Context: an optimization exercise on an open-source flow, tuned for small area, a short achievable clock period and few clock cycles per item. The choices shown serve that exercise and are no tape-out recipe. RTL that was checked went through simulation tests only; none was proved equivalent to the original. The series may have gaps, and a smaller design here may also do less where the tests do not look. No functional check of the RTL was part of runs 5 to 8. No activity file was given, so power comes from the tool's default toggle rates.

### design/flow/constraint.sdc
create_clock -name core_clock -period 6.0 [get_ports {clk}]
set_input_delay 1.2000 -clock core_clock [delete_from_list [all_inputs] [get_ports {clk}]]
set_output_delay 1.2000 -clock core_clock [all_outputs]
set_load 0.01 [all_outputs]
### design/flow/config.mk
export PLATFORM = sky130hd
export DESIGN_NAME = processor
export DESIGN_NICKNAME = processor
export VERILOG_FILES = /design/flow/design.v
export SDC_FILE = /design/flow/constraint.sdc
export NUM_CORES = 4
export LEC_CHECK = 0
export CAP_MARGIN = 20
export CORE_MARGIN = 2
export CORE_UTILIZATION = 40
export PLACE_DENSITY = 0.6
export SLEW_MARGIN = 20
### design/flow/run.sh
#!/bin/bash
# synth_recipe.tcl (not shown) runs the flow's synth.tcl, then flattens the netlist and writes it again
# the make line also repeats each setting of config.mk as NAME=value (left out here)
make -C /OpenROAD-flow-scripts/flow DESIGN_CONFIG=/design/flow/config.mk WORK_HOME=/design/flow/orfs CLKGATE_MAP_FILE= SYNTH_SCRIPT=/design/flow/synth_recipe.tcl finish
### design/flow/design.v
module instruction_memory(clk, state, imem_data, instr);
    input clk;
    input [2:0] state;
    input [31:0] imem_data;
    output reg[31:0] instr;
    always @(posedge clk) begin
        if(state == 3'd0) begin           
            instr <= imem_data;          
        end
    end
endmodule
module decoder(clk, state, instruct, 
    format, opcode, rs, rt, rd, 
    shift_amt, immediate, target);
    input [31:0] instruct;               
    input [2:0] state;
    input clk;
    output reg [1:0] format;
    output reg [4:0] rs, rt, rd, shift_amt;
    output reg [5:0] opcode;
    output reg [15:0] immediate;
    output reg [25:0] target;
    always @(posedge clk) begin
        if(state == 3'd1) begin                                 
            if(instruct[31:26] == 6'd0) begin                  
                format <= 2'd0;
                rs <= instruct[25:21];
                rt <= instruct[20:16];
                rd <= instruct[15:11];
                shift_amt <= instruct[10:6];
                opcode <= instruct[5:0];
            end
            else if(instruct[31:26] == 6'b000011) begin             
                format <= 2'd1;
                opcode <= instruct[31:26];
                target <= instruct[25:0];
            end
            else begin                                        
                format <= 2'd2;
                opcode <= instruct[31:26];
                rs <= instruct[25:21];
                if(instruct[31:26] == 6'b000100 || instruct[31:26] == 6'b000101) begin   
                    rt <= instruct[20:16];
                end
                else begin
                    rd <= instruct[20:16];
                end
                immediate <= instruct[15:0];
            end
        end
    end
endmodule
module register_file(clk, rst, state, read_address1, read_address2,
    write_address1, write_address2, write, format, valid, 
    read_out1, read_out2, write_in, done);
    input [7:0] write_in;
    input [4:0] read_address1, read_address2;
    input [4:0] write_address1, write_address2;
    input [2:0] state;
    input [1:0] format;
    input clk, rst, write, valid;
    output reg [7:0] read_out1, read_out2;
    output reg done;
    reg [7:0] registers[31:0];
    integer k;
    always @(posedge clk) begin
        if(rst == 1'b1) begin                         
            for(k = 0; k < 32; k = k + 1) begin
                registers[k] <= 8'd0;
            end
            done <= 1'b0;
        end
        else if(state == 3'd2) begin                        
            read_out1 <= registers[read_address1];
            read_out2 <= registers[read_address2];
        end
        else if(state == 3'd5) begin                  
            if(write == 1'b1 && valid == 1'b1) begin         
                if(format == 2'd1 && write_address2 != 5'd0) begin 
                    registers[write_address2] <= write_in;     
                end
                else if(write_address1 != 5'd0) begin
                    registers[write_address1] <= write_in;     
                end
            end
        end
        else if(state == 3'd6) begin                 
            read_out1 <= registers[4];
            done <= 1'b1;
        end
    end
endmodule
module data_memory(clk, state, data_en, 
    dmem_data, row_data);
    input clk, data_en;
    input [2:0] state;
    input [7:0] dmem_data;
    output reg [7:0] row_data;
    always @(posedge clk) begin
        if(state == 3'd4 && data_en == 1'b1) begin       
            row_data <= dmem_data;                       
        end
    end
endmodule
module alu_unit(clk, rst, state, pc, 
    format, opcode, op1, op2, 
    shift, imm, jumpt, new_pc, 
    data_addr, reg_addr, data_out, 
    data_en, valid, write);
    input clk, rst;
    input [1:0] format;
    input [2:0] state;
    input [4:0] shift;
    input [5:0] opcode;
    input [7:0] op1, op2, pc;
    input [15:0] imm;
    input [25:0] jumpt;
    output reg [7:0] data_out, new_pc;
    output reg [4:0] reg_addr;
    output reg [3:0] data_addr;
    output reg valid, write, data_en;
    always @(posedge clk) begin
        if(rst == 1'b1) begin
            data_addr <= 4'd0;                       
        end
        else if(state == 3'd3) begin
            valid <= 1'b1;
            write <= 1'b0;
            data_en <= 1'b0;
            reg_addr <= 5'd0;
            if(format == 2'd0) begin
                case (opcode) 
                    6'b101010: begin
                        if($signed(op1) < $signed(op2)) begin    
                            data_out <= 8'd1;        
                        end
                        else begin
                            data_out <= 8'd0;        
                        end
                        write <= 1'b1;               
                        new_pc <= pc + 1;
                    end
                    6'b100001: begin
                        data_out <= op1 + op2;       
                        write <= 1'b1;               
                        new_pc <= pc + 1;
                    end
                    6'b001000: begin
                        new_pc <= op1;               
                    end
                    default: begin
                        valid <= 1'b0;               
                        new_pc <= pc + 1;            
                    end
                endcase
            end
            else if(format == 2'd2) begin
                case (opcode)
                    6'b001001: begin
                        data_out <= op1 + imm[7:0];          
                        write <= 1'b1;                       
                        new_pc <= pc + 1;
                    end
                    6'b000100: begin
                        if(op1 == op2) begin
                            new_pc <= pc + imm[7:0];         
                        end
                        else begin
                            new_pc <= pc + 1;                
                        end
                    end
                    6'b100011: begin
                        data_addr <= op1 + imm[7:0];         
                        data_en <= 1'b1;                     
                        write <= 1'b1;                       
                        new_pc <= pc + 1;
                    end
                    6'b000101: begin
                        if(op1 != op2) begin
                            new_pc <= pc + imm[7:0];     
                        end
                        else begin
                            new_pc <= pc + 1;            
                        end
                    end
                    default: begin
                        valid <= 1'b0;               
                        new_pc <= pc + 1;            
                    end
                endcase
            end
            else if(format == 2'd1) begin              
                data_out <= pc + 8'd4;               
                reg_addr <= 5'd31;                   
                write <= 1'b1;                       
                new_pc <= jumpt[7:0];                
            end
            else begin
                valid <= 1'b0;               
                new_pc <= pc + 1;            
            end
        end
    end
endmodule
module processor(clk, rst, max_pc, imem_addr, imem_data, dmem_addr, dmem_data, done, out);
    input clk, rst;
    input [7:0] max_pc;                  
    output [7:0] imem_addr;              
    input [31:0] imem_data;              
    output [3:0] dmem_addr;              
    input [7:0] dmem_data;               
    output reg done;
    output reg [7:0] out;
    reg [2:0] state;
    reg [7:0] pc;
    wire [31:0] instr;
    wire [1:0] format;
    wire [5:0] opcode;
    wire [4:0] rs, rd, rt, shift;
    wire [15:0] imm;
    wire [25:0] jt;
    wire [7:0] r_data1, r_data2;
    reg [7:0] w_data;
    wire [3:0] data_addr;
    wire [4:0] reg_addr;
    wire valid, write, data_en, exec_done;
    wire [7:0] new_pc, res_data, data_out;
    assign imem_addr = pc;
    assign dmem_addr = data_addr;
    instruction_memory INSTR(clk, state, imem_data, instr);
    decoder DEC(clk, state, instr, 
            format, opcode, rs, rt, rd, 
            shift, imm, jt);
    register_file REGFILE(clk, rst, state, 
            rs, rt, rd, reg_addr, 
            write, format, valid, 
            r_data1, r_data2, w_data, 
            exec_done);
    alu_unit ALU(clk, rst, state, pc, 
            format, opcode, r_data1, r_data2, 
            shift, imm, jt, new_pc, 
            data_addr, reg_addr, res_data, 
            data_en, valid, write);
    data_memory DATA(clk, state, data_en, dmem_data, data_out);
    always @(posedge clk) begin
        if(rst == 1'b1) begin
            state <= 3'd0;
            done <= 1'd0;
            pc <= 0;
        end
        else begin
            if(state == 3'd5 && pc < max_pc) begin        
                state <= 3'd0;                           
            end
            else if(state != 3'd6) begin                 
                state <= state + 3'd1;                   
            end
            else begin                                   
                out <= r_data1;                          
                done <= exec_done;                       
            end
            if(state == 3'd4) begin
                pc <= new_pc;                            
            end
        end
    end
    always @(*) begin
        if(data_en == 1'b1) begin
            w_data = data_out;                   
        end
        else begin
            w_data = res_data;                   
        end
    end
endmodule
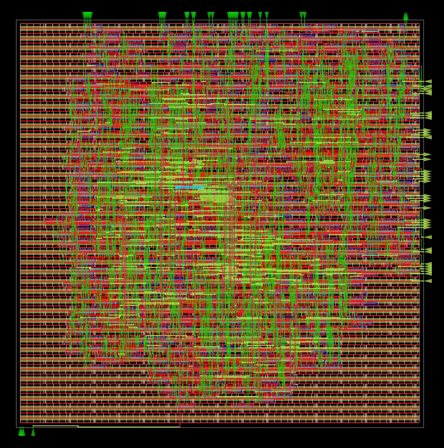
*The routed nets, run 1*
Routed wire per std cell: 23.74 um
met1 WL: 21.37 mm

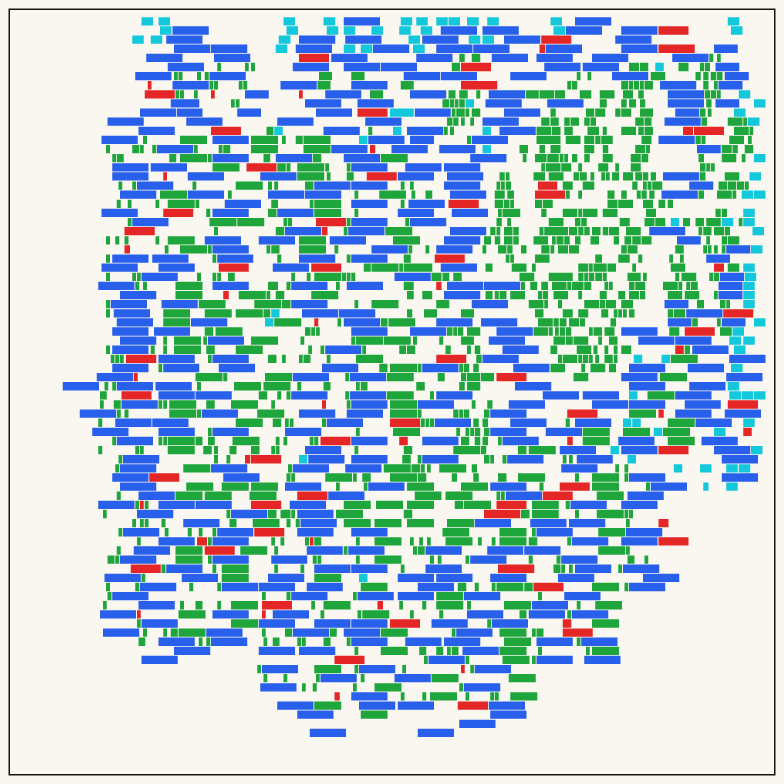
*Cell classes on the final placement, run 1*
| colour | class | cells | share of their area |
|---|---|---|---|
| cyan | other buffers and delay cells | 89 | 3.8% |
| red | clock drivers and dummy loads | 82 | 6.6% |
| green | combinational and other logic | 968 | 36% |
| blue | flops | 398 | 53% |
final instance area: 22900 um2
Layout Utilization: 46.01%
Seq/total area: 51.26%
FP Rows: 82
core area: 49760 um2

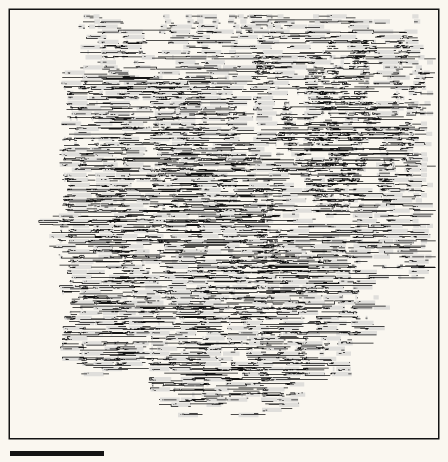
*Met1 routing, run 1*
Bar = 50 um.
wire length on this layer: 21.4 mm
share of all routed wire: 41%
main direction: horizontal
longest straight run: 54.7 um
via count: 12610
M1 GR Usage: 27.47%
drt total wl: 52.46 mm

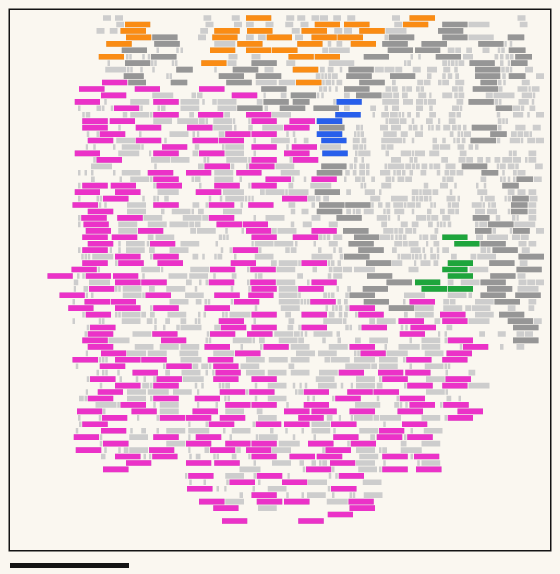
*Where the registers sit, run 1*
Bar = 50 um.
| colour | name in the netlist | flops |
|---|---|---|
| orange | INSTR.instr | 29 |
| magenta | REGFILE.registers | 256 |
| green | ALU.data_out | 8 |
| blue | DEC.opcode | 6 |
seq pwr: 3.39 mW
register area: 11740 um2

==> results.txt, run 1 <==
Initial Util 40.26%; number of flops mapped to enable cells by yosys 376; DRC viols 0; CP peak stage delay 0.94 ns; DRT Pass-1 Iters 7; final worst slack 2.380 ns; Final Hold Fails 0; grt met3 use 3.850%; Worst Path Arrival 3.85 ns; buffering overhead 3.683%; gpl congestion 0.8728; Top Registers REGFILE.registers x256, INSTR.instr x29; Max Root-Sink Buffers 3; pwr/cell area 306.5 nW/um2; Max-cap violations 0; final layout net count 1597; share of layout cells above drive strength 1 18.02%; # port buffers 67; Synth Area in Simple Gates 11.16%; clock power share 38.6%; Setup Skew 0.01974 ns; PostCTS Resize Cnt 0; cell depth of the worst hold path 2; GRT Util Overall 20.40%; postcts setup bufs 0; unrepaired setup endpoints after global routing false; CP startpoint state[0]; setup TNS 0 ns; clock group power 2.71 mW; main combinational cell family by area after synthesis multiplexers; leading cell types in the layout, fill and taps excluded 376 x edfxtp_1, 289 x nor2_1, 144 x mux4_2; first-pass GRT wire length 79.36 mm; M2 GR Usage 32.57%; commonest non-fill, non-tap cell in the layout edfxtp_1; Met3 Wirelength 4.073 mm; CP Class flop to flop; max reg flops 256; placed cells 2127; Syn-to-layout area delta 14.30%; clk slew on worst S/H paths 0.06 ns; max layer used met5; highest-delay cell along the critical path nor4b_4; Async SR Flop Fraction 0%; Power Total 7.017 mW; ANT nets after route 0; Clock buf/inv share 6.345%; status finished clean; Rel. slew slack 30.10%; smallest hold slack 0.4392 ns
Testbench counts for the RTL of run 1, summed over its fixed seeds: cycles 92,064, instructions 15,104.
### Clock wires, drivers and flops, run 1

Bar = 50 um.
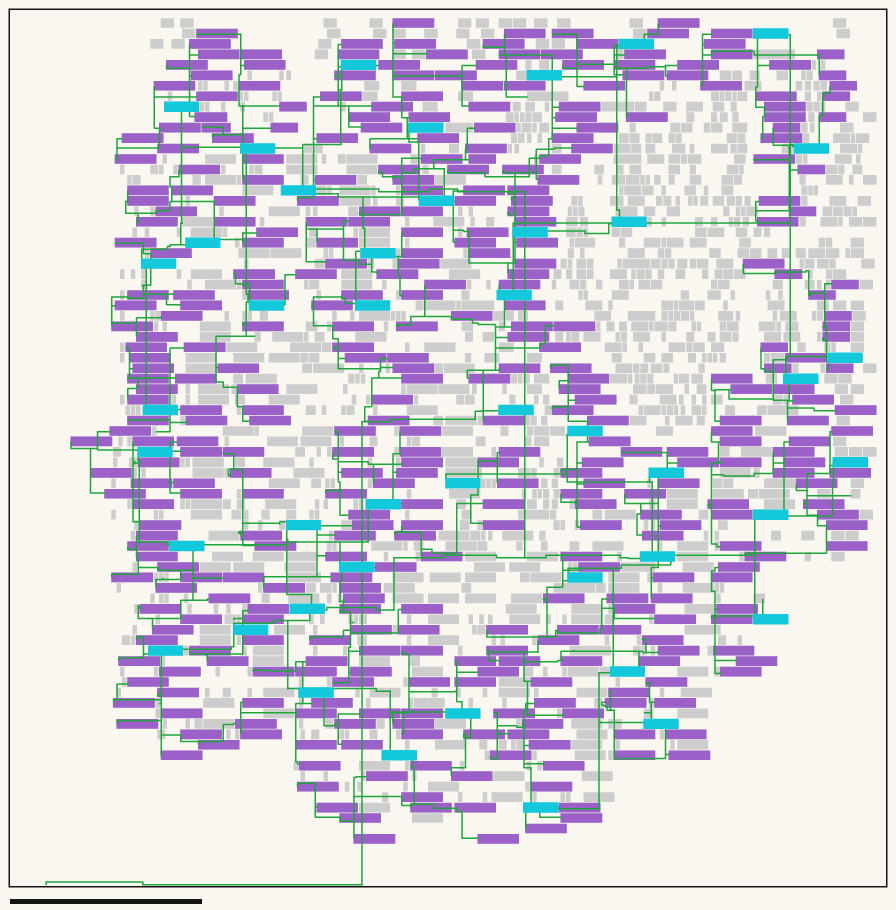

==> run 2, diff against run 1 <==
==> design/flow/design.v (replaced) <==
module register_file(clk, rst, ra1, ra2, wa, wd, rd1, rd2, r4);
    input clk, rst;
    input [4:0] ra1, ra2;
    input [4:0] wa;                
    input [7:0] wd;
    output [7:0] rd1, rd2;
    output [7:0] r4;
    reg [7:0] regs [1:31];
    wire [7:0] wd_m = rst ? 8'd0 : wd;
    genvar i;
    generate
        for (i = 1; i < 32; i = i + 1) begin : g_reg
            always @(posedge clk)
                if (rst || wa == i)
                    regs[i] <= wd_m;
        end
    endgenerate
    assign rd1 = (ra1 == 5'd0) ? 8'd0 : regs[ra1];
    assign rd2 = (ra2 == 5'd0) ? 8'd0 : regs[ra2];
    assign r4 = regs[4];
endmodule
module processor(clk, rst, max_pc, imem_addr, imem_data, dmem_addr, dmem_data, done, out);
    input clk, rst;
    input [7:0] max_pc;
    output [7:0] imem_addr;
    input [31:0] imem_data;
    output [3:0] dmem_addr;
    input [7:0] dmem_data;
    output reg done;
    output [7:0] out;
    reg       e_valid;           
    reg [7:0] e_pc;              
    reg [7:0] e_pc1;             
    reg [7:0] e_tgt;             
    reg [7:0] e_imm;             
    reg [7:0] e_a, e_b;          
    reg [4:0] e_wa;              
    reg       e_br, e_bne;       
    reg       e_jal, e_jr;
    reg       e_useimm;          
    reg       e_slt, e_lw;
    wire       eq    = (e_a == e_b);
    wire       taken = e_br & (eq ^ e_bne);
    wire [7:0] seq   = e_jal ? e_imm : (e_jr ? e_a : e_pc1);
    wire [7:0] npc   = taken ? e_tgt : seq;
    wire [7:0] sum   = e_a + (e_useimm ? e_imm : e_b);
    wire       lt    = $signed(e_a) < $signed(e_b);
    wire [7:0] wd    = e_lw  ? dmem_data :
                       e_jal ? (e_pc + 8'd4) :
                       e_slt ? {7'd0, lt} : sum;
    wire       finish = e_valid & (npc >= max_pc);
    assign imem_addr = npc;
    assign dmem_addr = sum[3:0];
    wire [4:0] f_rs = imem_data[25:21];
    wire [4:0] f_rt = imem_data[20:16];
    wire [7:0] rd1, rd2;
    register_file REGFILE(.clk(clk), .rst(rst), .ra1(f_rs), .ra2(f_rt),
                          .wa(e_wa), .wd(wd), .rd1(rd1), .rd2(rd2), .r4(out));
    wire [7:0] f_a = (f_rs != 5'd0 && f_rs == e_wa) ? wd : rd1;
    wire [7:0] f_b = (f_rt != 5'd0 && f_rt == e_wa) ? wd : rd2;
    wire [5:0] f_op = imem_data[31:26];
    wire [5:0] f_fn = imem_data[5:0];
    wire [7:0] f_imm = imem_data[7:0];
    wire f_rtype = (f_op == 6'b000000);
    wire f_slt   = f_rtype && f_fn == 6'b101010;
    wire f_addu  = f_rtype && f_fn == 6'b100001;
    wire f_jr    = f_rtype && f_fn == 6'b001000;
    wire f_jal   = (f_op == 6'b000011);
    wire f_addiu = (f_op == 6'b001001);
    wire f_beq   = (f_op == 6'b000100);
    wire f_bne   = (f_op == 6'b000101);
    wire f_lw    = (f_op == 6'b100011);
    wire [4:0] f_wa = (f_slt | f_addu)  ? imem_data[15:11] :
                      (f_addiu | f_lw)  ? f_rt :
                      f_jal             ? 5'd31 : 5'd0;
    wire go = ~rst & ~done & ~finish;
    always @(posedge clk) begin
        e_pc   <= npc;
        e_pc1  <= npc + 8'd1;
        e_tgt  <= npc + f_imm;
        e_a    <= f_a;
        e_b    <= f_b;
        e_useimm <= f_addiu | f_lw;
        e_slt  <= f_slt;
        e_lw   <= f_lw;
        e_jr   <= f_jr;
        e_bne  <= f_bne;
        if (rst) begin
            e_valid <= 1'b0;
            e_wa    <= 5'd0;
            e_br    <= 1'b0;
            e_jal   <= 1'b1;
            e_imm   <= 8'd0;
            done    <= 1'b0;
        end else begin
            e_valid <= go;
            e_wa    <= go ? f_wa : 5'd0;
            e_br    <= f_beq | f_bne;
            e_jal   <= f_jal;
            e_imm   <= f_imm;
            if (finish) done <= 1'b1;
        end
    end
endmodule
--- a/design/flow/config.mk
+++ b/design/flow/config.mk
@@ -11,2 +11,3 @@
 export PLACE_DENSITY = 0.6
+export SETUP_SLACK_MARGIN = 3
 export SLEW_MARGIN = 20
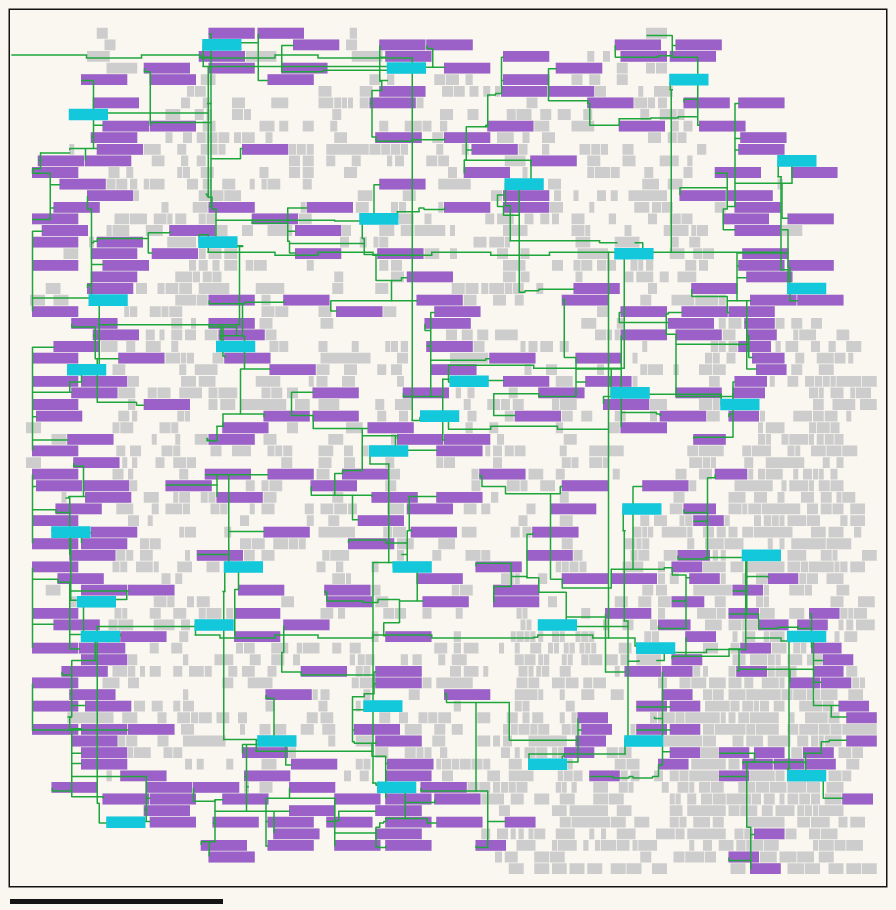
*Clock wires, drivers and flops, run 2*
Bar = 50 um.
[green] clock wires | length: 4470 um
[purple] flip-flops | count: 310
[cyan] clock drivers | count: 36
routed clock nets: 37
flops lie: spread over the die

==> run 2 against run 1 <==
Worst hold slack improved by 0.12 ns. Global-route usage up 18 points. Core utilization grew 4.5 points. Via count rose by 17%. Clock skew up 0.015 ns. Sequential power decreased by 13%. Critical endpoint is now imem_addr[6]. Largest power group unchanged.
==> results.txt, run 2 <==
status finished clean; max layer used met4; largest net degree at the start of global routing 39; final instance area 20150 um2 (-12%); buffering overhead 9.079% (+5.4 points); cell depth of the worst hold path 2 (unchanged); via count 14790 (+17%); CTS H-tree depth 2; seq pwr 2.96 mW (-13%); M2 GR Usage 58.01% (+25 points); main combinational cell family by area after synthesis simple AND/OR/NAND/NOR gates; Max-cap violations 0 (unchanged); Worst Path Arrival 2.73 ns (-1.12 ns); M1 GR Usage 49.06% (+22 points); gpl congestion 1.030 (+18%); GRT Util Overall 38.23% (+18 points); # port buffers 67 (unchanged); PostCTS Resize Cnt 155 (+155); smallest hold slack 0.5634 ns (+0.1242 ns); Max Root-Sink Buffers 3 (unchanged); Top reg by flops REGFILE.regs; DRT Pass-1 Iters 8 (+1); Routed wire per std cell 37.72 um (+59%); Synth Area in Simple Gates 17.89% (+6.7 points); clock power share 34.5% (-4.1 points); DRC viols 0 (unchanged); Top power group sequential cells; final layout net count 1681 (+5.3%); setup TNS 0 ns (unchanged); grt met3 use 12.07% (+8.2 points); Yosys cell types 80; met1 WL 30.85 mm (+44%); Async SR Flop Fraction 0% (unchanged); commonest non-fill, non-tap cell in the layout edfxtp_1; CP startpoint e_b[7]; FP Rows 73 (-11%); Max Slew Vio Count 0; Met3 Wirelength 10.22 mm (+150%); postcts setup bufs 36 (+36); number of flops mapped to enable cells by yosys 248 (-34%); clk slew on worst S/H paths 0.07 ns (about the same); unrepaired setup endpoints after global routing true; Hold Path Class flop to flop; Die W 205.4 um; CP peak stage delay 0.38 ns (-0.56 ns); Rel. slew slack 24.60% (-5.5 points); # setup viols final 0; CP Class flop to output port; Clock buf/inv share 6.011% (-0.33 points); clock group power 2.28 mW (-16%); pwr/cell area 328.3 nW/um2 (+7.1%); first-pass GRT wire length 110.4 mm (+39%); Final Hold Fails 0 (unchanged); Least-Margin Pin Slew 1.125 ns; Layout Utilization 50.48% (+4.5 points); share of layout cells above drive strength 1 22.83% (+4.8 points); final worst slack 2.072 ns (-0.3074 ns); Power Total 6.614 mW (-5.7%); core area 39910 um2 (-20%); ANT nets after route 0 (unchanged); max reg flops 248 (-3.1%); leading cell types in the layout, fill and taps excluded 248 x edfxtp_1, 104 x nand2_1, 97 x nand3_1; area of the die 42180 um2; placed cells 2026 (-4.7%); vias in the first global route 14050; drt total wl 81.21 mm (+55%); register area 8705 um2 (-26%); highest-delay cell along the critical path or3_4; Setup Skew 0.03430 ns (+0.01455 ns); part of the power in registers 44.7%; Iter 0 DRT Violations 2090; Seq/total area 43.20% (-8.1 points); Syn-to-layout area delta 24.21%; Initial Util 40.64% (+0.38 points); number of ordinary inverters in the final layout 35; FF-to-FF Start e_b[7]
Testbench counts for the RTL of run 2, summed over its fixed seeds: cycles 16,064, instructions 15,104.
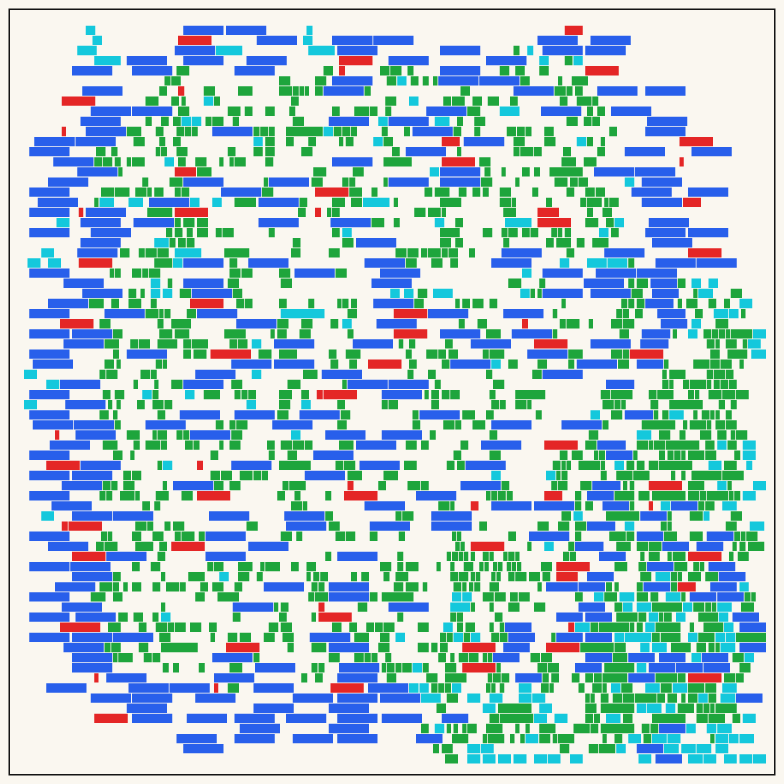
*Cell classes on the final placement, run 2*
| colour | class | cells | share of their area |
|---|---|---|---|
| red | clock drivers and dummy loads | 66 | 6.2% |
| cyan | other buffers and delay cells | 192 | 9.4% |
| green | combinational and other logic | 1057 | 40% |
| blue | flops | 310 | 45% |

### Where the registers sit, run 2

Bar = 50 um.
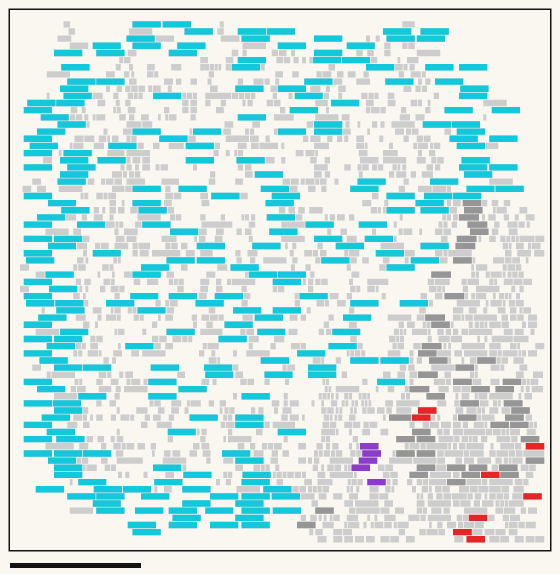

==> run 3, diff against run 2 <==
--- a/design/flow/config.mk
+++ b/design/flow/config.mk
@@ -11,3 +11,3 @@
 export PLACE_DENSITY = 0.6
-export SETUP_SLACK_MARGIN = 3
+export SETUP_SLACK_MARGIN = 2
 export SLEW_MARGIN = 20
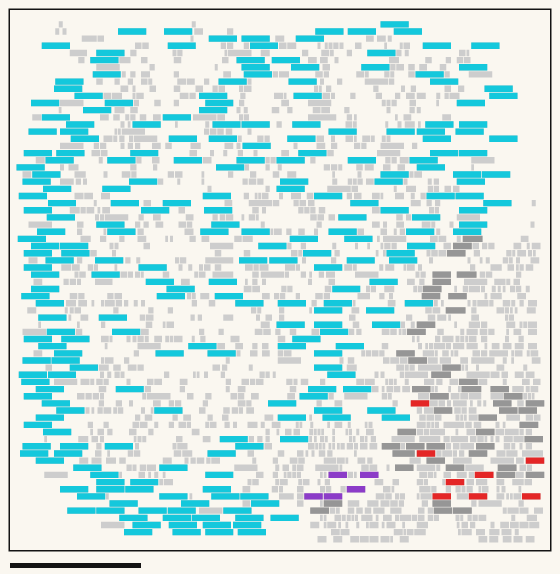
*Where the registers sit, run 3*
Bar = 50 um.
seq pwr: 2.96 mW
Seq/total area: 45.36%
Layout Utilization: 48.04%
register area: 8698 um2

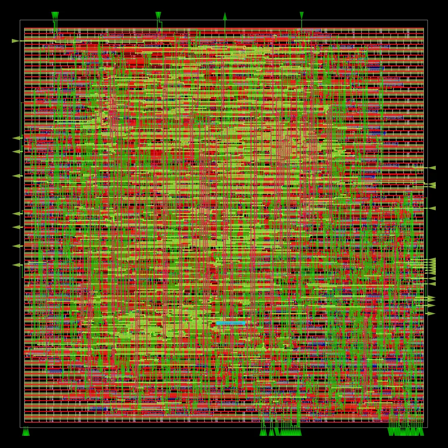
*The routed nets, run 3*
GRT Util Overall: 37.72%
via count: 14530

==> run 3 against run 2 <==
Critical endpoint is now imem_addr[3]. Still clean. Critical path depth shrank 2. Cell area shrank 4.8%. Register-to-register slack lost 0.29 ns.
==> results.txt, run 3 <==
area of the die 42180 um2 (unchanged); share of layout cells above drive strength 1 16.26% (-6.6 points); CP Class flop to output port; Initial Util 40.64% (unchanged); final worst slack 2.000 ns (-0.07241 ns); final instance count without filler cells 2120; Num CTS Buffers 37; Clock buf/inv share 6.343% (+0.33 points); combinational share of power 18.3%; buffering overhead 7.021% (-2.1 points); number of ordinary inverters in the final layout 35 (unchanged); pwr/cell area 336.0 nW/um2 (+2.3%); Synth Area in Simple Gates 17.89% (unchanged); # setup viols final 0 (unchanged); CP startpoint e_a[4]; Buf+Inv Stages, Crit Path 3; leading cell types in the layout, fill and taps excluded 248 x edfxtp_1, 106 x nand2_1, 98 x nand3_1; setup TNS 0 ns (unchanged); Post-CTS Hold Fix Bufs 0; grt met3 use 10.42% (-1.6 points); Worst Path Arrival 2.80 ns (+0.07 ns); final instance area 19170 um2 (-4.8%); postcts setup bufs 18 (-50%); Top power group sequential cells; largest net degree at the start of global routing 32 (-18%); part of the power in registers 45.9% (+1.2 points); M2 GR Usage 55.98% (-2.0 points); list of most frequent post-synthesis cells 248 x edfxtp_1, 106 x nand2_1, 98 x nand3_1, 82 x o21ai_0, 62 x dfxtp_1; DRC viols 0 (unchanged); clock group power 2.31 mW (about the same); Met3 Wirelength 9.587 mm (-6.2%); DRT Pass-1 Iters 6 (-2); FP Rows 73 (unchanged); main combinational cell family by area after synthesis simple AND/OR/NAND/NOR gates; smallest hold slack 0.5771 ns (+0.01367 ns); drt total wl 79.54 mm (-2.1%); FILL cells 3683; Least-Margin Pin Slew 1.115 ns (-0.009528 ns); first-pass GRT wire length 109.1 mm (-1.2%); Iter 0 DRT Violations 2412 (+15%); CP peak stage delay 0.45 ns (+0.07 ns); multi-input gate share of total cell area 37.14%; Vias/cell 6.854; r2r setup slk 2.17 ns; M1 GR Usage 50.18% (+1.1 points); final layout net count 1648 (-2.0%); Max Root-Sink Buffers 3 (unchanged); ANT nets after route 0 (unchanged); CTS H-tree depth 2 (unchanged); max reg flops 248 (unchanged); Yosys cell types 80 (unchanged); Max Slew Vio Count 0 (unchanged); Die Ht 205.4 um; number of flops mapped to enable cells by yosys 248 (unchanged); clock power share 35.8% (+1.3 points); Hold Path Class flop to flop; # port buffers 67 (unchanged); max layer used met5; FF-to-FF Start e_a[4]; Async SR Flop Fraction 0% (unchanged); Top reg by flops REGFILE.regs; core area 39910 um2 (unchanged); cell depth of the worst hold path 2 (unchanged); Final Hold Fails 0 (unchanged); Die W 205.4 um (unchanged); metal2 WL 33.16 mm; status finished clean; multi-input logic cell count 1020; post-synthesis mux area share 4.620%; Syn-to-layout area delta 18.21%; Power Total 6.443 mW (-2.6%); met1 WL 31.39 mm (+1.7%); highest-delay cell along the critical path or3_4; gr ovfl total 0; Setup Skew 0.01721 ns (-0.01709 ns); vias in the first global route 13870 (-1.3%); Max-cap violations 0 (unchanged); PostCTS Resize Cnt 45 (-71%); placed cells 2028 (+0.099%); commonest non-fill, non-tap cell in the layout edfxtp_1; Routed wire per std cell 37.52 um (-0.53%); clk slew on worst S/H paths 0.06 ns (about the same); Rel. slew slack 25.37% (+0.77 points); gpl congestion 0.9954 (-3.3%)
### Cell classes on the final placement, run 3

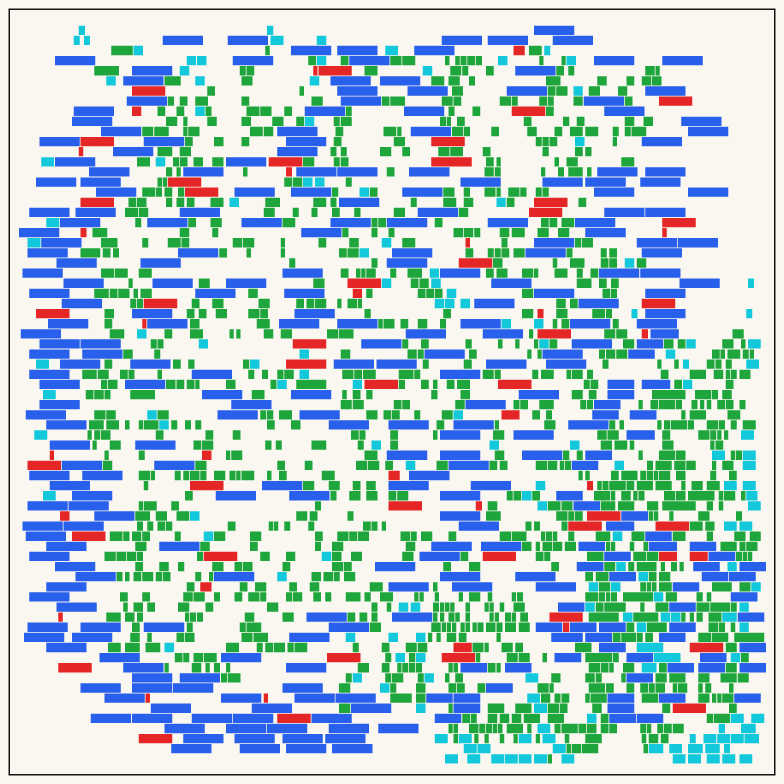

==> run 4, diff against run 3 <==
--- a/design/flow/config.mk
+++ b/design/flow/config.mk
@@ -11,3 +11,2 @@
 export PLACE_DENSITY = 0.6
-export SETUP_SLACK_MARGIN = 2
 export SLEW_MARGIN = 20
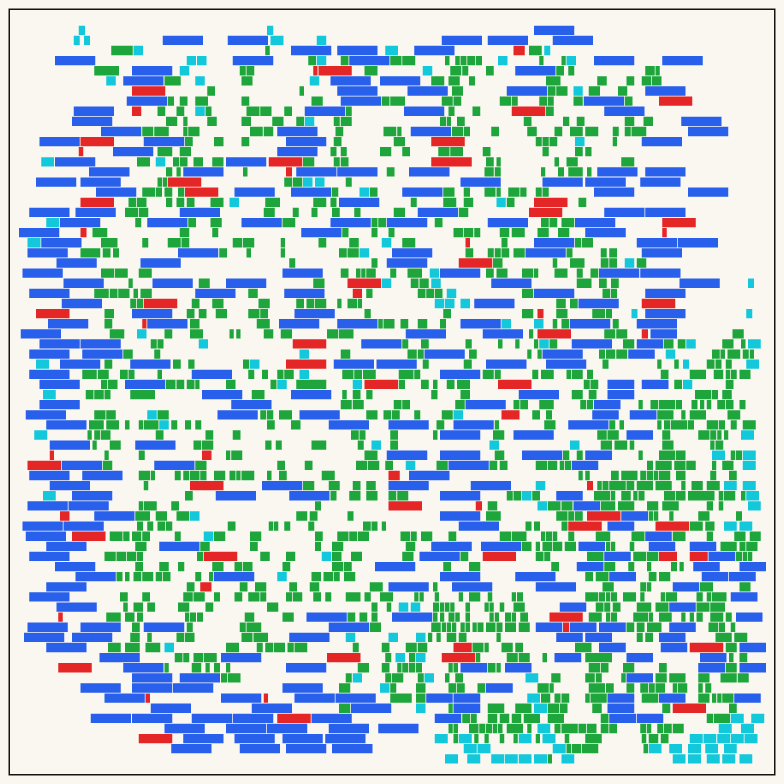
*Cell classes on the final placement, run 4*
| colour | class | cells | share of their area |
|---|---|---|---|
| red | clock drivers and dummy loads | 68 | 6.7% |
| green | combinational and other logic | 1055 | 39% |
| cyan | other buffers and delay cells | 138 | 6.4% |
| blue | flops | 310 | 48% |
Seq/total area: 46.04%
final instance area: 18870 um2
Layout Utilization: 47.28%
core area: 39910 um2

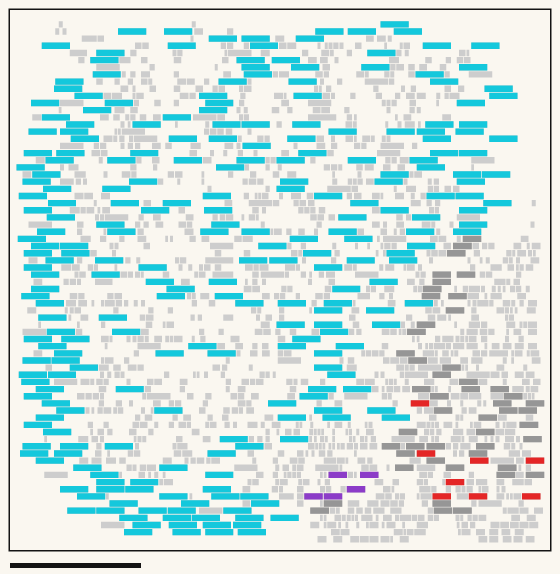
*Where the registers sit, run 4*
Bar = 50 um.
register area: 8688 um2
seq pwr: 2.95 mW

==> run 4 against run 3 <==
Largest power group unchanged. Final cell count fell by 1.1%. Via count fell by 0.43%. Synthesized area did not move. Global-route usage fell by 0.30 points. Sequential cell count did not move. Sequential share of layout area rose by 0.67 points. Critical endpoint is now imem_addr[1].
==> results.txt, run 4 <==
status finished clean; highest-delay cell along the critical path clkdlybuf4s50_1; number of flops mapped to enable cells by yosys 248 (unchanged); GRT Util Overall 37.43% (-0.30 points); multi-input logic cell count 1020 (unchanged); Power Total 6.402 mW (-0.63%); final worst slack 1.039 ns (-0.9613 ns); clock group power 2.30 mW (about the same); max reg flops 248 (unchanged); Hold Path Class flop to flop; met1 WL 31.32 mm (-0.23%); first-pass GRT wire length 108.3 mm (-0.77%); postcts setup bufs 0 (-18); largest net degree at the start of global routing 32 (unchanged); Met3 Wirelength 9.606 mm (+0.20%); Vias/cell 6.899 (+0.67%); pwr/cell area 339.2 nW/um2 (+0.96%); multi-input gate share of total cell area 37.19% (+0.056 points); FF-to-FF Start e_a[7]; Top reg by flops REGFILE.regs; main combinational cell family by area after synthesis simple AND/OR/NAND/NOR gates; Routed wire per std cell 37.64 um (+0.33%); metal2 WL 32.80 mm (-1.1%); final layout net count 1626 (-1.3%); # port buffers 67 (unchanged); # setup viols final 0 (unchanged); Buf+Inv Stages, Crit Path 1 (-2); drt total wl 78.93 mm (-0.76%); Setup Skew 0.01681 ns (-0.0003968 ns); Worst Path Arrival 3.76 ns (+0.96 ns); Max-cap violations 0 (unchanged); Least-Margin Pin Slew 1.109 ns (-0.005949 ns); Rel. slew slack 25.77% (+0.40 points); Initial Util 40.64% (unchanged); via count 14470 (-0.43%); PostCTS Resize Cnt 0 (-100%); Final Hold Fails 0 (unchanged); max layer used met5; combinational share of power 18.0% (-0.3 points); CP peak stage delay 0.63 ns (+0.18 ns); Max Slew Vio Count 0 (unchanged); DRT Pass-1 Iters 8 (+2); gpl congestion 0.9954 (unchanged); Async SR Flop Fraction 0% (unchanged); share of layout cells above drive strength 1 13.49% (-2.8 points); DRC viols 0 (unchanged); ANT nets after route 0 (unchanged); CP startpoint e_a[7]; Num CTS Buffers 37 (unchanged); CTS H-tree depth 2 (unchanged); Die Ht 205.4 um (unchanged); M1 GR Usage 50.04% (-0.15 points); number of ordinary inverters in the final layout 35 (unchanged); Post-CTS Hold Fix Bufs 0 (unchanged); list of most frequent post-synthesis cells 248 x edfxtp_1, 106 x nand2_1, 98 x nand3_1, 82 x o21ai_0, 62 x dfxtp_1; M2 GR Usage 55.10% (-0.88 points); r2r setup slk 1.72 ns (-0.45 ns); leading cell types in the layout, fill and taps excluded 248 x edfxtp_1, 106 x nand2_1, 98 x nand3_1; final instance count without filler cells 2097 (-1.1%); smallest hold slack 0.5754 ns (-0.001729 ns); CP Class flop to output port; diodes inserted 1; Yosys cell types 80 (unchanged); part of the power in registers 46.0% (about the same); Clock buf/inv share 6.444% (+0.10 points); clock power share 36.0% (+0.2 points); Iter 0 DRT Violations 2447 (+1.5%); placed cells 2028 (unchanged); buffering overhead 6.139% (-0.88 points); Top power group sequential cells
### Met1 routing, run 4

Bar = 50 um.
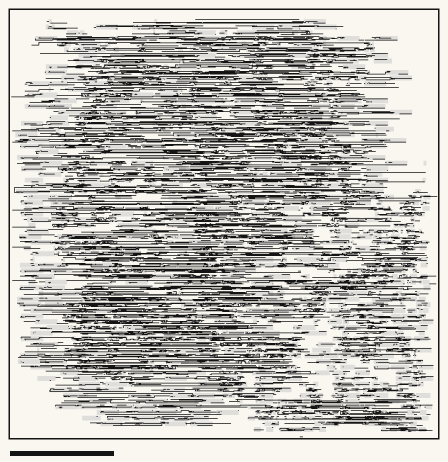

==> run 5, diff against run 4 <==
--- a/design/flow/design.v
+++ b/design/flow/design.v
@@ -31,22 +31,16 @@
     reg       e_valid;           
-    reg [7:0] e_pc;              
-    reg [7:0] e_pc1;             
+    reg       e_taken;           
     reg [7:0] e_tgt;             
-    reg [7:0] e_imm;             
+    reg [7:0] e_seq;             
     reg [7:0] e_a, e_b;          
     reg [4:0] e_wa;              
-    reg       e_br, e_bne;       
-    reg       e_jal, e_jr;
-    reg       e_useimm;          
-    reg       e_slt, e_lw;
-    wire       eq    = (e_a == e_b);
-    wire       taken = e_br & (eq ^ e_bne);
-    wire [7:0] seq   = e_jal ? e_imm : (e_jr ? e_a : e_pc1);
-    wire [7:0] npc   = taken ? e_tgt : seq;
-    wire [7:0] sum   = e_a + (e_useimm ? e_imm : e_b);
+    reg       e_jal, e_slt, e_lw;
+    reg [7:0] mp;                
+    wire [7:0] npc   = e_taken ? e_tgt : e_seq;
+    wire [7:0] sum   = e_a + e_b;
     wire       lt    = $signed(e_a) < $signed(e_b);
     wire [7:0] wd    = e_lw  ? dmem_data :
-                       e_jal ? (e_pc + 8'd4) :
+                       e_jal ? e_tgt :
                        e_slt ? {7'd0, lt} : sum;
-    wire       finish = e_valid & (npc >= max_pc);
+    wire       finish = e_valid & (npc >= mp);
     assign imem_addr = npc;
@@ -75,14 +69,14 @@
                       f_jal             ? 5'd31 : 5'd0;
+    wire f_eq    = (f_a == f_b);
+    wire f_taken = (f_beq & f_eq) | (f_bne & ~f_eq);
+    wire [7:0] f_seq = f_jal ? f_imm : f_jr ? f_a : npc + 8'd1;
     wire go = ~rst & ~done & ~finish;
     always @(posedge clk) begin
-        e_pc   <= npc;
-        e_pc1  <= npc + 8'd1;
-        e_tgt  <= npc + f_imm;
+        mp     <= max_pc;
+        e_tgt  <= npc + (f_jal ? 8'd4 : f_imm);
         e_a    <= f_a;
-        e_b    <= f_b;
-        e_useimm <= f_addiu | f_lw;
+        e_b    <= (f_addiu | f_lw) ? f_imm : f_b;
         e_slt  <= f_slt;
         e_lw   <= f_lw;
-        e_jr   <= f_jr;
-        e_bne  <= f_bne;
+        e_jal  <= f_jal;
         if (rst) begin
@@ -90,5 +84,4 @@
             e_wa    <= 5'd0;
-            e_br    <= 1'b0;
-            e_jal   <= 1'b1;
-            e_imm   <= 8'd0;
+            e_taken <= 1'b0;
+            e_seq   <= 8'd0;
             done    <= 1'b0;
@@ -97,5 +90,4 @@
             e_wa    <= go ? f_wa : 5'd0;
-            e_br    <= f_beq | f_bne;
-            e_jal   <= f_jal;
-            e_imm   <= f_imm;
+            e_taken <= f_taken;
+            e_seq   <= f_seq;
             if (finish) done <= 1'b1;
--- a/design/flow/config.mk
+++ b/design/flow/config.mk
@@ -11,2 +11,3 @@
 export PLACE_DENSITY = 0.6
+export SETUP_SLACK_MARGIN = 2.5
 export SLEW_MARGIN = 20
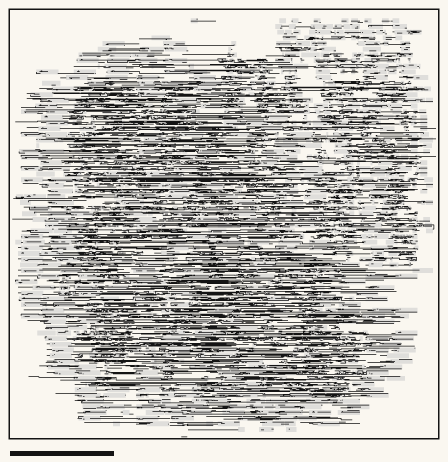
*Met1 routing, run 5*
Bar = 50 um.
nets with wire on the layer: 1653
wire length on this layer: 28.9 mm
main direction: horizontal
longest straight run: 99.4 um

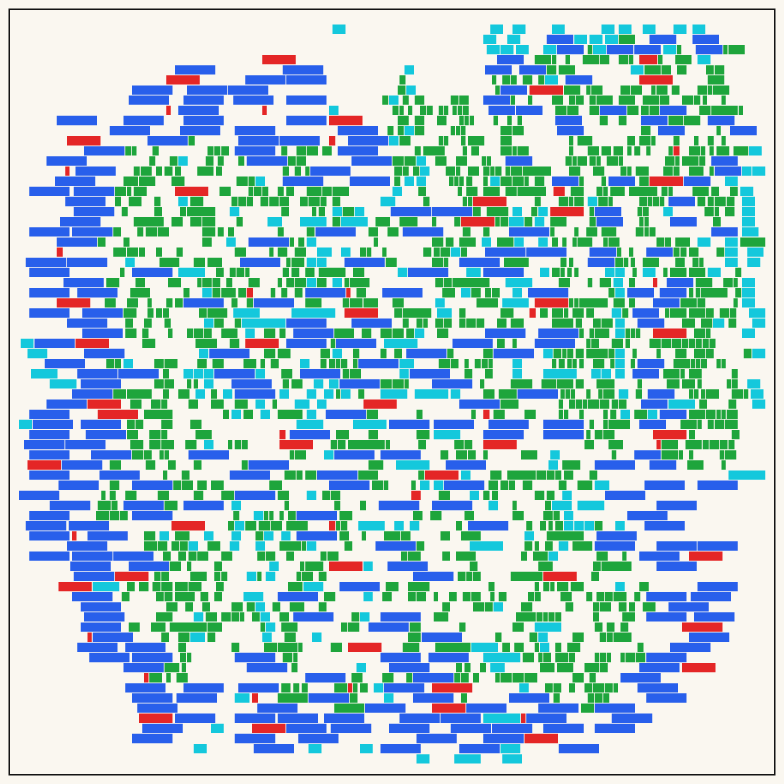
*Cell classes on the final placement, run 5*
| colour | class | cells | share of their area |
|---|---|---|---|
| blue | flops | 299 | 42% |
| green | combinational and other logic | 1098 | 39% |
| red | clock drivers and dummy loads | 62 | 5.5% |
| cyan | other buffers and delay cells | 244 | 13% |

==> run 5 against run 4 <==
Synthesized cell count up 2.5%. Routed wire length up 0.72%. Total power increased by 15%. Fmax rose by 37%. Synthesized area shrank 0.28%. Cell area up 9.3%. Sequential share of layout area shrank 5.0 points. Critical path depth rose by 7. Highest routed layer unchanged.
==> results.txt, run 5 <==
buffering overhead 12.18% (+6.0 points); number of flops mapped to enable cells by yosys 248 (unchanged); combinational share of power 24.5% (+6.5 points); Iter 0 DRT Violations 2517 (+2.9%); first-pass GRT wire length 105.7 mm (-2.4%); placed cells 2088 (+3.0%); max layer used met5; leading cell types in the layout, fill and taps excluded 248 x edfxtp_1, 140 x buf_4, 121 x nand2_1; final instance count without filler cells 2229 (+6.3%); M1 GR Usage 46.98% (-3.1 points); met1 WL 28.91 mm (-7.7%); clock power share 29.0% (-7.0 points); Max-cap violations 0 (unchanged); Initial Util 40.62% (about the same); smallest hold slack 0.5964 ns (+0.02099 ns); part of the power in registers 46.5% (+0.5 points); Least-Margin Pin Slew 1.185 ns (+0.07542 ns); Top power group sequential cells; gpl congestion 1.037 (+4.2%); Num CTS Buffers 35 (-5.4%); ANT nets after route 0 (unchanged); Routed wire per std cell 35.67 um (-5.2%); CTS H-tree depth 2 (unchanged); FF-to-FF Start e_b[0]; diodes inserted 1 (unchanged); seq pwr 3.43 mW (+16%); status finished clean; number of ordinary inverters in the final layout 46 (+31%); highest-delay cell along the critical path or4_4; Top reg by flops REGFILE.regs; Buf+Inv Stages, Crit Path 3 (+2); Final Hold Fails 0 (unchanged); CP peak stage delay 0.52 ns (-0.11 ns); # port buffers 67 (unchanged); Clock buf/inv share 5.370% (-1.1 points); final instance area 20620 um2 (+9.3%); Vias/cell 6.900 (about the same); share of layout cells above drive strength 1 22.14% (+8.6 points); Yosys cell types 87 (+8.8%); main combinational cell family by area after synthesis simple AND/OR/NAND/NOR gates; PostCTS Resize Cnt 106 (+106); # setup viols final 0 (unchanged); largest net degree at the start of global routing 35 (+9.4%); max reg flops 248 (unchanged); metal2 WL 32.18 mm (-1.9%); final worst slack 2.389 ns (+1.350 ns); Worst Path Arrival 4.04 ns (+0.28 ns); Async SR Flop Fraction 0% (unchanged); DRC viols 0 (unchanged); CP startpoint imem_data[18]
### Where the registers sit, run 5

Bar = 50 um.
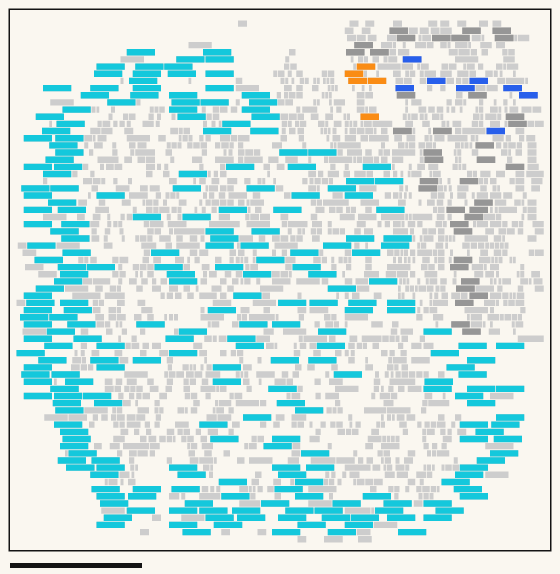

==> run 6, diff against run 5 <==
--- a/design/flow/config.mk
+++ b/design/flow/config.mk
@@ -7,2 +7,3 @@
 export LEC_CHECK = 0
+export ABC_AREA = 1
 export CAP_MARGIN = 20
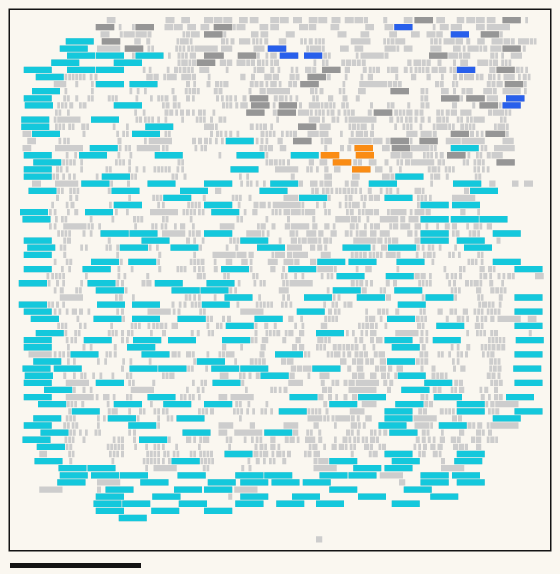
*Where the registers sit, run 6*
Bar = 50 um.
| colour | name in the netlist | flops |
|---|---|---|
| cyan | REGFILE.regs | 248 |
| blue | e_tgt | 8 |
| orange | e_wa | 5 |
not coloured: 38
Seq/total area: 43.43%
Layout Utilization: 47.99%

==> run 6 against run 5 <==
Clock skew is 0.010 ns lower. Final cell count increased by 21%. Largest cell class unchanged. Still clean on timing, DRC and antenna. Worst hold slack worse by 0.080 ns. Non-clock buffer count is 119 lower.
==> results.txt, run 6 <==
highest-delay cell along the critical path nor2_2; buffering overhead 5.510% (-6.7 points); Crit Reg-Reg Endpoint e_wa[3]; Max VDD drop 0.0002411 V; diodes inserted 2 (+1); post-synthesis sequential area ratio 51.63%; ANT nets after route 0 (unchanged); # port buffers 67 (unchanged); leading cell types in the layout, fill and taps excluded 785 x nand2_1, 248 x edfxtp_1, 234 x nor2_1; number of ordinary inverters in the final layout 145 (+220%); Top power group sequential cells; HP Start e_valid; Async SR Flop Fraction 0% (unchanged); Hold Path Class flop to flop; drt total wl 69.32 mm; status finished clean; Routed wire per std cell 25.62 um (-28%); met1 WL 28.92 mm (about the same); FILL cells 3942; Clock buf/inv share 6.960% (+1.6 points); Top reg by flops REGFILE.regs; # setup viols final 0 (unchanged); DRC viols 0 (unchanged); setup TNS 0 ns; seq pwr 3.24 mW (-6%); PostCTS Resize Cnt 59 (-44%); Least-Margin Pin Slew 1.077 ns (-0.1073 ns); FF-to-FF Start e_taken; Rel. slew slack 27.69%; Vias/cell 5.640 (-18%); clk slew on worst S/H paths 0.06 ns; CP peak stage delay 0.56 ns (+0.04 ns); CTS root buffer clkbuf_16; gpl congestion 0.9909 (-4.4%); Synth Area in XOR/XNOR 1.121%; post-synthesis mux area share 0.1373%; Final Hold Fails 0 (unchanged); metal2 WL 29.72 mm (-7.7%); register area 8471 um2; Buf+Inv Stages, Crit Path 3 (unchanged); core area 40650 um2; Primary FF master, synth edfxtp_1; smallest hold slack 0.5166 ns (-0.07977 ns); final instance area 19510 um2 (-5.4%); max reg flops 248 (unchanged); max layer used met4; Worst Path Arrival 3.98 ns (-0.06 ns); first-pass GRT wire length 98.30 mm (-7.0%); synth top area cells edfxtp_1 45%, nand2_1 18%, dfxtp_1 6.2%; Iter 0 DRT Violations 1975 (-22%); largest net degree at the start of global routing 52 (+49%); CP startpoint imem_data[20]; # clk buffers 42; final sequential cell count 299; final worst slack 2.489 ns (+0.1001 ns); main combinational cell family by area after synthesis simple AND/OR/NAND/NOR gates; M1 GR Usage 45.79% (-1.2 points); share of layout cells above drive strength 1 11.92% (-10 points); Initial Util 40.35% (-0.27 points); crit path capture type flop; Max-cap violations 0 (unchanged); combinational share of power 19.8% (-4.7 points); part of the power in registers 45.0% (-1.5 points); CTS H-tree depth 2 (unchanged); Die W 206.5 um; placed cells 2626 (+26%); list of most frequent post-synthesis cells 787 x nand2_1, 263 x nor2_1, 248 x edfxtp_1, 141 x nand3_1, 132 x inv_1; number of flops mapped to enable cells by yosys 248 (unchanged); Yosys cell types 44 (-49%); FP Rows 74; Num CTS Buffers 37 (+5.7%); final instance count without filler cells 2706 (+21%); unrepaired setup endpoints after global routing true; via count 15260
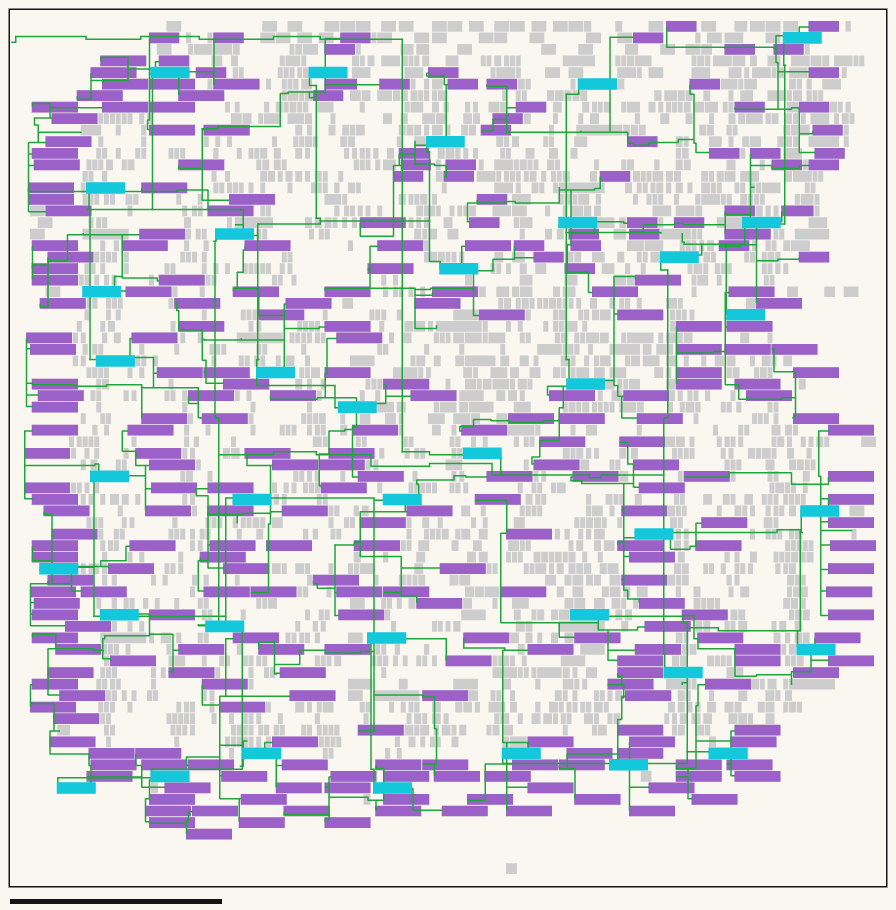
*Clock wires, drivers and flops, run 6*
Bar = 50 um.
[purple] flip-flops | count: 299
[cyan] clock drivers | count: 37
[green] clock wires | length: 4560 um
flops lie: spread over the die
routed clock nets: 38
clock group power: 2.54 mW
Clock Latency Late Sink: 0.58 ns
clock power share: 35.3%
Setup Skew: 0.02579 ns

### Met1 routing, run 6

Bar = 50 um.
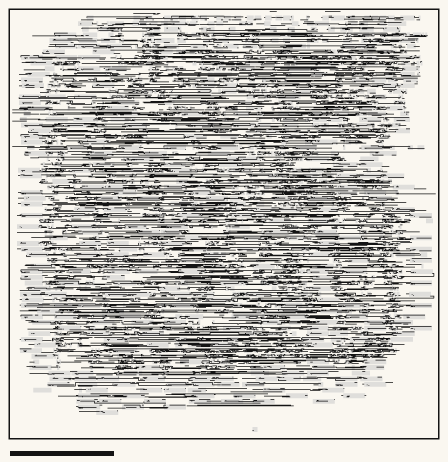

==> run 7, diff against run 6 <==
--- a/design/flow/config.mk
+++ b/design/flow/config.mk
@@ -12,3 +12,3 @@
 export PLACE_DENSITY = 0.6
-export SETUP_SLACK_MARGIN = 2.5
+export SETUP_SLACK_MARGIN = 3.2
 export SLEW_MARGIN = 20
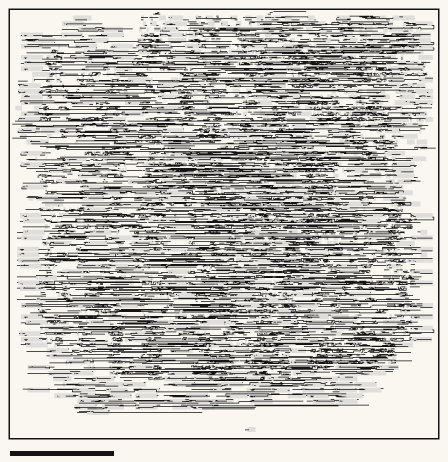
*Met1 routing, run 7*
Bar = 50 um.
nets with wire on the layer: 2212
share of all routed wire: 39%
M1 GR Usage: 46.21%
drt total wl: 73.77 mm
via count: 16070

==> run 7 against run 6 <==
Still clean. Count of clock-buffer cells in the layout is 8 higher. Worst setup slack gained 0.53 ns. Cell area increased by 11%. Synthesized area unchanged. Worst hold slack improved by 0.10 ns. Clock skew rose by 0.0095 ns. Sequential share of layout area decreased by 4.4 points. Total power fell by 1.8%. Core utilization increased by 5.5 points. Largest power group unchanged. Highest routed layer is now met5.
==> results.txt, run 7 <==
# port buffers 67 (unchanged); clock power share 30.4% (-4.9 points); final sequential cell count 299 (unchanged); Die W 206.5 um (unchanged); first-pass GRT wire length 102.3 mm (+4.0%); FF-to-FF Start e_taken; largest net degree at the start of global routing 48 (-7.7%); Routed wire per std cell 25.97 um (+1.4%); # clk buffers 50 (+19%); register area 8481 um2 (+0.12%); status finished clean; Least-Margin Pin Slew 0.7973 ns (-0.2802 ns); seq pwr 3.25 mW (about the same); Max VDD drop 0.0002209 V (-8.4%); Primary FF master, synth edfxtp_1; diodes inserted 0 (-2); CP startpoint e_b[0]; leading cell types in the layout, fill and taps excluded 746 x nand2_1, 248 x edfxtp_1, 197 x nor2_1; unrepaired setup endpoints after global routing true; CTS H-tree depth 2 (unchanged); Clock Latency Late Sink 0.57 ns (about the same); setup TNS 0 ns (unchanged); core area 40650 um2 (unchanged); post-synthesis mux area share 0.1373% (unchanged); Rel. slew slack 46.78% (+19 points); Top reg by flops REGFILE.regs; combinational share of power 23.6% (+3.8 points); Worst Path Arrival 1.78 ns (-2.20 ns); Num CTS Buffers 37 (unchanged); final instance count without filler cells 2841 (+5.0%); FP Rows 74 (unchanged); CTS root buffer clkbuf_16; final instance area 21740 um2 (+11%); Layout Utilization 53.50% (+5.5 points); share of layout cells above drive strength 1 23.60% (+12 points); Async SR Flop Fraction 0% (unchanged); gpl congestion 0.9992 (+0.84%); ANT nets after route 0 (unchanged); met1 WL 29.12 mm (+0.67%); Top power group sequential cells; Yosys cell types 44 (unchanged); synth top area cells edfxtp_1 45%, nand2_1 18%, dfxtp_1 6.2%; Initial Util 40.35% (unchanged); Seq/total area 39.00% (-4.4 points); smallest hold slack 0.6181 ns (+0.1015 ns); Clock buf/inv share 5.219% (-1.7 points)
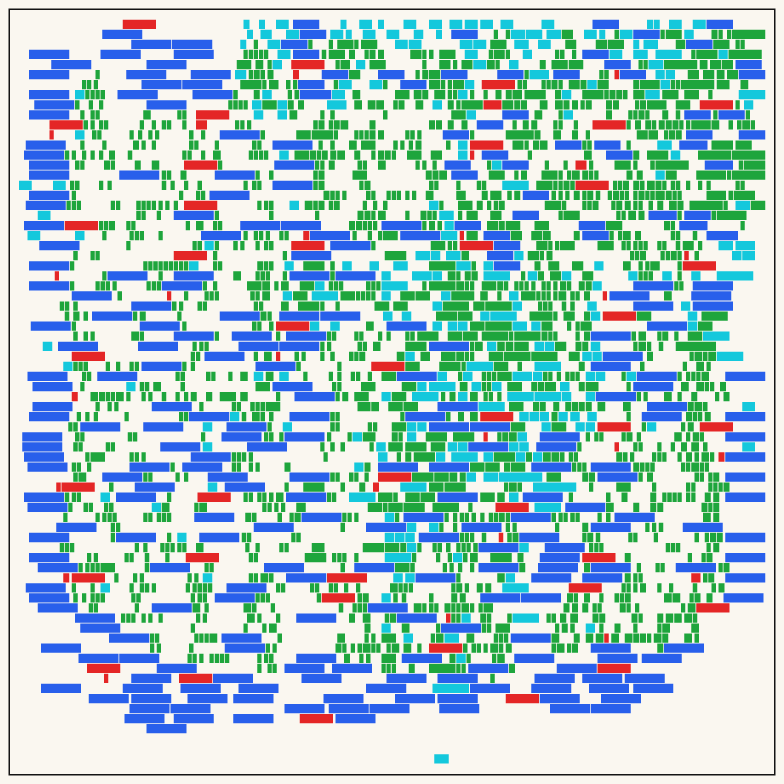
*Cell classes on the final placement, run 7*
| colour | class | cells | share of their area |
|---|---|---|---|
| blue | flops | 299 | 40% |
| red | clock drivers and dummy loads | 66 | 5.4% |
| green | combinational and other logic | 1684 | 42% |
| cyan | other buffers and delay cells | 260 | 12% |

### The routed nets, run 7

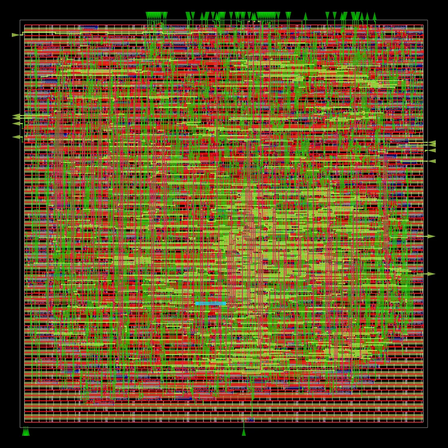

==> run 8, diff against run 7 <==
--- a/design/flow/design.v
+++ b/design/flow/design.v
@@ -31,3 +31,4 @@
     reg       e_valid;           
-    reg       e_taken;           
+    reg       e_beq, e_bne;      
+    reg       e_eql, e_eqh;      
     reg [7:0] e_tgt;             
@@ -38,3 +39,5 @@
     reg [7:0] mp;                
-    wire [7:0] npc   = e_taken ? e_tgt : e_seq;
+    wire       e_eq  = e_eql & e_eqh;
+    wire       taken = (e_beq & e_eq) | (e_bne & ~e_eq);
+    wire [7:0] npc   = taken ? e_tgt : e_seq;
     wire [7:0] sum   = e_a + e_b;
@@ -69,4 +72,2 @@
                       f_jal             ? 5'd31 : 5'd0;
-    wire f_eq    = (f_a == f_b);
-    wire f_taken = (f_beq & f_eq) | (f_bne & ~f_eq);
     wire [7:0] f_seq = f_jal ? f_imm : f_jr ? f_a : npc + 8'd1;
@@ -81,2 +82,4 @@
         e_jal  <= f_jal;
+        e_eql  <= (f_a[3:0] == f_b[3:0]);
+        e_eqh  <= (f_a[7:4] == f_b[7:4]);
         if (rst) begin
@@ -84,3 +87,4 @@
             e_wa    <= 5'd0;
-            e_taken <= 1'b0;
+            e_beq   <= 1'b0;
+            e_bne   <= 1'b0;
             e_seq   <= 8'd0;
@@ -90,3 +94,4 @@
             e_wa    <= go ? f_wa : 5'd0;
-            e_taken <= f_taken;
+            e_beq   <= f_beq;
+            e_bne   <= f_bne;
             e_seq   <= f_seq;
--- a/design/flow/config.mk
+++ b/design/flow/config.mk
@@ -12,3 +12,3 @@
 export PLACE_DENSITY = 0.6
-export SETUP_SLACK_MARGIN = 3.2
+export SETUP_SLACK_MARGIN = 2.5
 export SLEW_MARGIN = 20
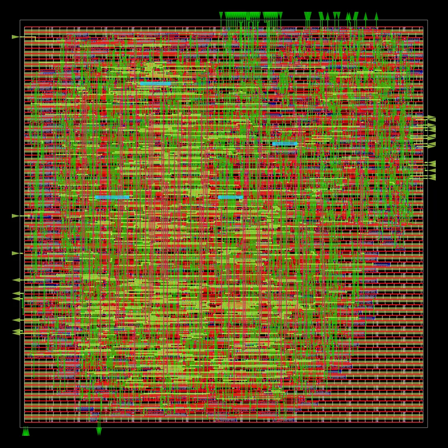
*The routed nets, run 8*
Met3 Wirelength: 7.393 mm
via count: 15770
Routed wire per std cell: 26.79 um
GRT Util Overall: 33.02%

==> run 8 against run 7 <==
Still clean on timing, DRC and antenna. Non-clock buffer count down 134. Critical path depth up 12. Clock power up 5%. Final cell count down 4.6%. Register-to-register slack worse by 0.26 ns. Highest routed layer unchanged.
==> results.txt, run 8 <==
internal power 4.752 mW; Worst Path Arrival 4.04 ns (+2.26 ns); drt total wl 72.63 mm (-1.5%); Logic power comb 1.53 mW; FP Rows 74 (unchanged); Primary FF master, synth edfxtp_1; Clock buf/inv share 6.181% (+0.96 points); M1 GR Usage 44.25% (-2.0 points); Sw Ratio 33.19%; Top power group sequential cells; Clock Latency Late Sink 0.58 ns (about the same); DP HPWL 53.54 mm; diodes inserted 0 (unchanged); clock power share 31.7% (+1.3 points); CTS root buffer clkbuf_16; Least-Margin Pin Slew 1.152 ns (+0.3546 ns); Die W 207.5 um (+0.49%); unrepaired setup endpoints after global routing true; largest net degree at the start of global routing 76 (+58%); final sequential cell count 302 (+1.0%); leading cell types in the layout, fill and taps excluded 706 x nand2_1, 248 x edfxtp_1, 240 x nor2_1; register area 8529 um2 (+0.58%); adder-cell share of the synthesized area 2.583%; clk slew on worst S/H paths 0.06 ns; share of layout cells above drive strength 1 10.42% (-13 points); Async SR Flop Fraction 0% (unchanged); list of most frequent post-synthesis cells 714 x nand2_1, 259 x nor2_1, 248 x edfxtp_1, 205 x nand3_1, 132 x inv_1; status finished clean; # clk buffers 50 (unchanged); final instance count without filler cells 2711 (-4.6%); ANT nets after route 0 (unchanged); CTS H-tree depth 2 (unchanged); final instance area 19450 um2 (-11%); Rel. slew slack 22.69% (-24 points); Num CTS Buffers 37 (unchanged); smallest hold slack 0.5048 ns (-0.1133 ns); synth top area cells edfxtp_1 45%, nand2_1 16%, dfxtp_1 6.5%; gpl congestion 1.025 (+2.6%); Synth Area in XOR/XNOR 0.7931%; Initial Util 40.57% (+0.22 points); Max Slew Vio Count 0; seq pwr 3.33 mW (+2%); CP startpoint imem_data[21]; Max VDD drop 0.0002375 V (+7.5%); post-synthesis mux area share 0% (-0.14 points); Placed Area 17900 um2; first-pass GRT wire length 102.4 mm (+0.11%); met1 WL 28.69 mm (-1.5%); # port buffers 67 (unchanged); CP required 6.49 ns; Yosys cell types 45 (+2.3%); setup TNS 0 ns (unchanged)
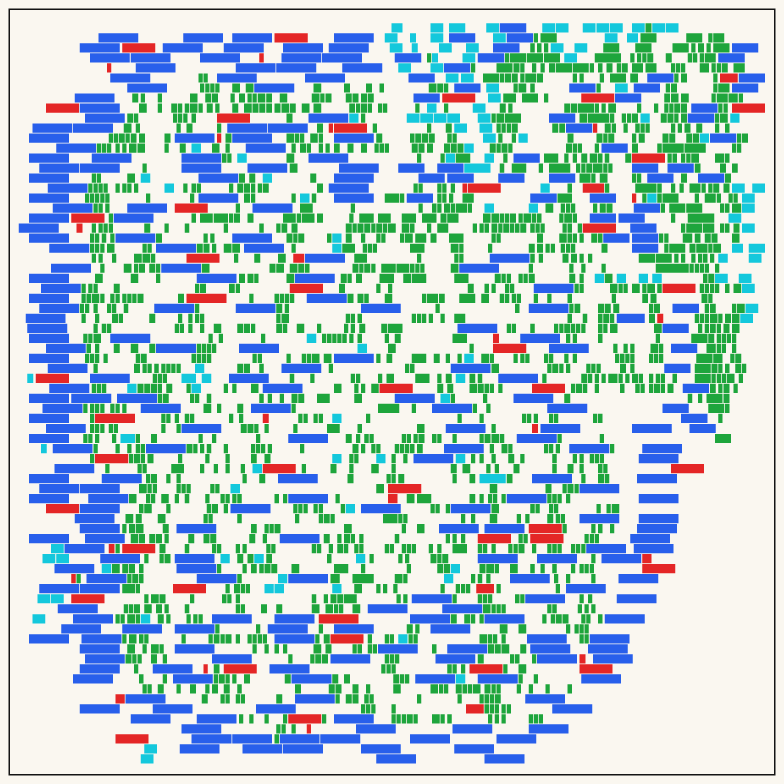
*Cell classes on the final placement, run 8*
Seq/total area: 43.84%
Layout Utilization: 47.64%
core area: 40830 um2

### Met1 routing, run 8

Bar = 50 um.
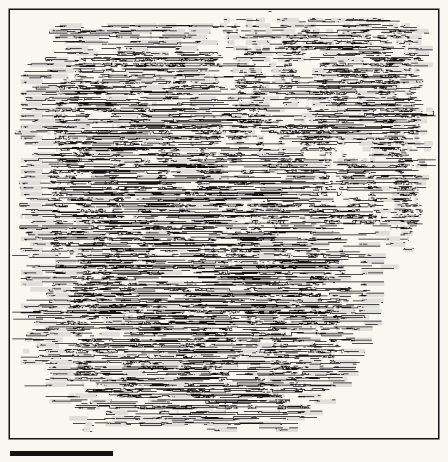

--- run 9 (changed files replaced; the others as in run 8) ---
removed: design/flow/run.sh
==> design/flow/design.v <==
module rf_read_port(ra, we, wa, wd, rall, rd);
    input [4:0] ra;
    input we;
    input [4:0] wa;
    input [7:0] wd;
    input [255:0] rall;
    output [7:0] rd;
    wire byp, nbyp;
    wire [3:0] nlo;
    wire [7:0] nhi;
    rf_bypass BYP(.ra(ra), .we(we), .wa(wa), .byp(byp), .nbyp(nbyp));
    rf_predecode PDEC(.ra(ra), .nlo(nlo), .nhi(nhi));
    wire [31:0] s;
    assign s[0] = 1'b0;
    genvar i, b;
    generate
        for (i = 1; i < 32; i = i + 1) begin : g_sel
            rf_nor2 SEL(.a(nlo[i % 4]), .b(nhi[i / 4]), .y(s[i]));
        end
        for (b = 0; b < 8; b = b + 1) begin : g_bit
            wire [10:0] g;
            wire [2:0] p;
            wire t, nwd;
            for (i = 0; i < 10; i = i + 1) begin : g_aoi
                rf_a222oi AOI(.a1(s[3*i+1]), .a2(rall[8*(3*i+1)+b]),
                              .b1(s[3*i+2]), .b2(rall[8*(3*i+2)+b]),
                              .c1(s[3*i+3]), .c2(rall[8*(3*i+3)+b]), .y(g[i]));
            end
            rf_nand2 AOI1(.a(s[31]), .b(rall[8*31+b]), .y(g[10]));
            rf_nand4 N0(.a(g[0]), .b(g[1]), .c(g[2]), .d(g[3]), .y(p[0]));
            rf_nand4 N1(.a(g[4]), .b(g[5]), .c(g[6]), .d(g[7]), .y(p[1]));
            rf_nand3 N2(.a(g[8]), .b(g[9]), .c(g[10]), .y(p[2]));
            rf_nor3 T(.a(p[0]), .b(p[1]), .c(p[2]), .y(t));
            rf_inv IW(.a(wd[b]), .y(nwd));
            rf_o22ai O(.a1(t), .a2(byp), .b1(nbyp), .b2(nwd), .y(rd[b]));
        end
    endgenerate
endmodule
module rf_bypass(ra, we, wa, byp, nbyp);
    input [4:0] ra, wa;
    input we;
    output byp, nbyp;
    assign byp = we & (ra == wa);
    assign nbyp = ~byp;
endmodule
module rf_predecode(ra, nlo, nhi);
    input [4:0] ra;
    output [3:0] nlo;
    output [7:0] nhi;
    genvar j;
    generate
        for (j = 0; j < 4; j = j + 1) begin : g_lo
            assign nlo[j] = ~(ra[1:0] == j);
        end
        for (j = 0; j < 8; j = j + 1) begin : g_hi
            assign nhi[j] = ~(ra[4:2] == j);
        end
    endgenerate
endmodule
module rf_nor3(a, b, c, y);
    input a, b, c;
    output y;
    assign y = ~(a | b | c);
endmodule
module rf_a222oi(a1, a2, b1, b2, c1, c2, y);
    input a1, a2, b1, b2, c1, c2;
    output y;
    assign y = ~((a1 & a2) | (b1 & b2) | (c1 & c2));
endmodule
module rf_o22ai(a1, a2, b1, b2, y);
    input a1, a2, b1, b2;
    output y;
    assign y = ~((a1 | a2) & (b1 | b2));
endmodule
module rf_nor2(a, b, y);
    input a, b;
    output y;
    assign y = ~(a | b);
endmodule
module rf_nand2(a, b, y);
    input a, b;
    output y;
    assign y = ~(a & b);
endmodule
module rf_inv(a, y);
    input a;
    output y;
    assign y = ~a;
endmodule
module rf_nand4(a, b, c, d, y);
    input a, b, c, d;
    output y;
    assign y = ~(a & b & c & d);
endmodule
module rf_nand3(a, b, c, y);
    input a, b, c;
    output y;
    assign y = ~(a & b & c);
endmodule
module processor(clk, rst, max_pc, imem_addr, imem_data, dmem_addr, dmem_data, done, out);
    input clk, rst;
    input [7:0] max_pc;
    output [7:0] imem_addr;
    input [31:0] imem_data;
    output [3:0] dmem_addr;
    input [7:0] dmem_data;
    output reg done;
    output [7:0] out;
    reg       e_valid;           
    reg       e_beq, e_bne;      
    reg       e_eql, e_eqh;      
    reg [7:0] e_tgt;             
    reg [7:0] e_seq;             
    reg [7:0] e_a, e_b;          
    reg [4:0] e_wa;              
    reg       e_jal, e_slt, e_lw;
    wire       e_eq  = e_eql & e_eqh;
    wire       taken = (e_beq & e_eq) | (e_bne & ~e_eq);
    wire [7:0] npc   = taken ? e_tgt : e_seq;
    wire [7:0] sum   = e_a + e_b;
    wire       lt    = $signed(e_a) < $signed(e_b);
    wire [7:0] wd    = e_lw  ? dmem_data :
                       e_jal ? e_tgt :
                       e_slt ? {7'd0, lt} : sum;
    wire       tgt_ge = (e_tgt >= max_pc);
    wire       seq_ge = (e_seq >= max_pc);
    wire       finish = e_valid & (taken ? tgt_ge : seq_ge);
    assign imem_addr = npc;
    assign dmem_addr = sum[3:0];
    reg [7:0] rf [1:31];
    wire [255:0] rall;
    wire [7:0] wd_m = rst ? 8'd0 : wd;
    assign rall[7:0] = 8'd0;
    genvar i;
    generate
        for (i = 1; i < 32; i = i + 1) begin : g_rf
            always @(posedge clk)
                if (rst || e_wa == i)
                    rf[i] <= wd_m;
            assign rall[8 * i +: 8] = rf[i];
        end
    endgenerate
    assign out = rf[4];
    wire [4:0] f_rs = imem_data[25:21];
    wire [4:0] f_rt = imem_data[20:16];
    wire       e_we = (e_wa != 5'd0);
    wire [7:0] f_a, f_b;     
    rf_read_port RPA(.ra(f_rs), .we(e_we), .wa(e_wa), .wd(wd), .rall(rall), .rd(f_a));
    rf_read_port RPB(.ra(f_rt), .we(e_we), .wa(e_wa), .wd(wd), .rall(rall), .rd(f_b));
    wire [5:0] f_op = imem_data[31:26];
    wire [5:0] f_fn = imem_data[5:0];
    wire [7:0] f_imm = imem_data[7:0];
    wire f_rtype = (f_op == 6'b000000);
    wire f_slt   = f_rtype && f_fn == 6'b101010;
    wire f_addu  = f_rtype && f_fn == 6'b100001;
    wire f_jr    = f_rtype && f_fn == 6'b001000;
    wire f_jal   = (f_op == 6'b000011);
    wire f_addiu = (f_op == 6'b001001);
    wire f_beq   = (f_op == 6'b000100);
    wire f_bne   = (f_op == 6'b000101);
    wire f_lw    = (f_op == 6'b100011);
    wire [4:0] f_wa = (f_slt | f_addu)  ? imem_data[15:11] :
                      (f_addiu | f_lw)  ? f_rt :
                      f_jal             ? 5'd31 : 5'd0;
    wire [7:0] f_seq = f_jal ? f_imm : f_jr ? f_a : npc + 8'd1;
    wire go = ~rst & ~done & ~finish;
    always @(posedge clk) begin
        e_tgt  <= npc + (f_jal ? 8'd4 : f_imm);
        e_a    <= f_a;
        e_b    <= (f_addiu | f_lw) ? f_imm : f_b;
        e_slt  <= f_slt;
        e_lw   <= f_lw;
        e_jal  <= f_jal;
        e_eql  <= (f_a[3:0] == f_b[3:0]);
        e_eqh  <= (f_a[7:4] == f_b[7:4]);
        if (rst) begin
            e_valid <= 1'b0;
            e_wa    <= 5'd0;
            e_beq   <= 1'b0;
            e_bne   <= 1'b0;
            e_seq   <= 8'd0;
            done    <= 1'b0;
        end else begin
            e_valid <= go;
            e_wa    <= go ? f_wa : 5'd0;
            e_beq   <= f_beq;
            e_bne   <= f_bne;
            e_seq   <= f_seq;
            if (finish) done <= 1'b1;
        end
    end
endmodule
==> design/flow/flow/run.sh <==
#!/bin/bash
# The standard layout, with strong buffers on the ports (in place of the
# delay cells buffer_ports picks by default) and cell sizing in repair not
# held to the original cell's footprint.
set -euo pipefail
export BUFFER_PORTS_ARGS="-buffer_cell sky130_fd_sc_hd__buf_4"
bash standard.sh MATCH_CELL_FOOTPRINT=0 finish > standard.log 2>&1
==> design/flow/standard.sh <==
#!/bin/bash
# synth_recipe.tcl (not shown) runs the flow's synth.tcl, then flattens the netlist and writes it again
# the make line also repeats each setting of config.mk as NAME=value (left out here)
make -C /OpenROAD-flow-scripts/flow DESIGN_CONFIG=/design/flow/config.mk WORK_HOME=/design/flow/orfs CLKGATE_MAP_FILE= SYNTH_SCRIPT=/design/flow/synth_recipe.tcl "${@:-finish}"
==> design/flow/config.mk <==
export PLATFORM = sky130hd
export DESIGN_NAME = processor
export DESIGN_NICKNAME = processor
export VERILOG_FILES = /design/flow/design.v
export SDC_FILE = /design/flow/constraint.sdc
export NUM_CORES = 4
export LEC_CHECK = 0
export CAP_MARGIN = 20
export CORE_MARGIN = 2
export CORE_UTILIZATION = 40
export PLACE_DENSITY = 0.6
export SETUP_SLACK_MARGIN = 2.5
export SLEW_MARGIN = 20
export SYNTH_HIERARCHICAL = 1
export SYNTH_MINIMUM_KEEP_SIZE = 0
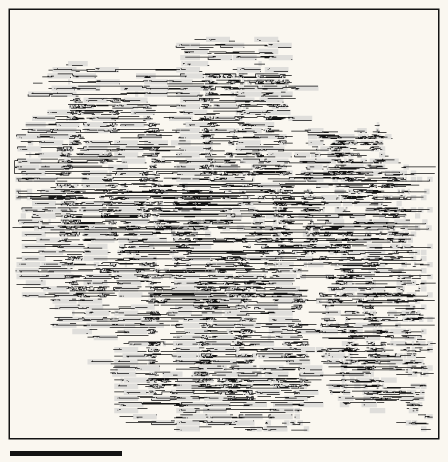
*Met1 routing, run 9*
Bar = 50 um.
nets with wire on the layer: 1175
main direction: horizontal
longest straight run: 59.8 um
wire length on this layer: 17100 um
M1 GR Usage: 30.11%
drt total wl: 41.84 mm
via count: 10550

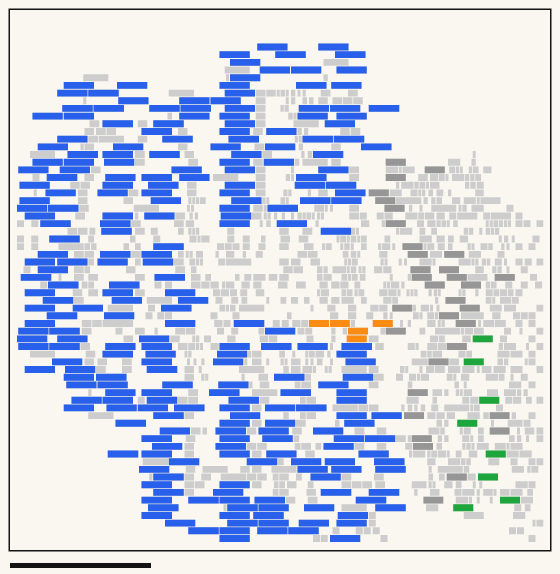
*Where the registers sit, run 9*
Bar = 50 um.
| colour | name in the netlist | flops |
|---|---|---|
| orange | e_wa | 5 |
| green | e_tgt | 8 |
| blue | rf | 248 |
not coloured: 33

==> run 9 against run 8 <==
Count of clock-buffer cells in the layout is 13 lower. Core utilization is 1.3 points lower. Sequential cell count is 8 lower. Still clean. Sequential share of layout area is 8.4 points higher. Synthesized area is 15% lower. Non-clock buffer count is 50 lower. Total power is 10% lower. Register-to-register slack worse by 0.17 ns. Synthesized cell count is 47% lower. Critical path depth is 7 lower.
==> results.txt, run 9 <==
Buf+Inv Stages, Crit Path 1; grt met3 use 3.690%; Seq/total area 52.26% (+8.4 points); # clk buffers 37 (-26%); GRT Util Overall 22.53% (-10 points); first-pass GRT wire length 61.90 mm (-40%); internal power 4.453 mW (-6.3%); FILL cells 3131; WHS Endpoint e_valid; Setup Skew 0.01339 ns; pre-CTS setup slack 1.968 ns; static leakage 5.847 nW; diodes inserted 0 (unchanged); r2r setup slk 2.88 ns; Startpoint Class input port; bufs w/o clock 76; leading cell types in the layout, fill and taps excluded 248 x edfxtp_1, 160 x a222oi_1, 89 x nor2_1; Max Root-Sink Buffers 3; max reg flops 248; combinational share of power 20.7%; Initial Util 40.61% (about the same); Worst Path Arrival 3.90 ns (-0.14 ns); CP peak stage delay 0.56 ns; HP Start e_valid; DRC viols 0; Top power group sequential cells; # Taps 455; Num CTS Buffers 31 (-16%); final sequential cell count 294 (-2.6%); syn_area_per_cell 12.93 um2; clock power share 27.3% (-4.4 points); max layer used met4; ANT nets after route 0 (unchanged); # setup viols final 0; Die W 191.3 um (-7.8%); gpl congestion 0.9595 (-6.4%); Least-Margin Pin Slew 1.018 ns (-0.1344 ns); Logic power comb 1.32 mW (-14%); Clock buf/inv share 5.727% (-0.45 points); # port buffers 67 (unchanged); Die Ht 191.3 um; Met3 Wirelength 3.780 mm (-49%); unrepaired setup endpoints after global routing false; largest net degree at the start of global routing 59 (-22%); DRT Pass-1 Iters 8; Rel. slew slack 32.03% (+9.3 points); Sw Ratio 30.22% (-3.0 points); status finished clean; CP startpoint imem_data[25]; FP Rows 68 (-8.1%); Max VDD drop 0.0002642 V (+11%); CTS root buffer clkbuf_16; Syn-to-layout area delta 14.16%; clk slew on worst S/H paths 0.06 ns (about the same); Yosys warnings 8; P_sw 1.928 mW; DP HPWL 30.71 mm (-43%); CTS H-tree depth 1 (-1); WP depth 9; final instance area 16010 um2 (-18%); smallest hold slack 0.6343 ns (+0.1295 ns); final instance count without filler cells 1647 (-39%); seq pwr 3.32 mW (about the same); number of ordinary inverters in the final layout 48; register area 8368 um2 (-1.9%); Max Slew Vio Count 0 (unchanged); Iter 0 DRT Violations 1836; share of layout cells above drive strength 1 15.35% (+4.9 points); core area 34540 um2 (-15%); metal2 WL 18.93 mm; M2 GR Usage 35.81%; CP required 6.44 ns (-0.05 ns); setup TNS 0 ns (unchanged); Placed Area 15050 um2 (-16%); met1 WL 17.11 mm (-40%); Routed wire per std cell 25.40 um (-5.2%); Syn Std Cell Area 14030 um2; highest-delay cell along the critical path nor2_1; Post-Syn Instances 1085; PostCTS Resize Cnt 0; Clock Latency Late Sink 0.57 ns (about the same); Layout Utilization 46.36% (-1.3 points); crit path capture type flop; postcts setup bufs 2
Testbench counts for the RTL of run 9, summed over its fixed seeds: cycles 16,064, instructions 15,104.
### Cell classes on the final placement, run 9

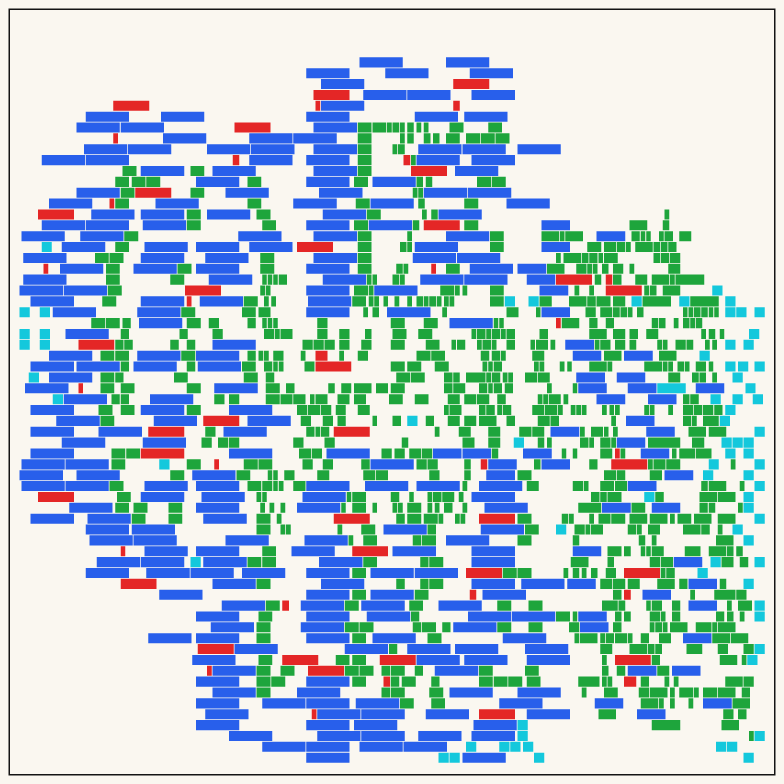

==> run 10, diff against run 9 <==
--- a/design/flow/config.mk
+++ b/design/flow/config.mk
@@ -11,3 +11,3 @@
 export PLACE_DENSITY = 0.6
-export SETUP_SLACK_MARGIN = 2.5
+export SETUP_SLACK_MARGIN = 3.2
 export SLEW_MARGIN = 20
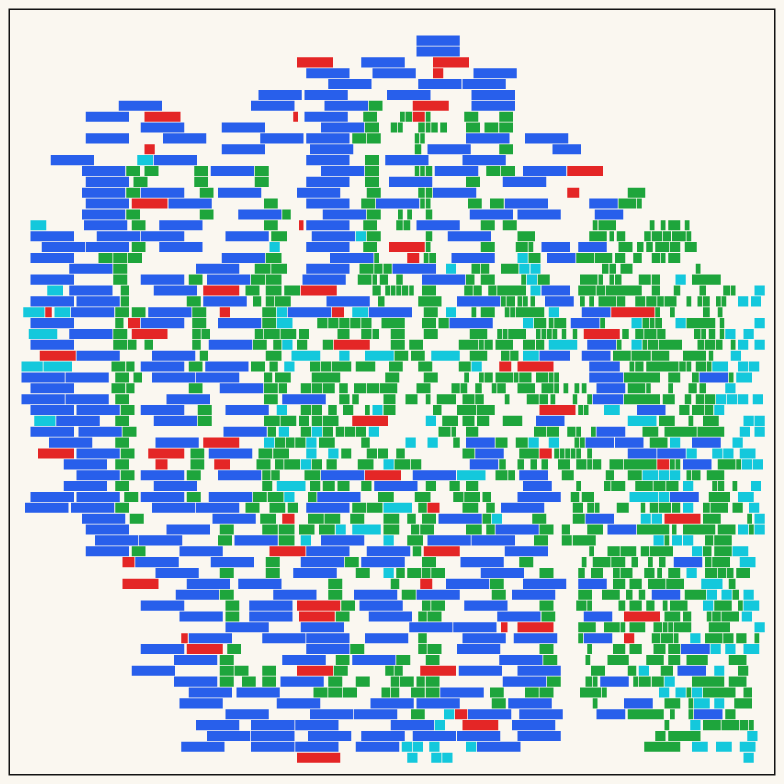
*Cell classes on the final placement, run 10*
Layout Utilization: 51.26%
final instance area: 17710 um2

==> run 10 against run 9 <==
Synthesized cell count stayed put. Via count is 4.9% higher. Sequential cell count stayed put. Core utilization is 4.9 points higher. Synthesized area stayed put. Total power is 7.3% higher. Routed wire length is 7.1% higher. Clock power is 13% higher. Critical path type is now flop to output port. Critical endpoint is now imem_addr[4]. Largest power group unchanged. Highest routed layer unchanged.
==> results.txt, run 10 <==
status finished clean; CP required 4.80 ns (-1.64 ns); first-pass GRT wire length 65.64 mm (+6.0%); fin crit share 52.50%; CP peak stage delay 0.31 ns (-0.25 ns); unrepaired setup endpoints after global routing true; Num CTS Buffers 31 (unchanged); crit path capture type output port; metal2 WL 21.09 mm (+11%); combinational share of power 22.8% (+2.1 points); final sequential cell count 294 (unchanged); Sw Ratio 31.23% (+1.0 points); Routed wire per std cell 25.97 um (+2.2%); pre-CTS setup slack 2.178 ns (+0.2101 ns); M2 GR Usage 39.84% (+4.0 points); WHS Endpoint e_valid; # setup viols final 0 (unchanged); FP Rows 68 (unchanged); gpl congestion 1.026 (+6.9%); CP startpoint e_eql; DRC viols 0 (unchanged); Yosys warnings 8 (unchanged); Top power group sequential cells; bufs w/o clock 152 (+100%); seq pwr 3.32 mW (about the same); Least-Margin Pin Slew 0.9979 ns (-0.01960 ns); Syn Std Cell Area 14030 um2 (unchanged); setup TNS 0 ns (unchanged); Startpoint Class flop; Die W 191.3 um (unchanged); Buf+Inv Stages, Crit Path 3 (+2); leading cell types in the layout, fill and taps excluded 248 x edfxtp_1, 160 x a222oi_1, 115 x buf_4; Max Slew Vio Count 0 (unchanged); max reg flops 248 (unchanged); largest net degree at the start of global routing 59 (unchanged); # Taps 455 (unchanged); # clk buffers 31 (-16%); # port buffers 67 (unchanged); M1 GR Usage 32.83% (+2.7 points); Clock Latency Late Sink 0.58 ns (about the same); Clock buf/inv share 5.943% (+0.22 points); DP HPWL 31.13 mm (+1.4%); Max Root-Sink Buffers 3 (unchanged); smallest hold slack 0.6415 ns (+0.007132 ns); Logic power comb 1.56 mW (+18%); postcts setup bufs 62 (+60); Syn-to-layout area delta 26.22%; PostCTS Resize Cnt 104 (+104); diodes inserted 0 (unchanged); max layer used met4; clk slew on worst S/H paths 0.07 ns (about the same); CTS root buffer clkbuf_16; FILL cells 3021 (-3.5%); r2r setup slk 3.07 ns (+0.19 ns); ANT nets after route 0 (unchanged); Post-Syn Instances 1085 (unchanged); Placed Area 15400 um2 (+2.3%); syn_area_per_cell 12.93 um2 (unchanged); HP Start e_valid; core area 34540 um2 (unchanged); Initial Util 40.61% (unchanged); WP depth 6 (-3); internal power 4.709 mW (+5.7%); static leakage 6.449 nW (+10%); Max VDD drop 0.0002632 V (-0.39%); grt met3 use 2.864% (-0.83 points); drt total wl 44.80 mm (+7.1%); final instance count without filler cells 1725 (+4.7%); Rel. slew slack 33.34% (+1.3 points)
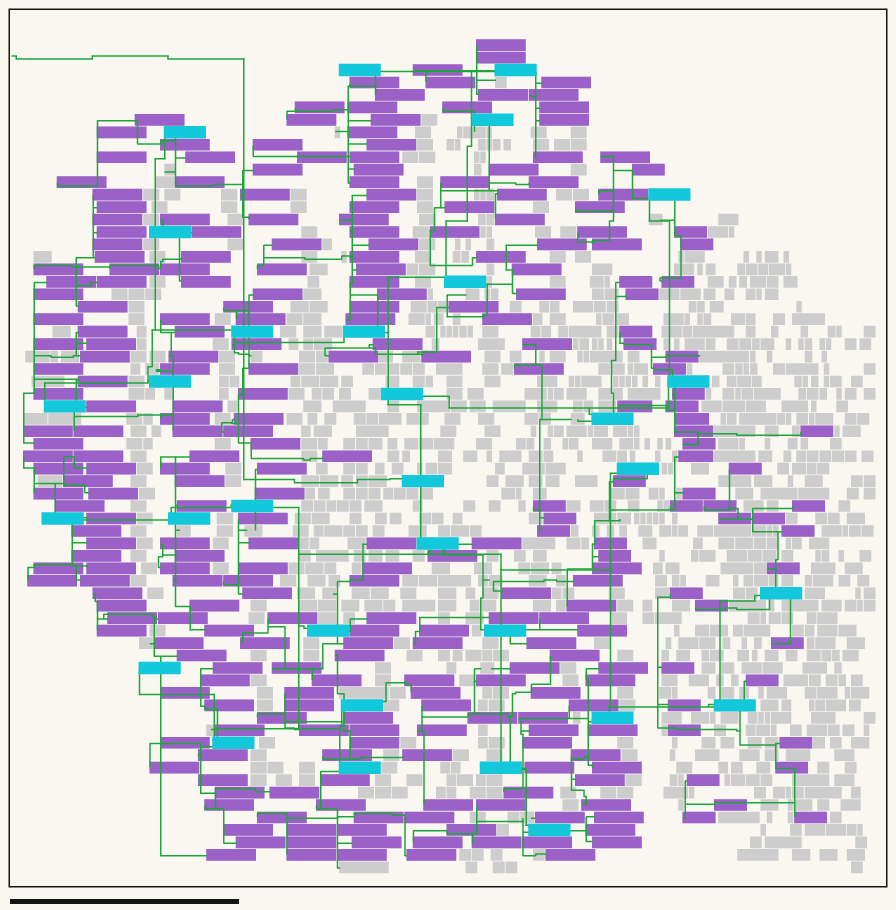
*Clock wires, drivers and flops, run 10*
Bar = 50 um.
clock power share: 28.7%
clock group power: 1.96 mW

### Where the registers sit, run 10

Bar = 50 um.
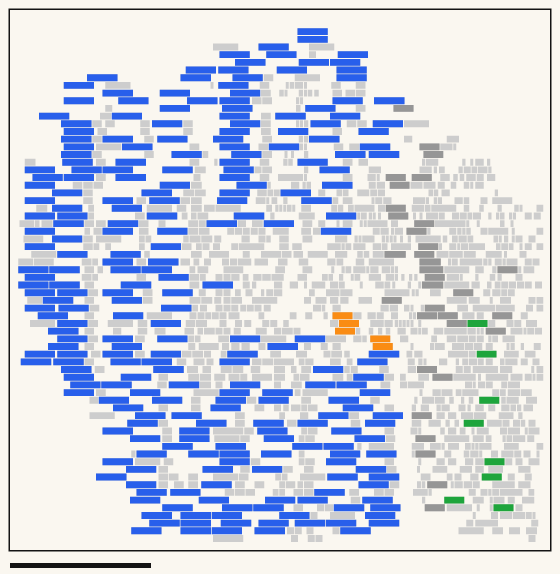

==> run 11, diff against run 10 <==
--- a/design/flow/config.mk
+++ b/design/flow/config.mk
@@ -10,2 +10,3 @@
 export CORE_UTILIZATION = 40
+export CTS_BUF_LIST = sky130_fd_sc_hd__clkbuf_4 sky130_fd_sc_hd__clkbuf_8
 export PLACE_DENSITY = 0.6
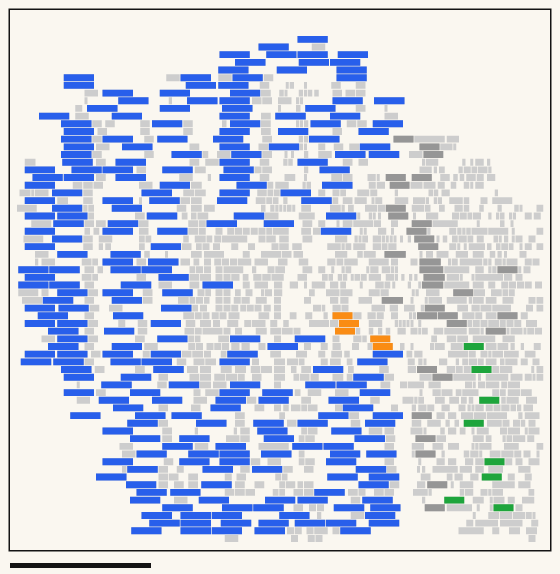
*Where the registers sit, run 11*
Bar = 50 um.
| colour | name in the netlist | flops |
|---|---|---|
| orange | e_wa | 5 |
| green | e_tgt | 8 |
| blue | rf | 248 |
not coloured: 33

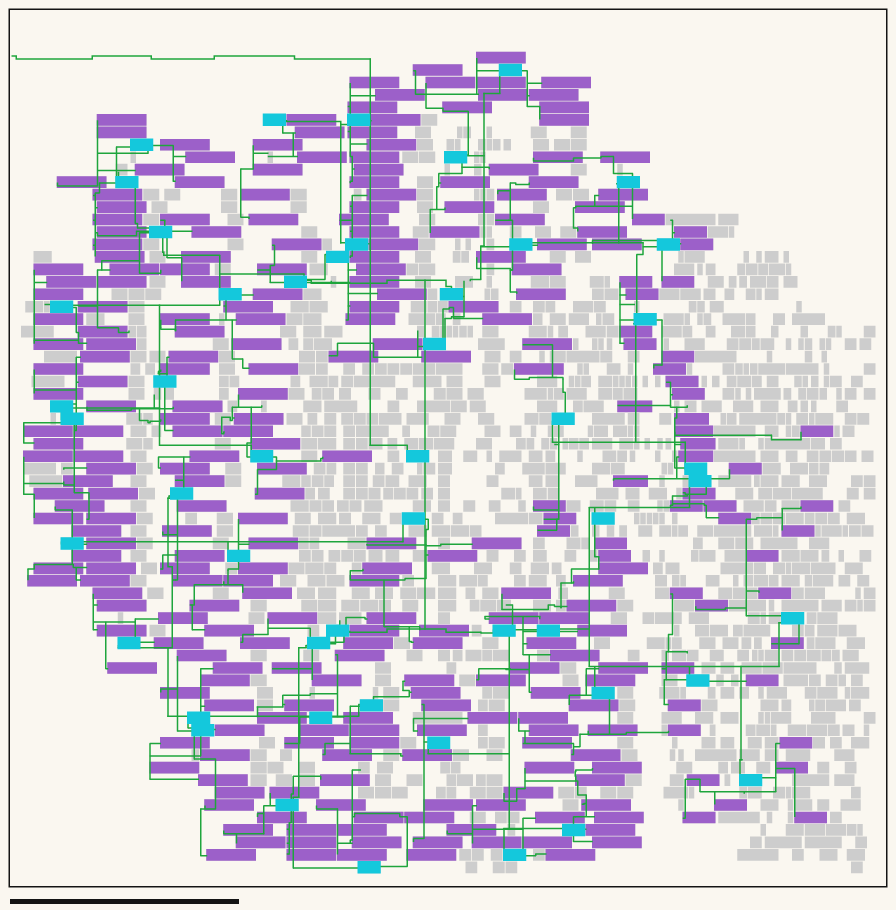
*Clock wires, drivers and flops, run 11*
Bar = 50 um.
[green] clock wires | length: 3810 um
[purple] flip-flops | count: 294
[cyan] clock drivers | count: 49
routed clock nets: 50
flops lie: spread over the die
clock power share: 26.4%
Clock Latency Late Sink: 0.59 ns
clock group power: 1.75 mW
Setup Skew: 0.02135 ns

==> run 11 against run 10 <==
Sequential cell count unchanged. First-iteration DRC count grew 7.3%. Largest cell class unchanged. Worst setup slack improved by 0.0074 ns. Count of clock-buffer cells in the layout rose by 29. Critical path type unchanged. Highest routed layer unchanged. Die area is the same.
==> results.txt, run 11 <==
status finished clean; Max Root-Sink Buffers 3 (unchanged); Top power group sequential cells; Num CTS Buffers 49 (+58%); via count 11300; P_sw 2.103 mW; commonest non-fill, non-tap cell in the layout edfxtp_1; Hold Path Class flop to flop; unrepaired setup endpoints after global routing true; WP depth 6 (unchanged); Die W 191.3 um (unchanged); drt total wl 45.87 mm (+2.4%); Rel. slew slack 34.49% (+1.2 points); Syn Std Cell Area 14030 um2 (unchanged); PostCTS Resize Cnt 98 (-5.8%); max layer used met4; diodes inserted 0 (unchanged); combinational share of power 23.5% (+0.7 points); final sequential cell count 294 (unchanged); internal power 4.544 mW (-3.5%); CP startpoint e_eql; Post-Syn Instances 1085 (unchanged); # clk buffers 60 (+94%); CP top delay family multiplexers; # Taps 455 (unchanged); core area 34540 um2 (unchanged); HP Start e_valid; # setup viols final 0 (unchanged); area of the die 36580 um2; first-pass GRT wire length 66.34 mm (+1.1%); CP Capture Point imem_addr[4]; DRT Pass-1 Iters 9; post-layout min period 3.143 ns; Die Ht 191.3 um; Max Slew Vio Count 0 (unchanged); DRC viols 0 (unchanged); register area 8378 um2; Logic power comb 1.56 mW (about the same); multi-input logic cell count 718; Routed wire per std cell 25.77 um (-0.78%); Syn-to-layout area delta 27.58%; fin crit share 52.38% (-0.12 points); DP HPWL 31.13 mm (unchanged); CTS root buffer clkbuf_8; bufs w/o clock 176 (+16%); Worst Path Arrival 1.94 ns; postcts setup bufs 73 (+18%); worst-path fanout max 6; metal2 WL 21.72 mm (+3.0%); Clock buf/inv share 5.328% (-0.62 points); M1 GR Usage 32.64% (-0.20 points); FP Rows 68 (unchanged); Startpoint Class flop; Initial Util 40.61% (unchanged); CP required 4.80 ns (about the same); max reg flops 248 (unchanged); syn_area_per_cell 12.93 um2 (unchanged); CTS tree done; r2r setup slk 3.01 ns (-0.06 ns); grt met3 use 4.314% (+1.5 points); Layout Utilization 51.81% (+0.55 points); Vias/cell 6.348; setup TNS 0 ns (unchanged); # port buffers 67 (unchanged); Placed Area 15400 um2 (unchanged); FILL cells 3012 (-0.30%); FF-to-FF Start e_eql; Buf+Inv Stages, Crit Path 3 (unchanged); seq pwr 3.33 mW (about the same); pre-CTS setup slack 2.178 ns (unchanged); Max VDD drop 0.0002435 V (-7.5%); Crit Reg-Reg Endpoint e_tgt[7]; gpl congestion 1.026 (unchanged); Least-Margin Pin Slew 0.9806 ns (-0.01734 ns); pwr/cell area 371.4 nW/um2; largest net degree at the start of global routing 59 (unchanged); CP Class flop to output port; Yosys warnings 8 (unchanged); final instance count without filler cells 1780 (+3.2%); leading cell types in the layout, fill and taps excluded 248 x edfxtp_1, 160 x a222oi_1, 129 x buf_4; static leakage 6.582 nW (+2.1%); WHS Endpoint e_valid; smallest hold slack 0.6807 ns (+0.03924 ns); R2R depth 21; clock sink total 294; CP peak stage delay 0.33 ns (+0.02 ns); crit path capture type output port; Sw Ratio 31.64% (+0.41 points); vias in the first global route 10840; placed cells 1590; Max-cap violations 0; Power Total 6.647 mW; ANT nets after route 0 (unchanged); final instance area 17900 um2 (+1.1%); clk slew on worst S/H paths 0.07 ns (about the same); M2 GR Usage 39.59% (-0.25 points)
### The routed nets, run 11

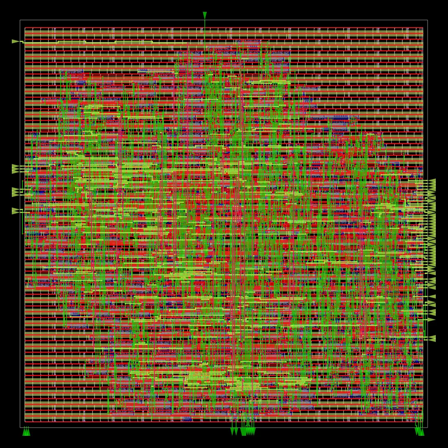

==> run 12, diff against run 11 <==
--- a/design/flow/design.v
+++ b/design/flow/design.v
@@ -124,5 +124,3 @@
                        e_slt ? {7'd0, lt} : sum;
-    wire       tgt_ge = (e_tgt >= max_pc);
-    wire       seq_ge = (e_seq >= max_pc);
-    wire       finish = e_valid & (taken ? tgt_ge : seq_ge);
+    wire       finish = e_valid & (npc >= max_pc);
     assign imem_addr = npc;
--- a/design/flow/config.mk
+++ b/design/flow/config.mk
@@ -10,3 +10,2 @@
 export CORE_UTILIZATION = 40
-export CTS_BUF_LIST = sky130_fd_sc_hd__clkbuf_4 sky130_fd_sc_hd__clkbuf_8
 export PLACE_DENSITY = 0.6
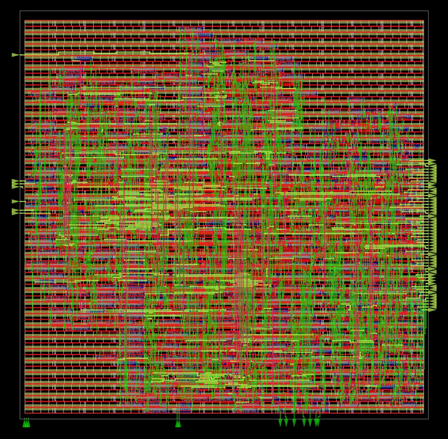
*The routed nets, run 12*
max layer used: met4
Met3 Wirelength: 3.631 mm
drt total wl: 44.42 mm

==> run 12 against run 11 <==
Sequential share of layout area up 1.8 points. Final cell count fell by 5.1%. Sequential power about the same. Worst hold slack lost 0.16 ns. Clock skew fell by 0.0083 ns. Routed wire length decreased by 3.2%. Synthesized cell count down 1.8%. Sequential cell count stayed put. First-iteration DRC count is 21% lower. Via count shrank 4.6%. Total power increased by 2.2%. Largest power group unchanged.
==> results.txt, run 12 <==
Logic power comb 1.59 mW (about the same); HP Start done; ANT nets after route 0 (unchanged); register area 8378 um2 (unchanged); CP Class flop to output port; # port buffers 67 (unchanged); diodes inserted 0 (unchanged); syn_area_per_cell 12.91 um2 (-0.18%); Power Total 6.794 mW (+2.2%); worst-path fanout max 4 (-2); Layout Utilization 51.13% (-0.68 points); CP Capture Point imem_addr[5]; P_sw 2.070 mW (-1.6%); r2r setup slk 3.17 ns (+0.16 ns); Top power group sequential cells; Crit Reg-Reg Endpoint e_wa[3]; DRC viols 0 (unchanged); pwr/cell area 394.3 nW/um2 (+6.2%); Post-Syn Instances 1066 (-1.8%); first-pass GRT wire length 64.51 mm (-2.8%); Initial Util 40.82% (+0.21 points); Die Ht 189.5 um (-0.95%); Num CTS Buffers 31 (-37%); seq pwr 3.34 mW (about the same); metal2 WL 20.73 mm (-4.6%); postcts setup bufs 40 (-45%); Hold Path Class flop to flop; WP depth 5 (-1); final sequential cell count 294 (unchanged); PostCTS Resize Cnt 119 (+21%); post-layout min period 3.081 ns (-0.06164 ns); Startpoint Class flop; commonest non-fill, non-tap cell in the layout edfxtp_1; Setup Skew 0.01301 ns (-0.008338 ns); leading cell types in the layout, fill and taps excluded 248 x edfxtp_1, 160 x a222oi_1, 123 x buf_4; combinational share of power 23.4% (about the same); Rel. slew slack 29.95% (-4.5 points); bufs w/o clock 146 (-17%); grt met3 use 3.411% (-0.90 points); clk slew on worst S/H paths 0.07 ns (about the same); Clock buf/inv share 5.628% (+0.30 points); Least-Margin Pin Slew 1.049 ns (+0.06805 ns); Routed wire per std cell 26.30 um (+2.1%); gpl congestion 0.8933 (-13%); DP HPWL 31.00 mm (-0.43%); setup TNS 0 ns (unchanged); pre-CTS setup slack 2.036 ns (-0.1417 ns); Die W 189.5 um (-0.95%); Sw Ratio 30.46% (-1.2 points); WHS Endpoint done; Max Slew Vio Count 0 (unchanged); area of the die 35890 um2 (-1.9%); largest net degree at the start of global routing 52 (-12%); status finished clean; # setup viols final 0 (unchanged); R2R depth 12 (-43%); CP peak stage delay 0.37 ns (+0.04 ns); CTS root buffer clkbuf_16; CP startpoint e_eqh; vias in the first global route 10420 (-3.9%); internal power 4.724 mW (+4.0%); FF-to-FF Start e_eqh; # clk buffers 37 (-38%); Max-cap violations 0 (unchanged); max reg flops 248 (unchanged); M2 GR Usage 39.39% (-0.19 points); Placed Area 15060 um2 (-2.2%); crit path capture type output port; Yosys warnings 8 (unchanged); CP required 4.80 ns (about the same); final instance count without filler cells 1689 (-5.1%)
Testbench counts for the RTL of run 12, summed over its fixed seeds: cycles 16,064, instructions 15,104.
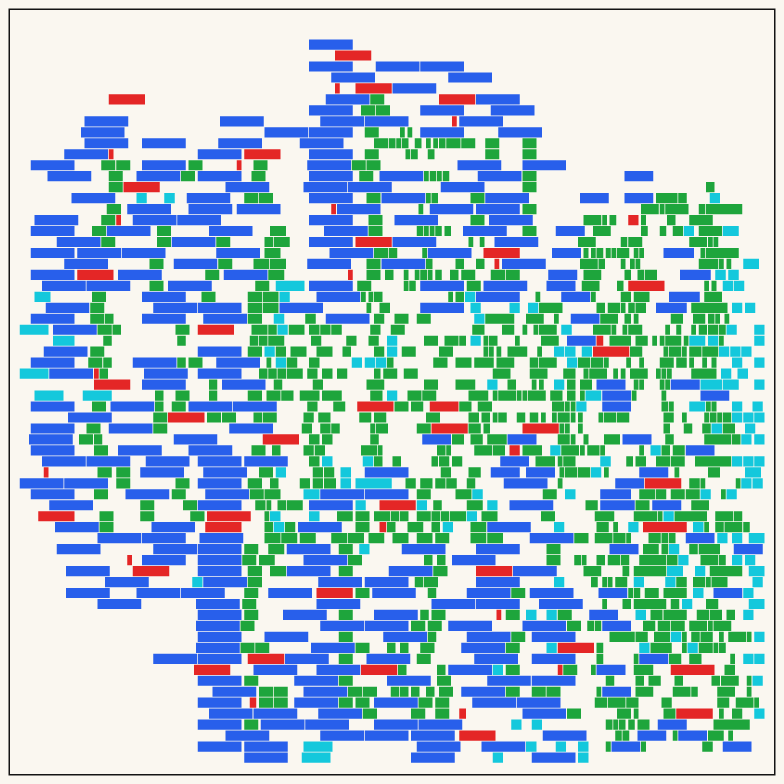
*Cell classes on the final placement, run 12*
| colour | class | cells | share of their area |
|---|---|---|---|
| blue | flops | 294 | 50% |
| green | combinational and other logic | 747 | 36% |
| red | clock drivers and dummy loads | 54 | 5.8% |
| cyan | other buffers and delay cells | 146 | 7.6% |
final instance area: 17230 um2
core area: 33700 um2
FP Rows: 67

### Where the registers sit, run 12

Bar = 50 um.
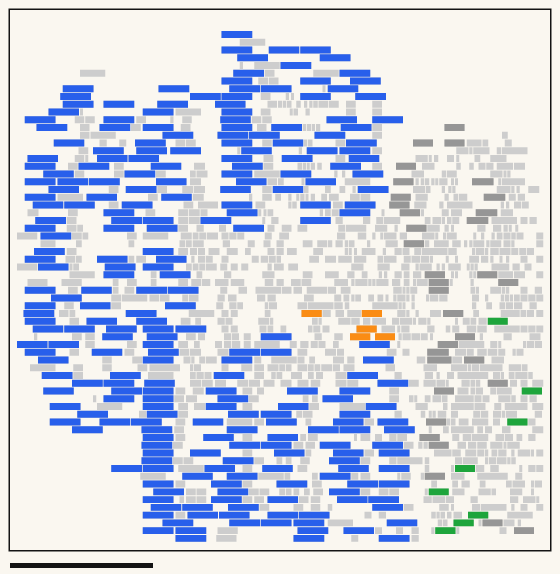

==> run 13, diff against run 12 <==
--- a/design/flow/config.mk
+++ b/design/flow/config.mk
@@ -15 +15,2 @@
 export SYNTH_MINIMUM_KEEP_SIZE = 0
+export TNS_END_PERCENT = 20
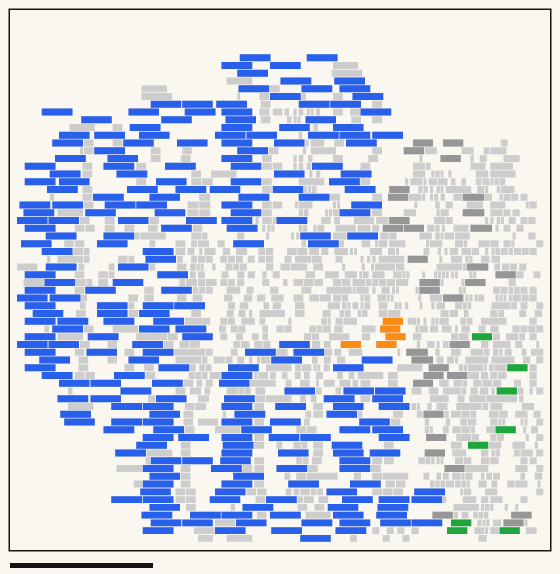
*Where the registers sit, run 13*
Bar = 50 um.
| colour | name in the netlist | flops |
|---|---|---|
| green | e_tgt | 8 |
| blue | rf | 248 |
| orange | e_wa | 5 |
not coloured: 33
seq pwr: 3.35 mW
Seq/total area: 49.44%

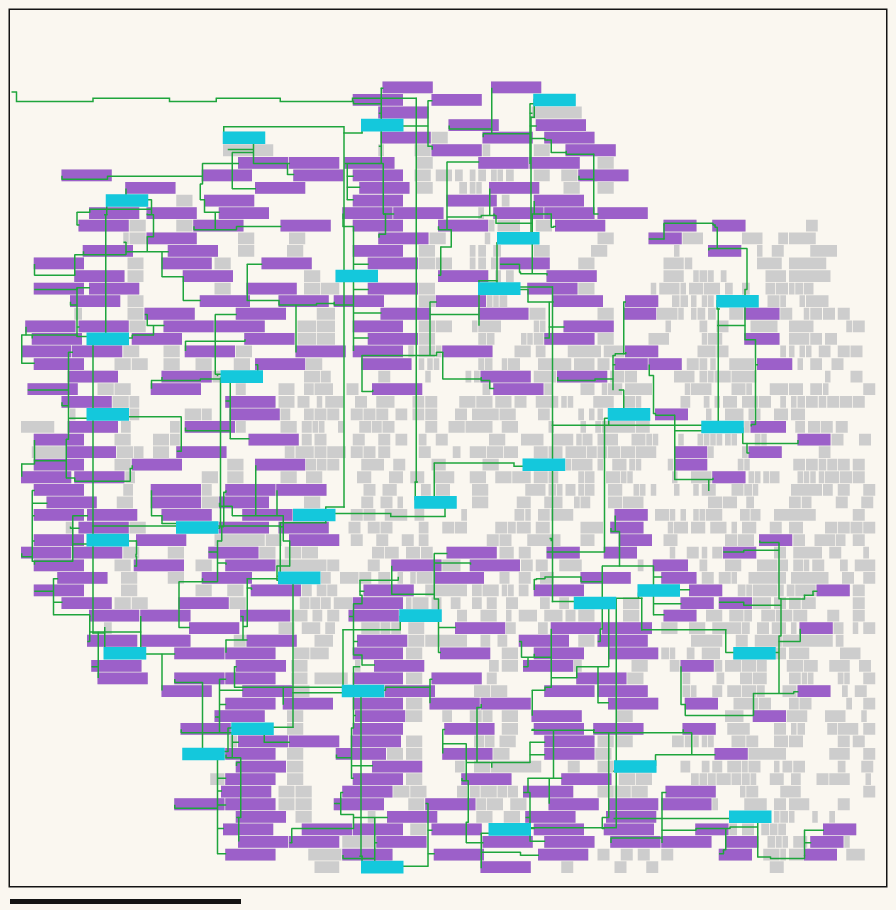
*Clock wires, drivers and flops, run 13*
Bar = 50 um.
[purple] flip-flops | count: 294
[green] clock wires | length: 3580 um
[cyan] clock drivers | count: 31
flops lie: spread over the die
routed clock nets: 32

==> run 13 against run 12 <==
Sequential cell count unchanged. Register-to-register slack got worse by 0.06 ns. Critical path depth increased by 4. Highest routed layer is now met5.
==> results.txt, run 13 <==
Met3 Wirelength 4.331 mm (+19%); DRC viols 0 (unchanged); final instance area 16940 um2 (-1.7%); M1 GR Usage 30.72%; diodes inserted 0 (unchanged); Clock Latency Late Sink 0.58 ns; vias in the first global route 10410 (-0.12%); Placed Area 14810 um2 (-1.7%); fin crit share 53.21%; drt total wl 43.54 mm (-2.0%); initial antenna violation count 1; DP HPWL 30.56 mm (-1.4%); GRT Util Overall 23.53%; max reg flops 248 (unchanged); Least-Margin Pin Slew 1.009 ns (-0.03938 ns); Clock buf/inv share 6.491% (+0.86 points); M2 GR Usage 38.36% (-1.0 points); Sw Ratio 30.26% (-0.20 points); grt met3 use 4.968% (+1.6 points); # Taps 448; crit path capture type flop; area of the die 35890 um2 (unchanged); Num CTS Buffers 31 (unchanged); # setup viols final 0 (unchanged); gpl congestion 0.9133 (+2.2%); register area 8376 um2 (about the same); core area 33700 um2 (unchanged); share of layout cells above drive strength 1 26.63%; largest net degree at the start of global routing 52 (unchanged); r2r setup slk 3.11 ns (-0.06 ns); Die W 189.5 um (unchanged); Rel. slew slack 32.58% (+2.6 points); pwr/cell area 411.4 nW/um2 (+4.3%); leading cell types in the layout, fill and taps excluded 248 x edfxtp_1, 160 x a222oi_1, 115 x buf_4; final sequential cell count 294 (unchanged); Startpoint Class input port; Max Root-Sink Buffers 3; FILL cells 2934; post-layout min period 3.192 ns (+0.1111 ns); setup TNS 0 ns (unchanged); Yosys warnings 8 (unchanged); CP Capture Point e_eql; Routed wire per std cell 26.04 um (-0.98%); CP peak stage delay 0.54 ns (+0.17 ns); CP startpoint imem_data[17]; internal power 4.861 mW (+2.9%); clk slew on worst S/H paths 0.06 ns (about the same); CTS H-tree depth 1; CP Class input port to flop; grt peak-use layer met2; commonest non-fill, non-tap cell in the layout edfxtp_1; first-pass GRT wire length 63.61 mm (-1.4%); number of ordinary inverters in the final layout 55; PostCTS Resize Cnt 147 (+24%); metal2 WL 20.24 mm (-2.3%); ANT nets after route 0 (unchanged); multi-input gate share of total cell area 33.29%; Setup Skew 0.01839 ns (+0.005386 ns); CP required 6.46 ns (+1.66 ns); Post-Syn Instances 1066 (unchanged); status finished clean; P_sw 2.109 mW (+1.9%); Crit Reg-Reg Endpoint rf[29][3]; Max-cap violations 0 (unchanged); WHS Endpoint done; Initial Util 40.82% (unchanged); # port buffers 67 (unchanged); Power Total 6.970 mW (+2.6%); Layout Utilization 50.27% (-0.85 points); worst-path fanout max 8 (+4); bufs w/o clock 125 (-14%); fmax 0.3132 GHz; HP Start done; final instance count without filler cells 1672 (-1.0%); Syn Std Cell Area 13760 um2; Logic power comb 1.57 mW (about the same); syn_area_per_cell 12.91 um2 (unchanged); Die Ht 189.5 um (unchanged); Hold Path Class flop to flop; multi-input logic area 5640 um2; max layer used met5; Max Slew Vio Count 0 (unchanged); Top power group sequential cells; WP depth 9 (+4); postcts setup bufs 29 (-28%); # clk buffers 35 (-5.4%); combinational share of power 22.6% (-0.8 points); FP Rows 67 (unchanged); clock sink total 294; FF-to-FF Start e_b[1]; R2R depth 11 (-1); CTS root buffer clkbuf_16; via count 10900; pre-CTS setup slack 1.846 ns (-0.1905 ns)
### Met1 routing, run 13

Bar = 50 um.
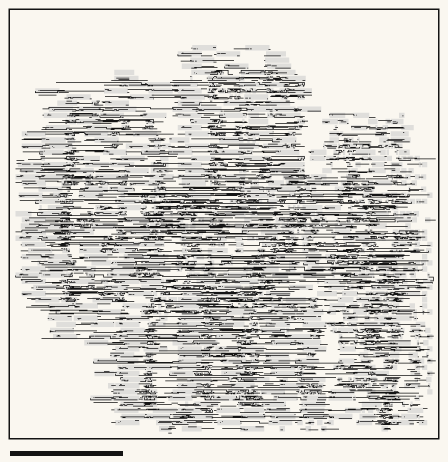

==> run 14, diff against run 13 <==
--- a/design/flow/config.mk
+++ b/design/flow/config.mk
@@ -10,2 +10,4 @@
 export CORE_UTILIZATION = 40
+export CTS_CLUSTER_DIAMETER = 80
+export CTS_CLUSTER_SIZE = 22
 export PLACE_DENSITY = 0.6
@@ -15,2 +17 @@
 export SYNTH_MINIMUM_KEEP_SIZE = 0
-export TNS_END_PERCENT = 20
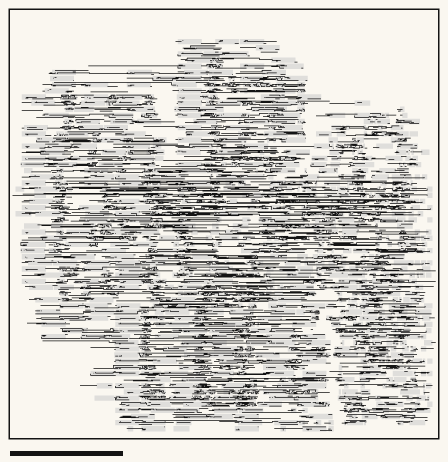
*Met1 routing, run 14*
Bar = 50 um.
longest straight run: 78.2 um
main direction: horizontal
wire length on this layer: 17600 um
share of all routed wire: 40%

==> run 14 against run 13 <==
Register-to-register slack gained 0.10 ns. Combinational power is essentially flat. Routed wire length grew 0.99%. Via count shrank 1.8%. Clock skew grew 0.0067 ns. Global-route usage grew 0.26 points. Sequential cell count is the same. Count of clock-buffer cells in the layout shrank 13. Non-clock buffer count grew 22. Fmax grew 1.1%. Final cell count shrank 0.42%. Worst hold slack gained 0.016 ns.
==> results.txt, run 14 <==
CP Class input port to flop; post-layout min period 3.157 ns (-0.03487 ns); DRT Pass-1 Iters 7; Rel. slew slack 32.35% (-0.23 points); Crit Reg-Reg Endpoint e_wa[0]; Top power group sequential cells; status finished clean; crit path capture type flop; # port buffers 67 (unchanged); CTS root buffer clkbuf_16; vias in the first global route 10290 (-1.1%); final sequential cell count 294 (unchanged); # setup viols final 0 (unchanged); share of layout cells above drive strength 1 28.84% (+2.2 points); Routed wire per std cell 26.41 um (+1.4%); multi-input gate share of total cell area 34.59% (+1.3 points); setup TNS 0 ns (unchanged); # clk buffers 22 (-37%); multi-input logic area 5834 um2 (+3.4%); Met3 Wirelength 3.788 mm (-13%); part of the power in registers 53.4%; Layout Utilization 50.06% (-0.22 points); Die Ht 189.5 um (unchanged); CP Capture Point e_eql; HP Start done; Yosys warnings 8 (unchanged); largest net degree at the start of global routing 52 (unchanged); initial antenna violation count 0 (-1); syn_area_per_cell 12.91 um2 (unchanged); postcts setup bufs 43 (+48%); worst-path fanout max 10 (+2); final instance area 16870 um2 (-0.44%); max layer used met4; FP Rows 67 (unchanged); FILL cells 2935 (+0.034%); r2r setup slk 3.21 ns (+0.10 ns); via count 10710 (-1.8%); WHS Endpoint done; Final Hold Fails 0; # Taps 448 (unchanged); Max-cap violations 0 (unchanged); GRT Util Overall 23.79% (+0.26 points); final layout net count 1290; multi-input logic cell count 692; Placed Area 15060 um2 (+1.7%); clock sink total 294 (unchanged); CP startpoint imem_data[20]; unrepaired setup endpoints after global routing true; DP HPWL 31.00 mm (+1.4%); Clock buf/inv share 3.397% (-3.1 points); Sw Ratio 31.82% (+1.6 points); Post-Syn Instances 1066 (unchanged); Power Total 6.251 mW (-10%); clk slew on worst S/H paths 0.08 ns (+0.02 ns); CP peak stage delay 0.52 ns (-0.02 ns); Vias/cell 6.429; DRC viols 0 (unchanged); gpl congestion 0.8933 (-2.2%); diodes inserted 0 (unchanged); internal power 4.262 mW (-12%); FF-to-FF Start e_eql; M2 GR Usage 39.11% (+0.75 points); Logic power comb 1.58 mW (about the same); pwr/cell area 370.6 nW/um2 (-9.9%); Top reg by flops rf; grt met3 use 3.448% (-1.5 points); P_sw 1.989 mW (-5.7%); first-pass GRT wire length 63.66 mm (about the same); R2R depth 12 (+1); placed cells 1564; leading cell types in the layout, fill and taps excluded 248 x edfxtp_1, 160 x a222oi_1, 116 x buf_4; CP required 6.41 ns (-0.05 ns); number of ordinary inverters in the final layout 55 (unchanged); CTS H-tree depth 1 (unchanged); Syn Std Cell Area 13760 um2 (unchanged); grt peak-use layer met2; max reg flops 248 (unchanged); Iter 0 DRT Violations 1637; combinational share of power 25.3% (+2.7 points); Hold Path Class flop to flop; area of the die 35890 um2 (unchanged); M1 GR Usage 31.81% (+1.1 points); Clock Latency Late Sink 0.54 ns (-0.04 ns); Max VDD drop 0.0002198 V; PostCTS Resize Cnt 117 (-20%); Least-Margin Pin Slew 1.013 ns (+0.003445 ns); Initial Util 40.82% (unchanged); fin crit share 52.62% (-0.58 points); Num CTS Buffers 19 (-39%); Die W 189.5 um (unchanged); metal2 WL 20.62 mm (+1.8%); pre-CTS setup slack 2.036 ns (+0.1905 ns); commonest non-fill, non-tap cell in the layout edfxtp_1; drt total wl 43.97 mm (+0.99%); bufs w/o clock 147 (+18%); register area 8378 um2 (about the same); seq pwr 3.34 mW (about the same); WP depth 9 (unchanged); Max Slew Vio Count 0 (unchanged); final instance count without filler cells 1665 (-0.42%); Buf+Inv Stages, Crit Path 1; Setup Skew 0.02512 ns (+0.006727 ns); Max Root-Sink Buffers 3 (unchanged); core area 33700 um2 (unchanged); Seq/total area 49.67% (+0.23 points); fmax 0.3167 GHz (+1.1%); Startpoint Class input port; ANT nets after route 0 (unchanged)
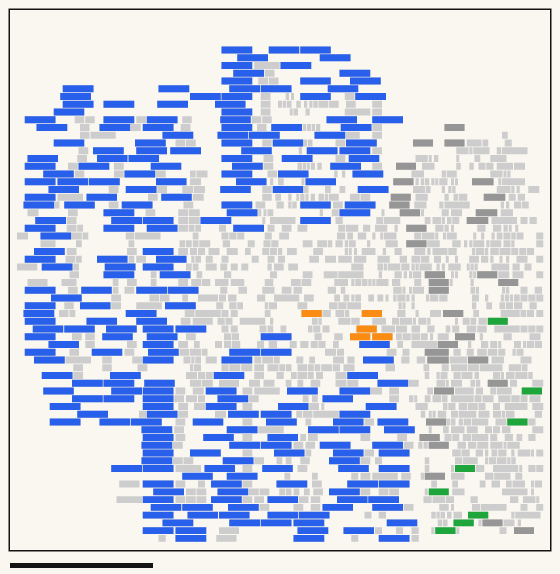
*Where the registers sit, run 14*
Bar = 50 um.
| colour | name in the netlist | flops |
|---|---|---|
| orange | e_wa | 5 |
| blue | rf | 248 |
| green | e_tgt | 8 |
not coloured: 33

### Clock wires, drivers and flops, run 14

Bar = 50 um.
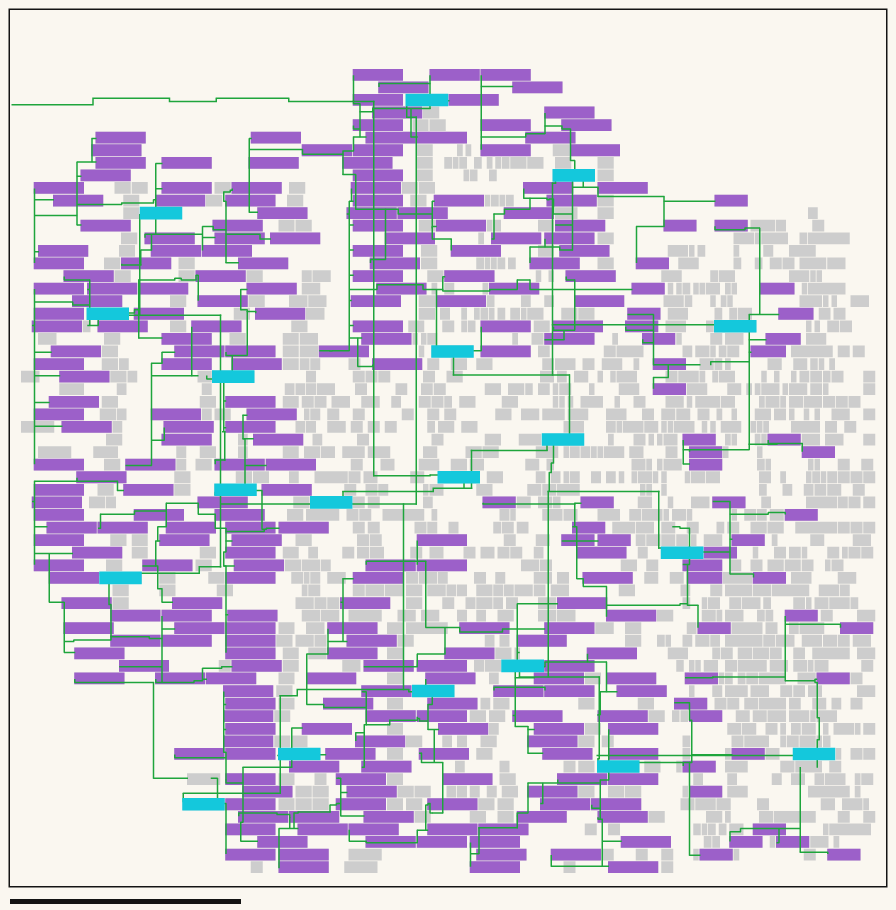

==> run 15, diff against run 14 <==
--- a/design/flow/config.mk
+++ b/design/flow/config.mk
@@ -10,6 +10,4 @@
 export CORE_UTILIZATION = 40
-export CTS_CLUSTER_DIAMETER = 80
-export CTS_CLUSTER_SIZE = 22
 export PLACE_DENSITY = 0.6
-export SETUP_SLACK_MARGIN = 3.2
+export SETUP_SLACK_MARGIN = 3.5
 export SLEW_MARGIN = 20
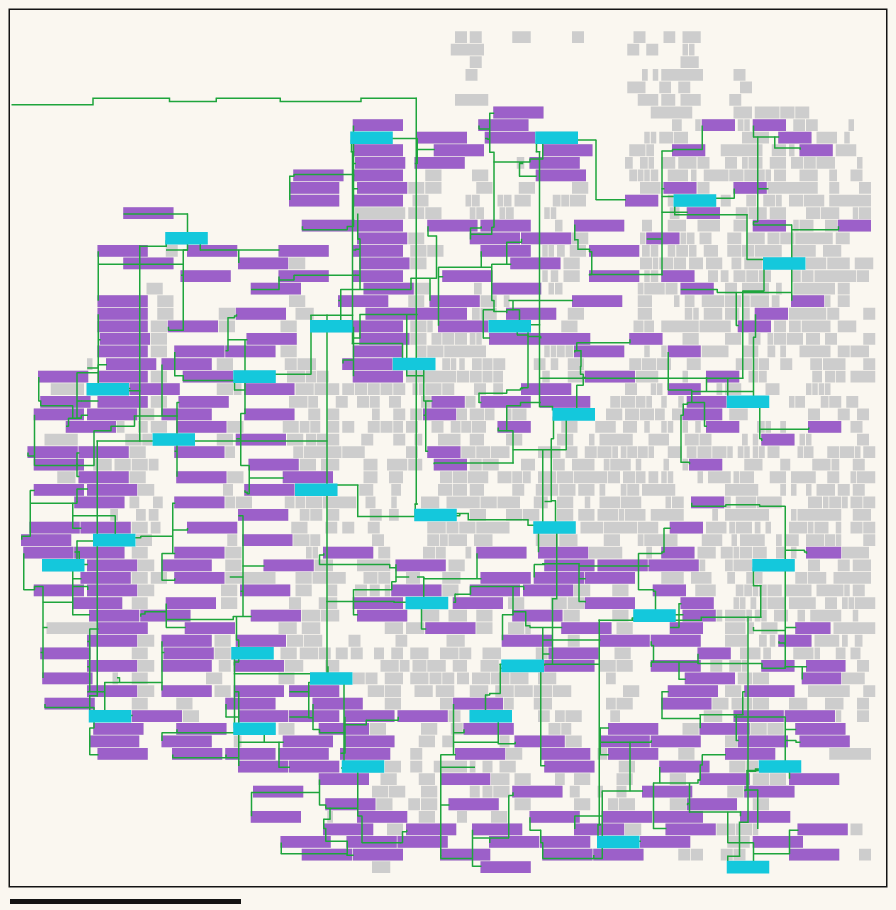
*Clock wires, drivers and flops, run 15*
Bar = 50 um.
[cyan] clock drivers | count: 31
[green] clock wires | length: 3680 um
[purple] flip-flops | count: 294
routed clock nets: 32
flops lie: spread over the die

==> run 15 against run 14 <==
Die area unchanged. Critical path type unchanged. Count of clock-buffer cells in the layout rose by 17. Worst hold slack got worse by 0.018 ns.
==> results.txt, run 15 <==
grt peak-use layer met2; Yosys warnings 8 (unchanged); fmax 0.3218 GHz (+1.6%); CP required 6.46 ns (+0.05 ns); Final Hold Fails 0 (unchanged); R2R depth 14 (+2); FP Rows 67 (unchanged); pwr/cell area 406.4 nW/um2 (+9.7%); area of the die 35890 um2 (unchanged); DRC viols 0 (unchanged); share of layout cells above drive strength 1 34.17% (+5.3 points); grt met3 use 3.781% (+0.33 points); Least-Margin Pin Slew 1.044 ns (+0.03174 ns); # setup viols final 0 (unchanged); Post-Syn Instances 1066 (unchanged); final instance count without filler cells 1727 (+3.7%); ANT nets after route 0 (unchanged); Logic power comb 1.96 mW (+24%); multi-input gate share of total cell area 33.95% (-0.64 points); FILL cells 2821 (-3.9%); CP Capture Point e_eqh; Die W 189.5 um (unchanged); Crit Reg-Reg Endpoint e_eqh; vias in the first global route 10600 (+3.1%); initial antenna violation count 1 (+1); PostCTS Resize Cnt 126 (+7.7%); M1 GR Usage 34.22% (+2.4 points); final sequential cell count 294 (unchanged); max layer used met5; Syn Std Cell Area 13760 um2 (unchanged); multi-input logic area 6101 um2 (+4.6%); Clock Latency Late Sink 0.58 ns (+0.04 ns); final instance area 17970 um2 (+6.5%); Hold Path Class flop to flop; Top reg by flops rf; HP Start done; Power Total 7.302 mW (+17%); # port buffers 67 (unchanged); diodes inserted 0 (unchanged); CTS root buffer clkbuf_16; Initial Util 40.82% (unchanged); Die Ht 189.5 um (unchanged); setup TNS 0 ns (unchanged); Max VDD drop 0.0002952 V (+34%); leading cell types in the layout, fill and taps excluded 248 x edfxtp_1, 160 x a222oi_1, 126 x buf_4; Max Slew Vio Count 0 (unchanged); crit path capture type flop; final layout net count 1335 (+3.5%); fin crit share 51.80% (-0.83 points); syn_area_per_cell 12.91 um2 (unchanged); commonest non-fill, non-tap cell in the layout edfxtp_1; P_sw 2.237 mW (+12%); core area 33700 um2 (unchanged); CTS H-tree depth 1 (unchanged); largest net degree at the start of global routing 55 (+5.8%); Top power group sequential cells; Num CTS Buffers 31 (+12); CP startpoint imem_data[17]; # Taps 448 (unchanged); Seq/total area 46.66% (-3.0 points); first-pass GRT wire length 66.82 mm (+5.0%); r2r setup slk 3.22 ns (about the same); postcts setup bufs 65 (+51%); status finished clean
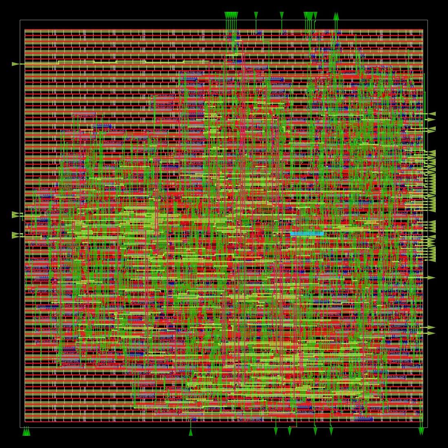
*The routed nets, run 15*
GRT Util Overall: 25.04%
Routed wire per std cell: 26.96 um

Re-timed with assumed drivers on the ports (clkbuf_16 on the clock, buf_2 on other inputs), run 15 has 2.849 ns of setup slack against 2.892 ns with ideal ports, and 2.227 ns once port delays also move by the mid clock arrival of 0.623 ns.
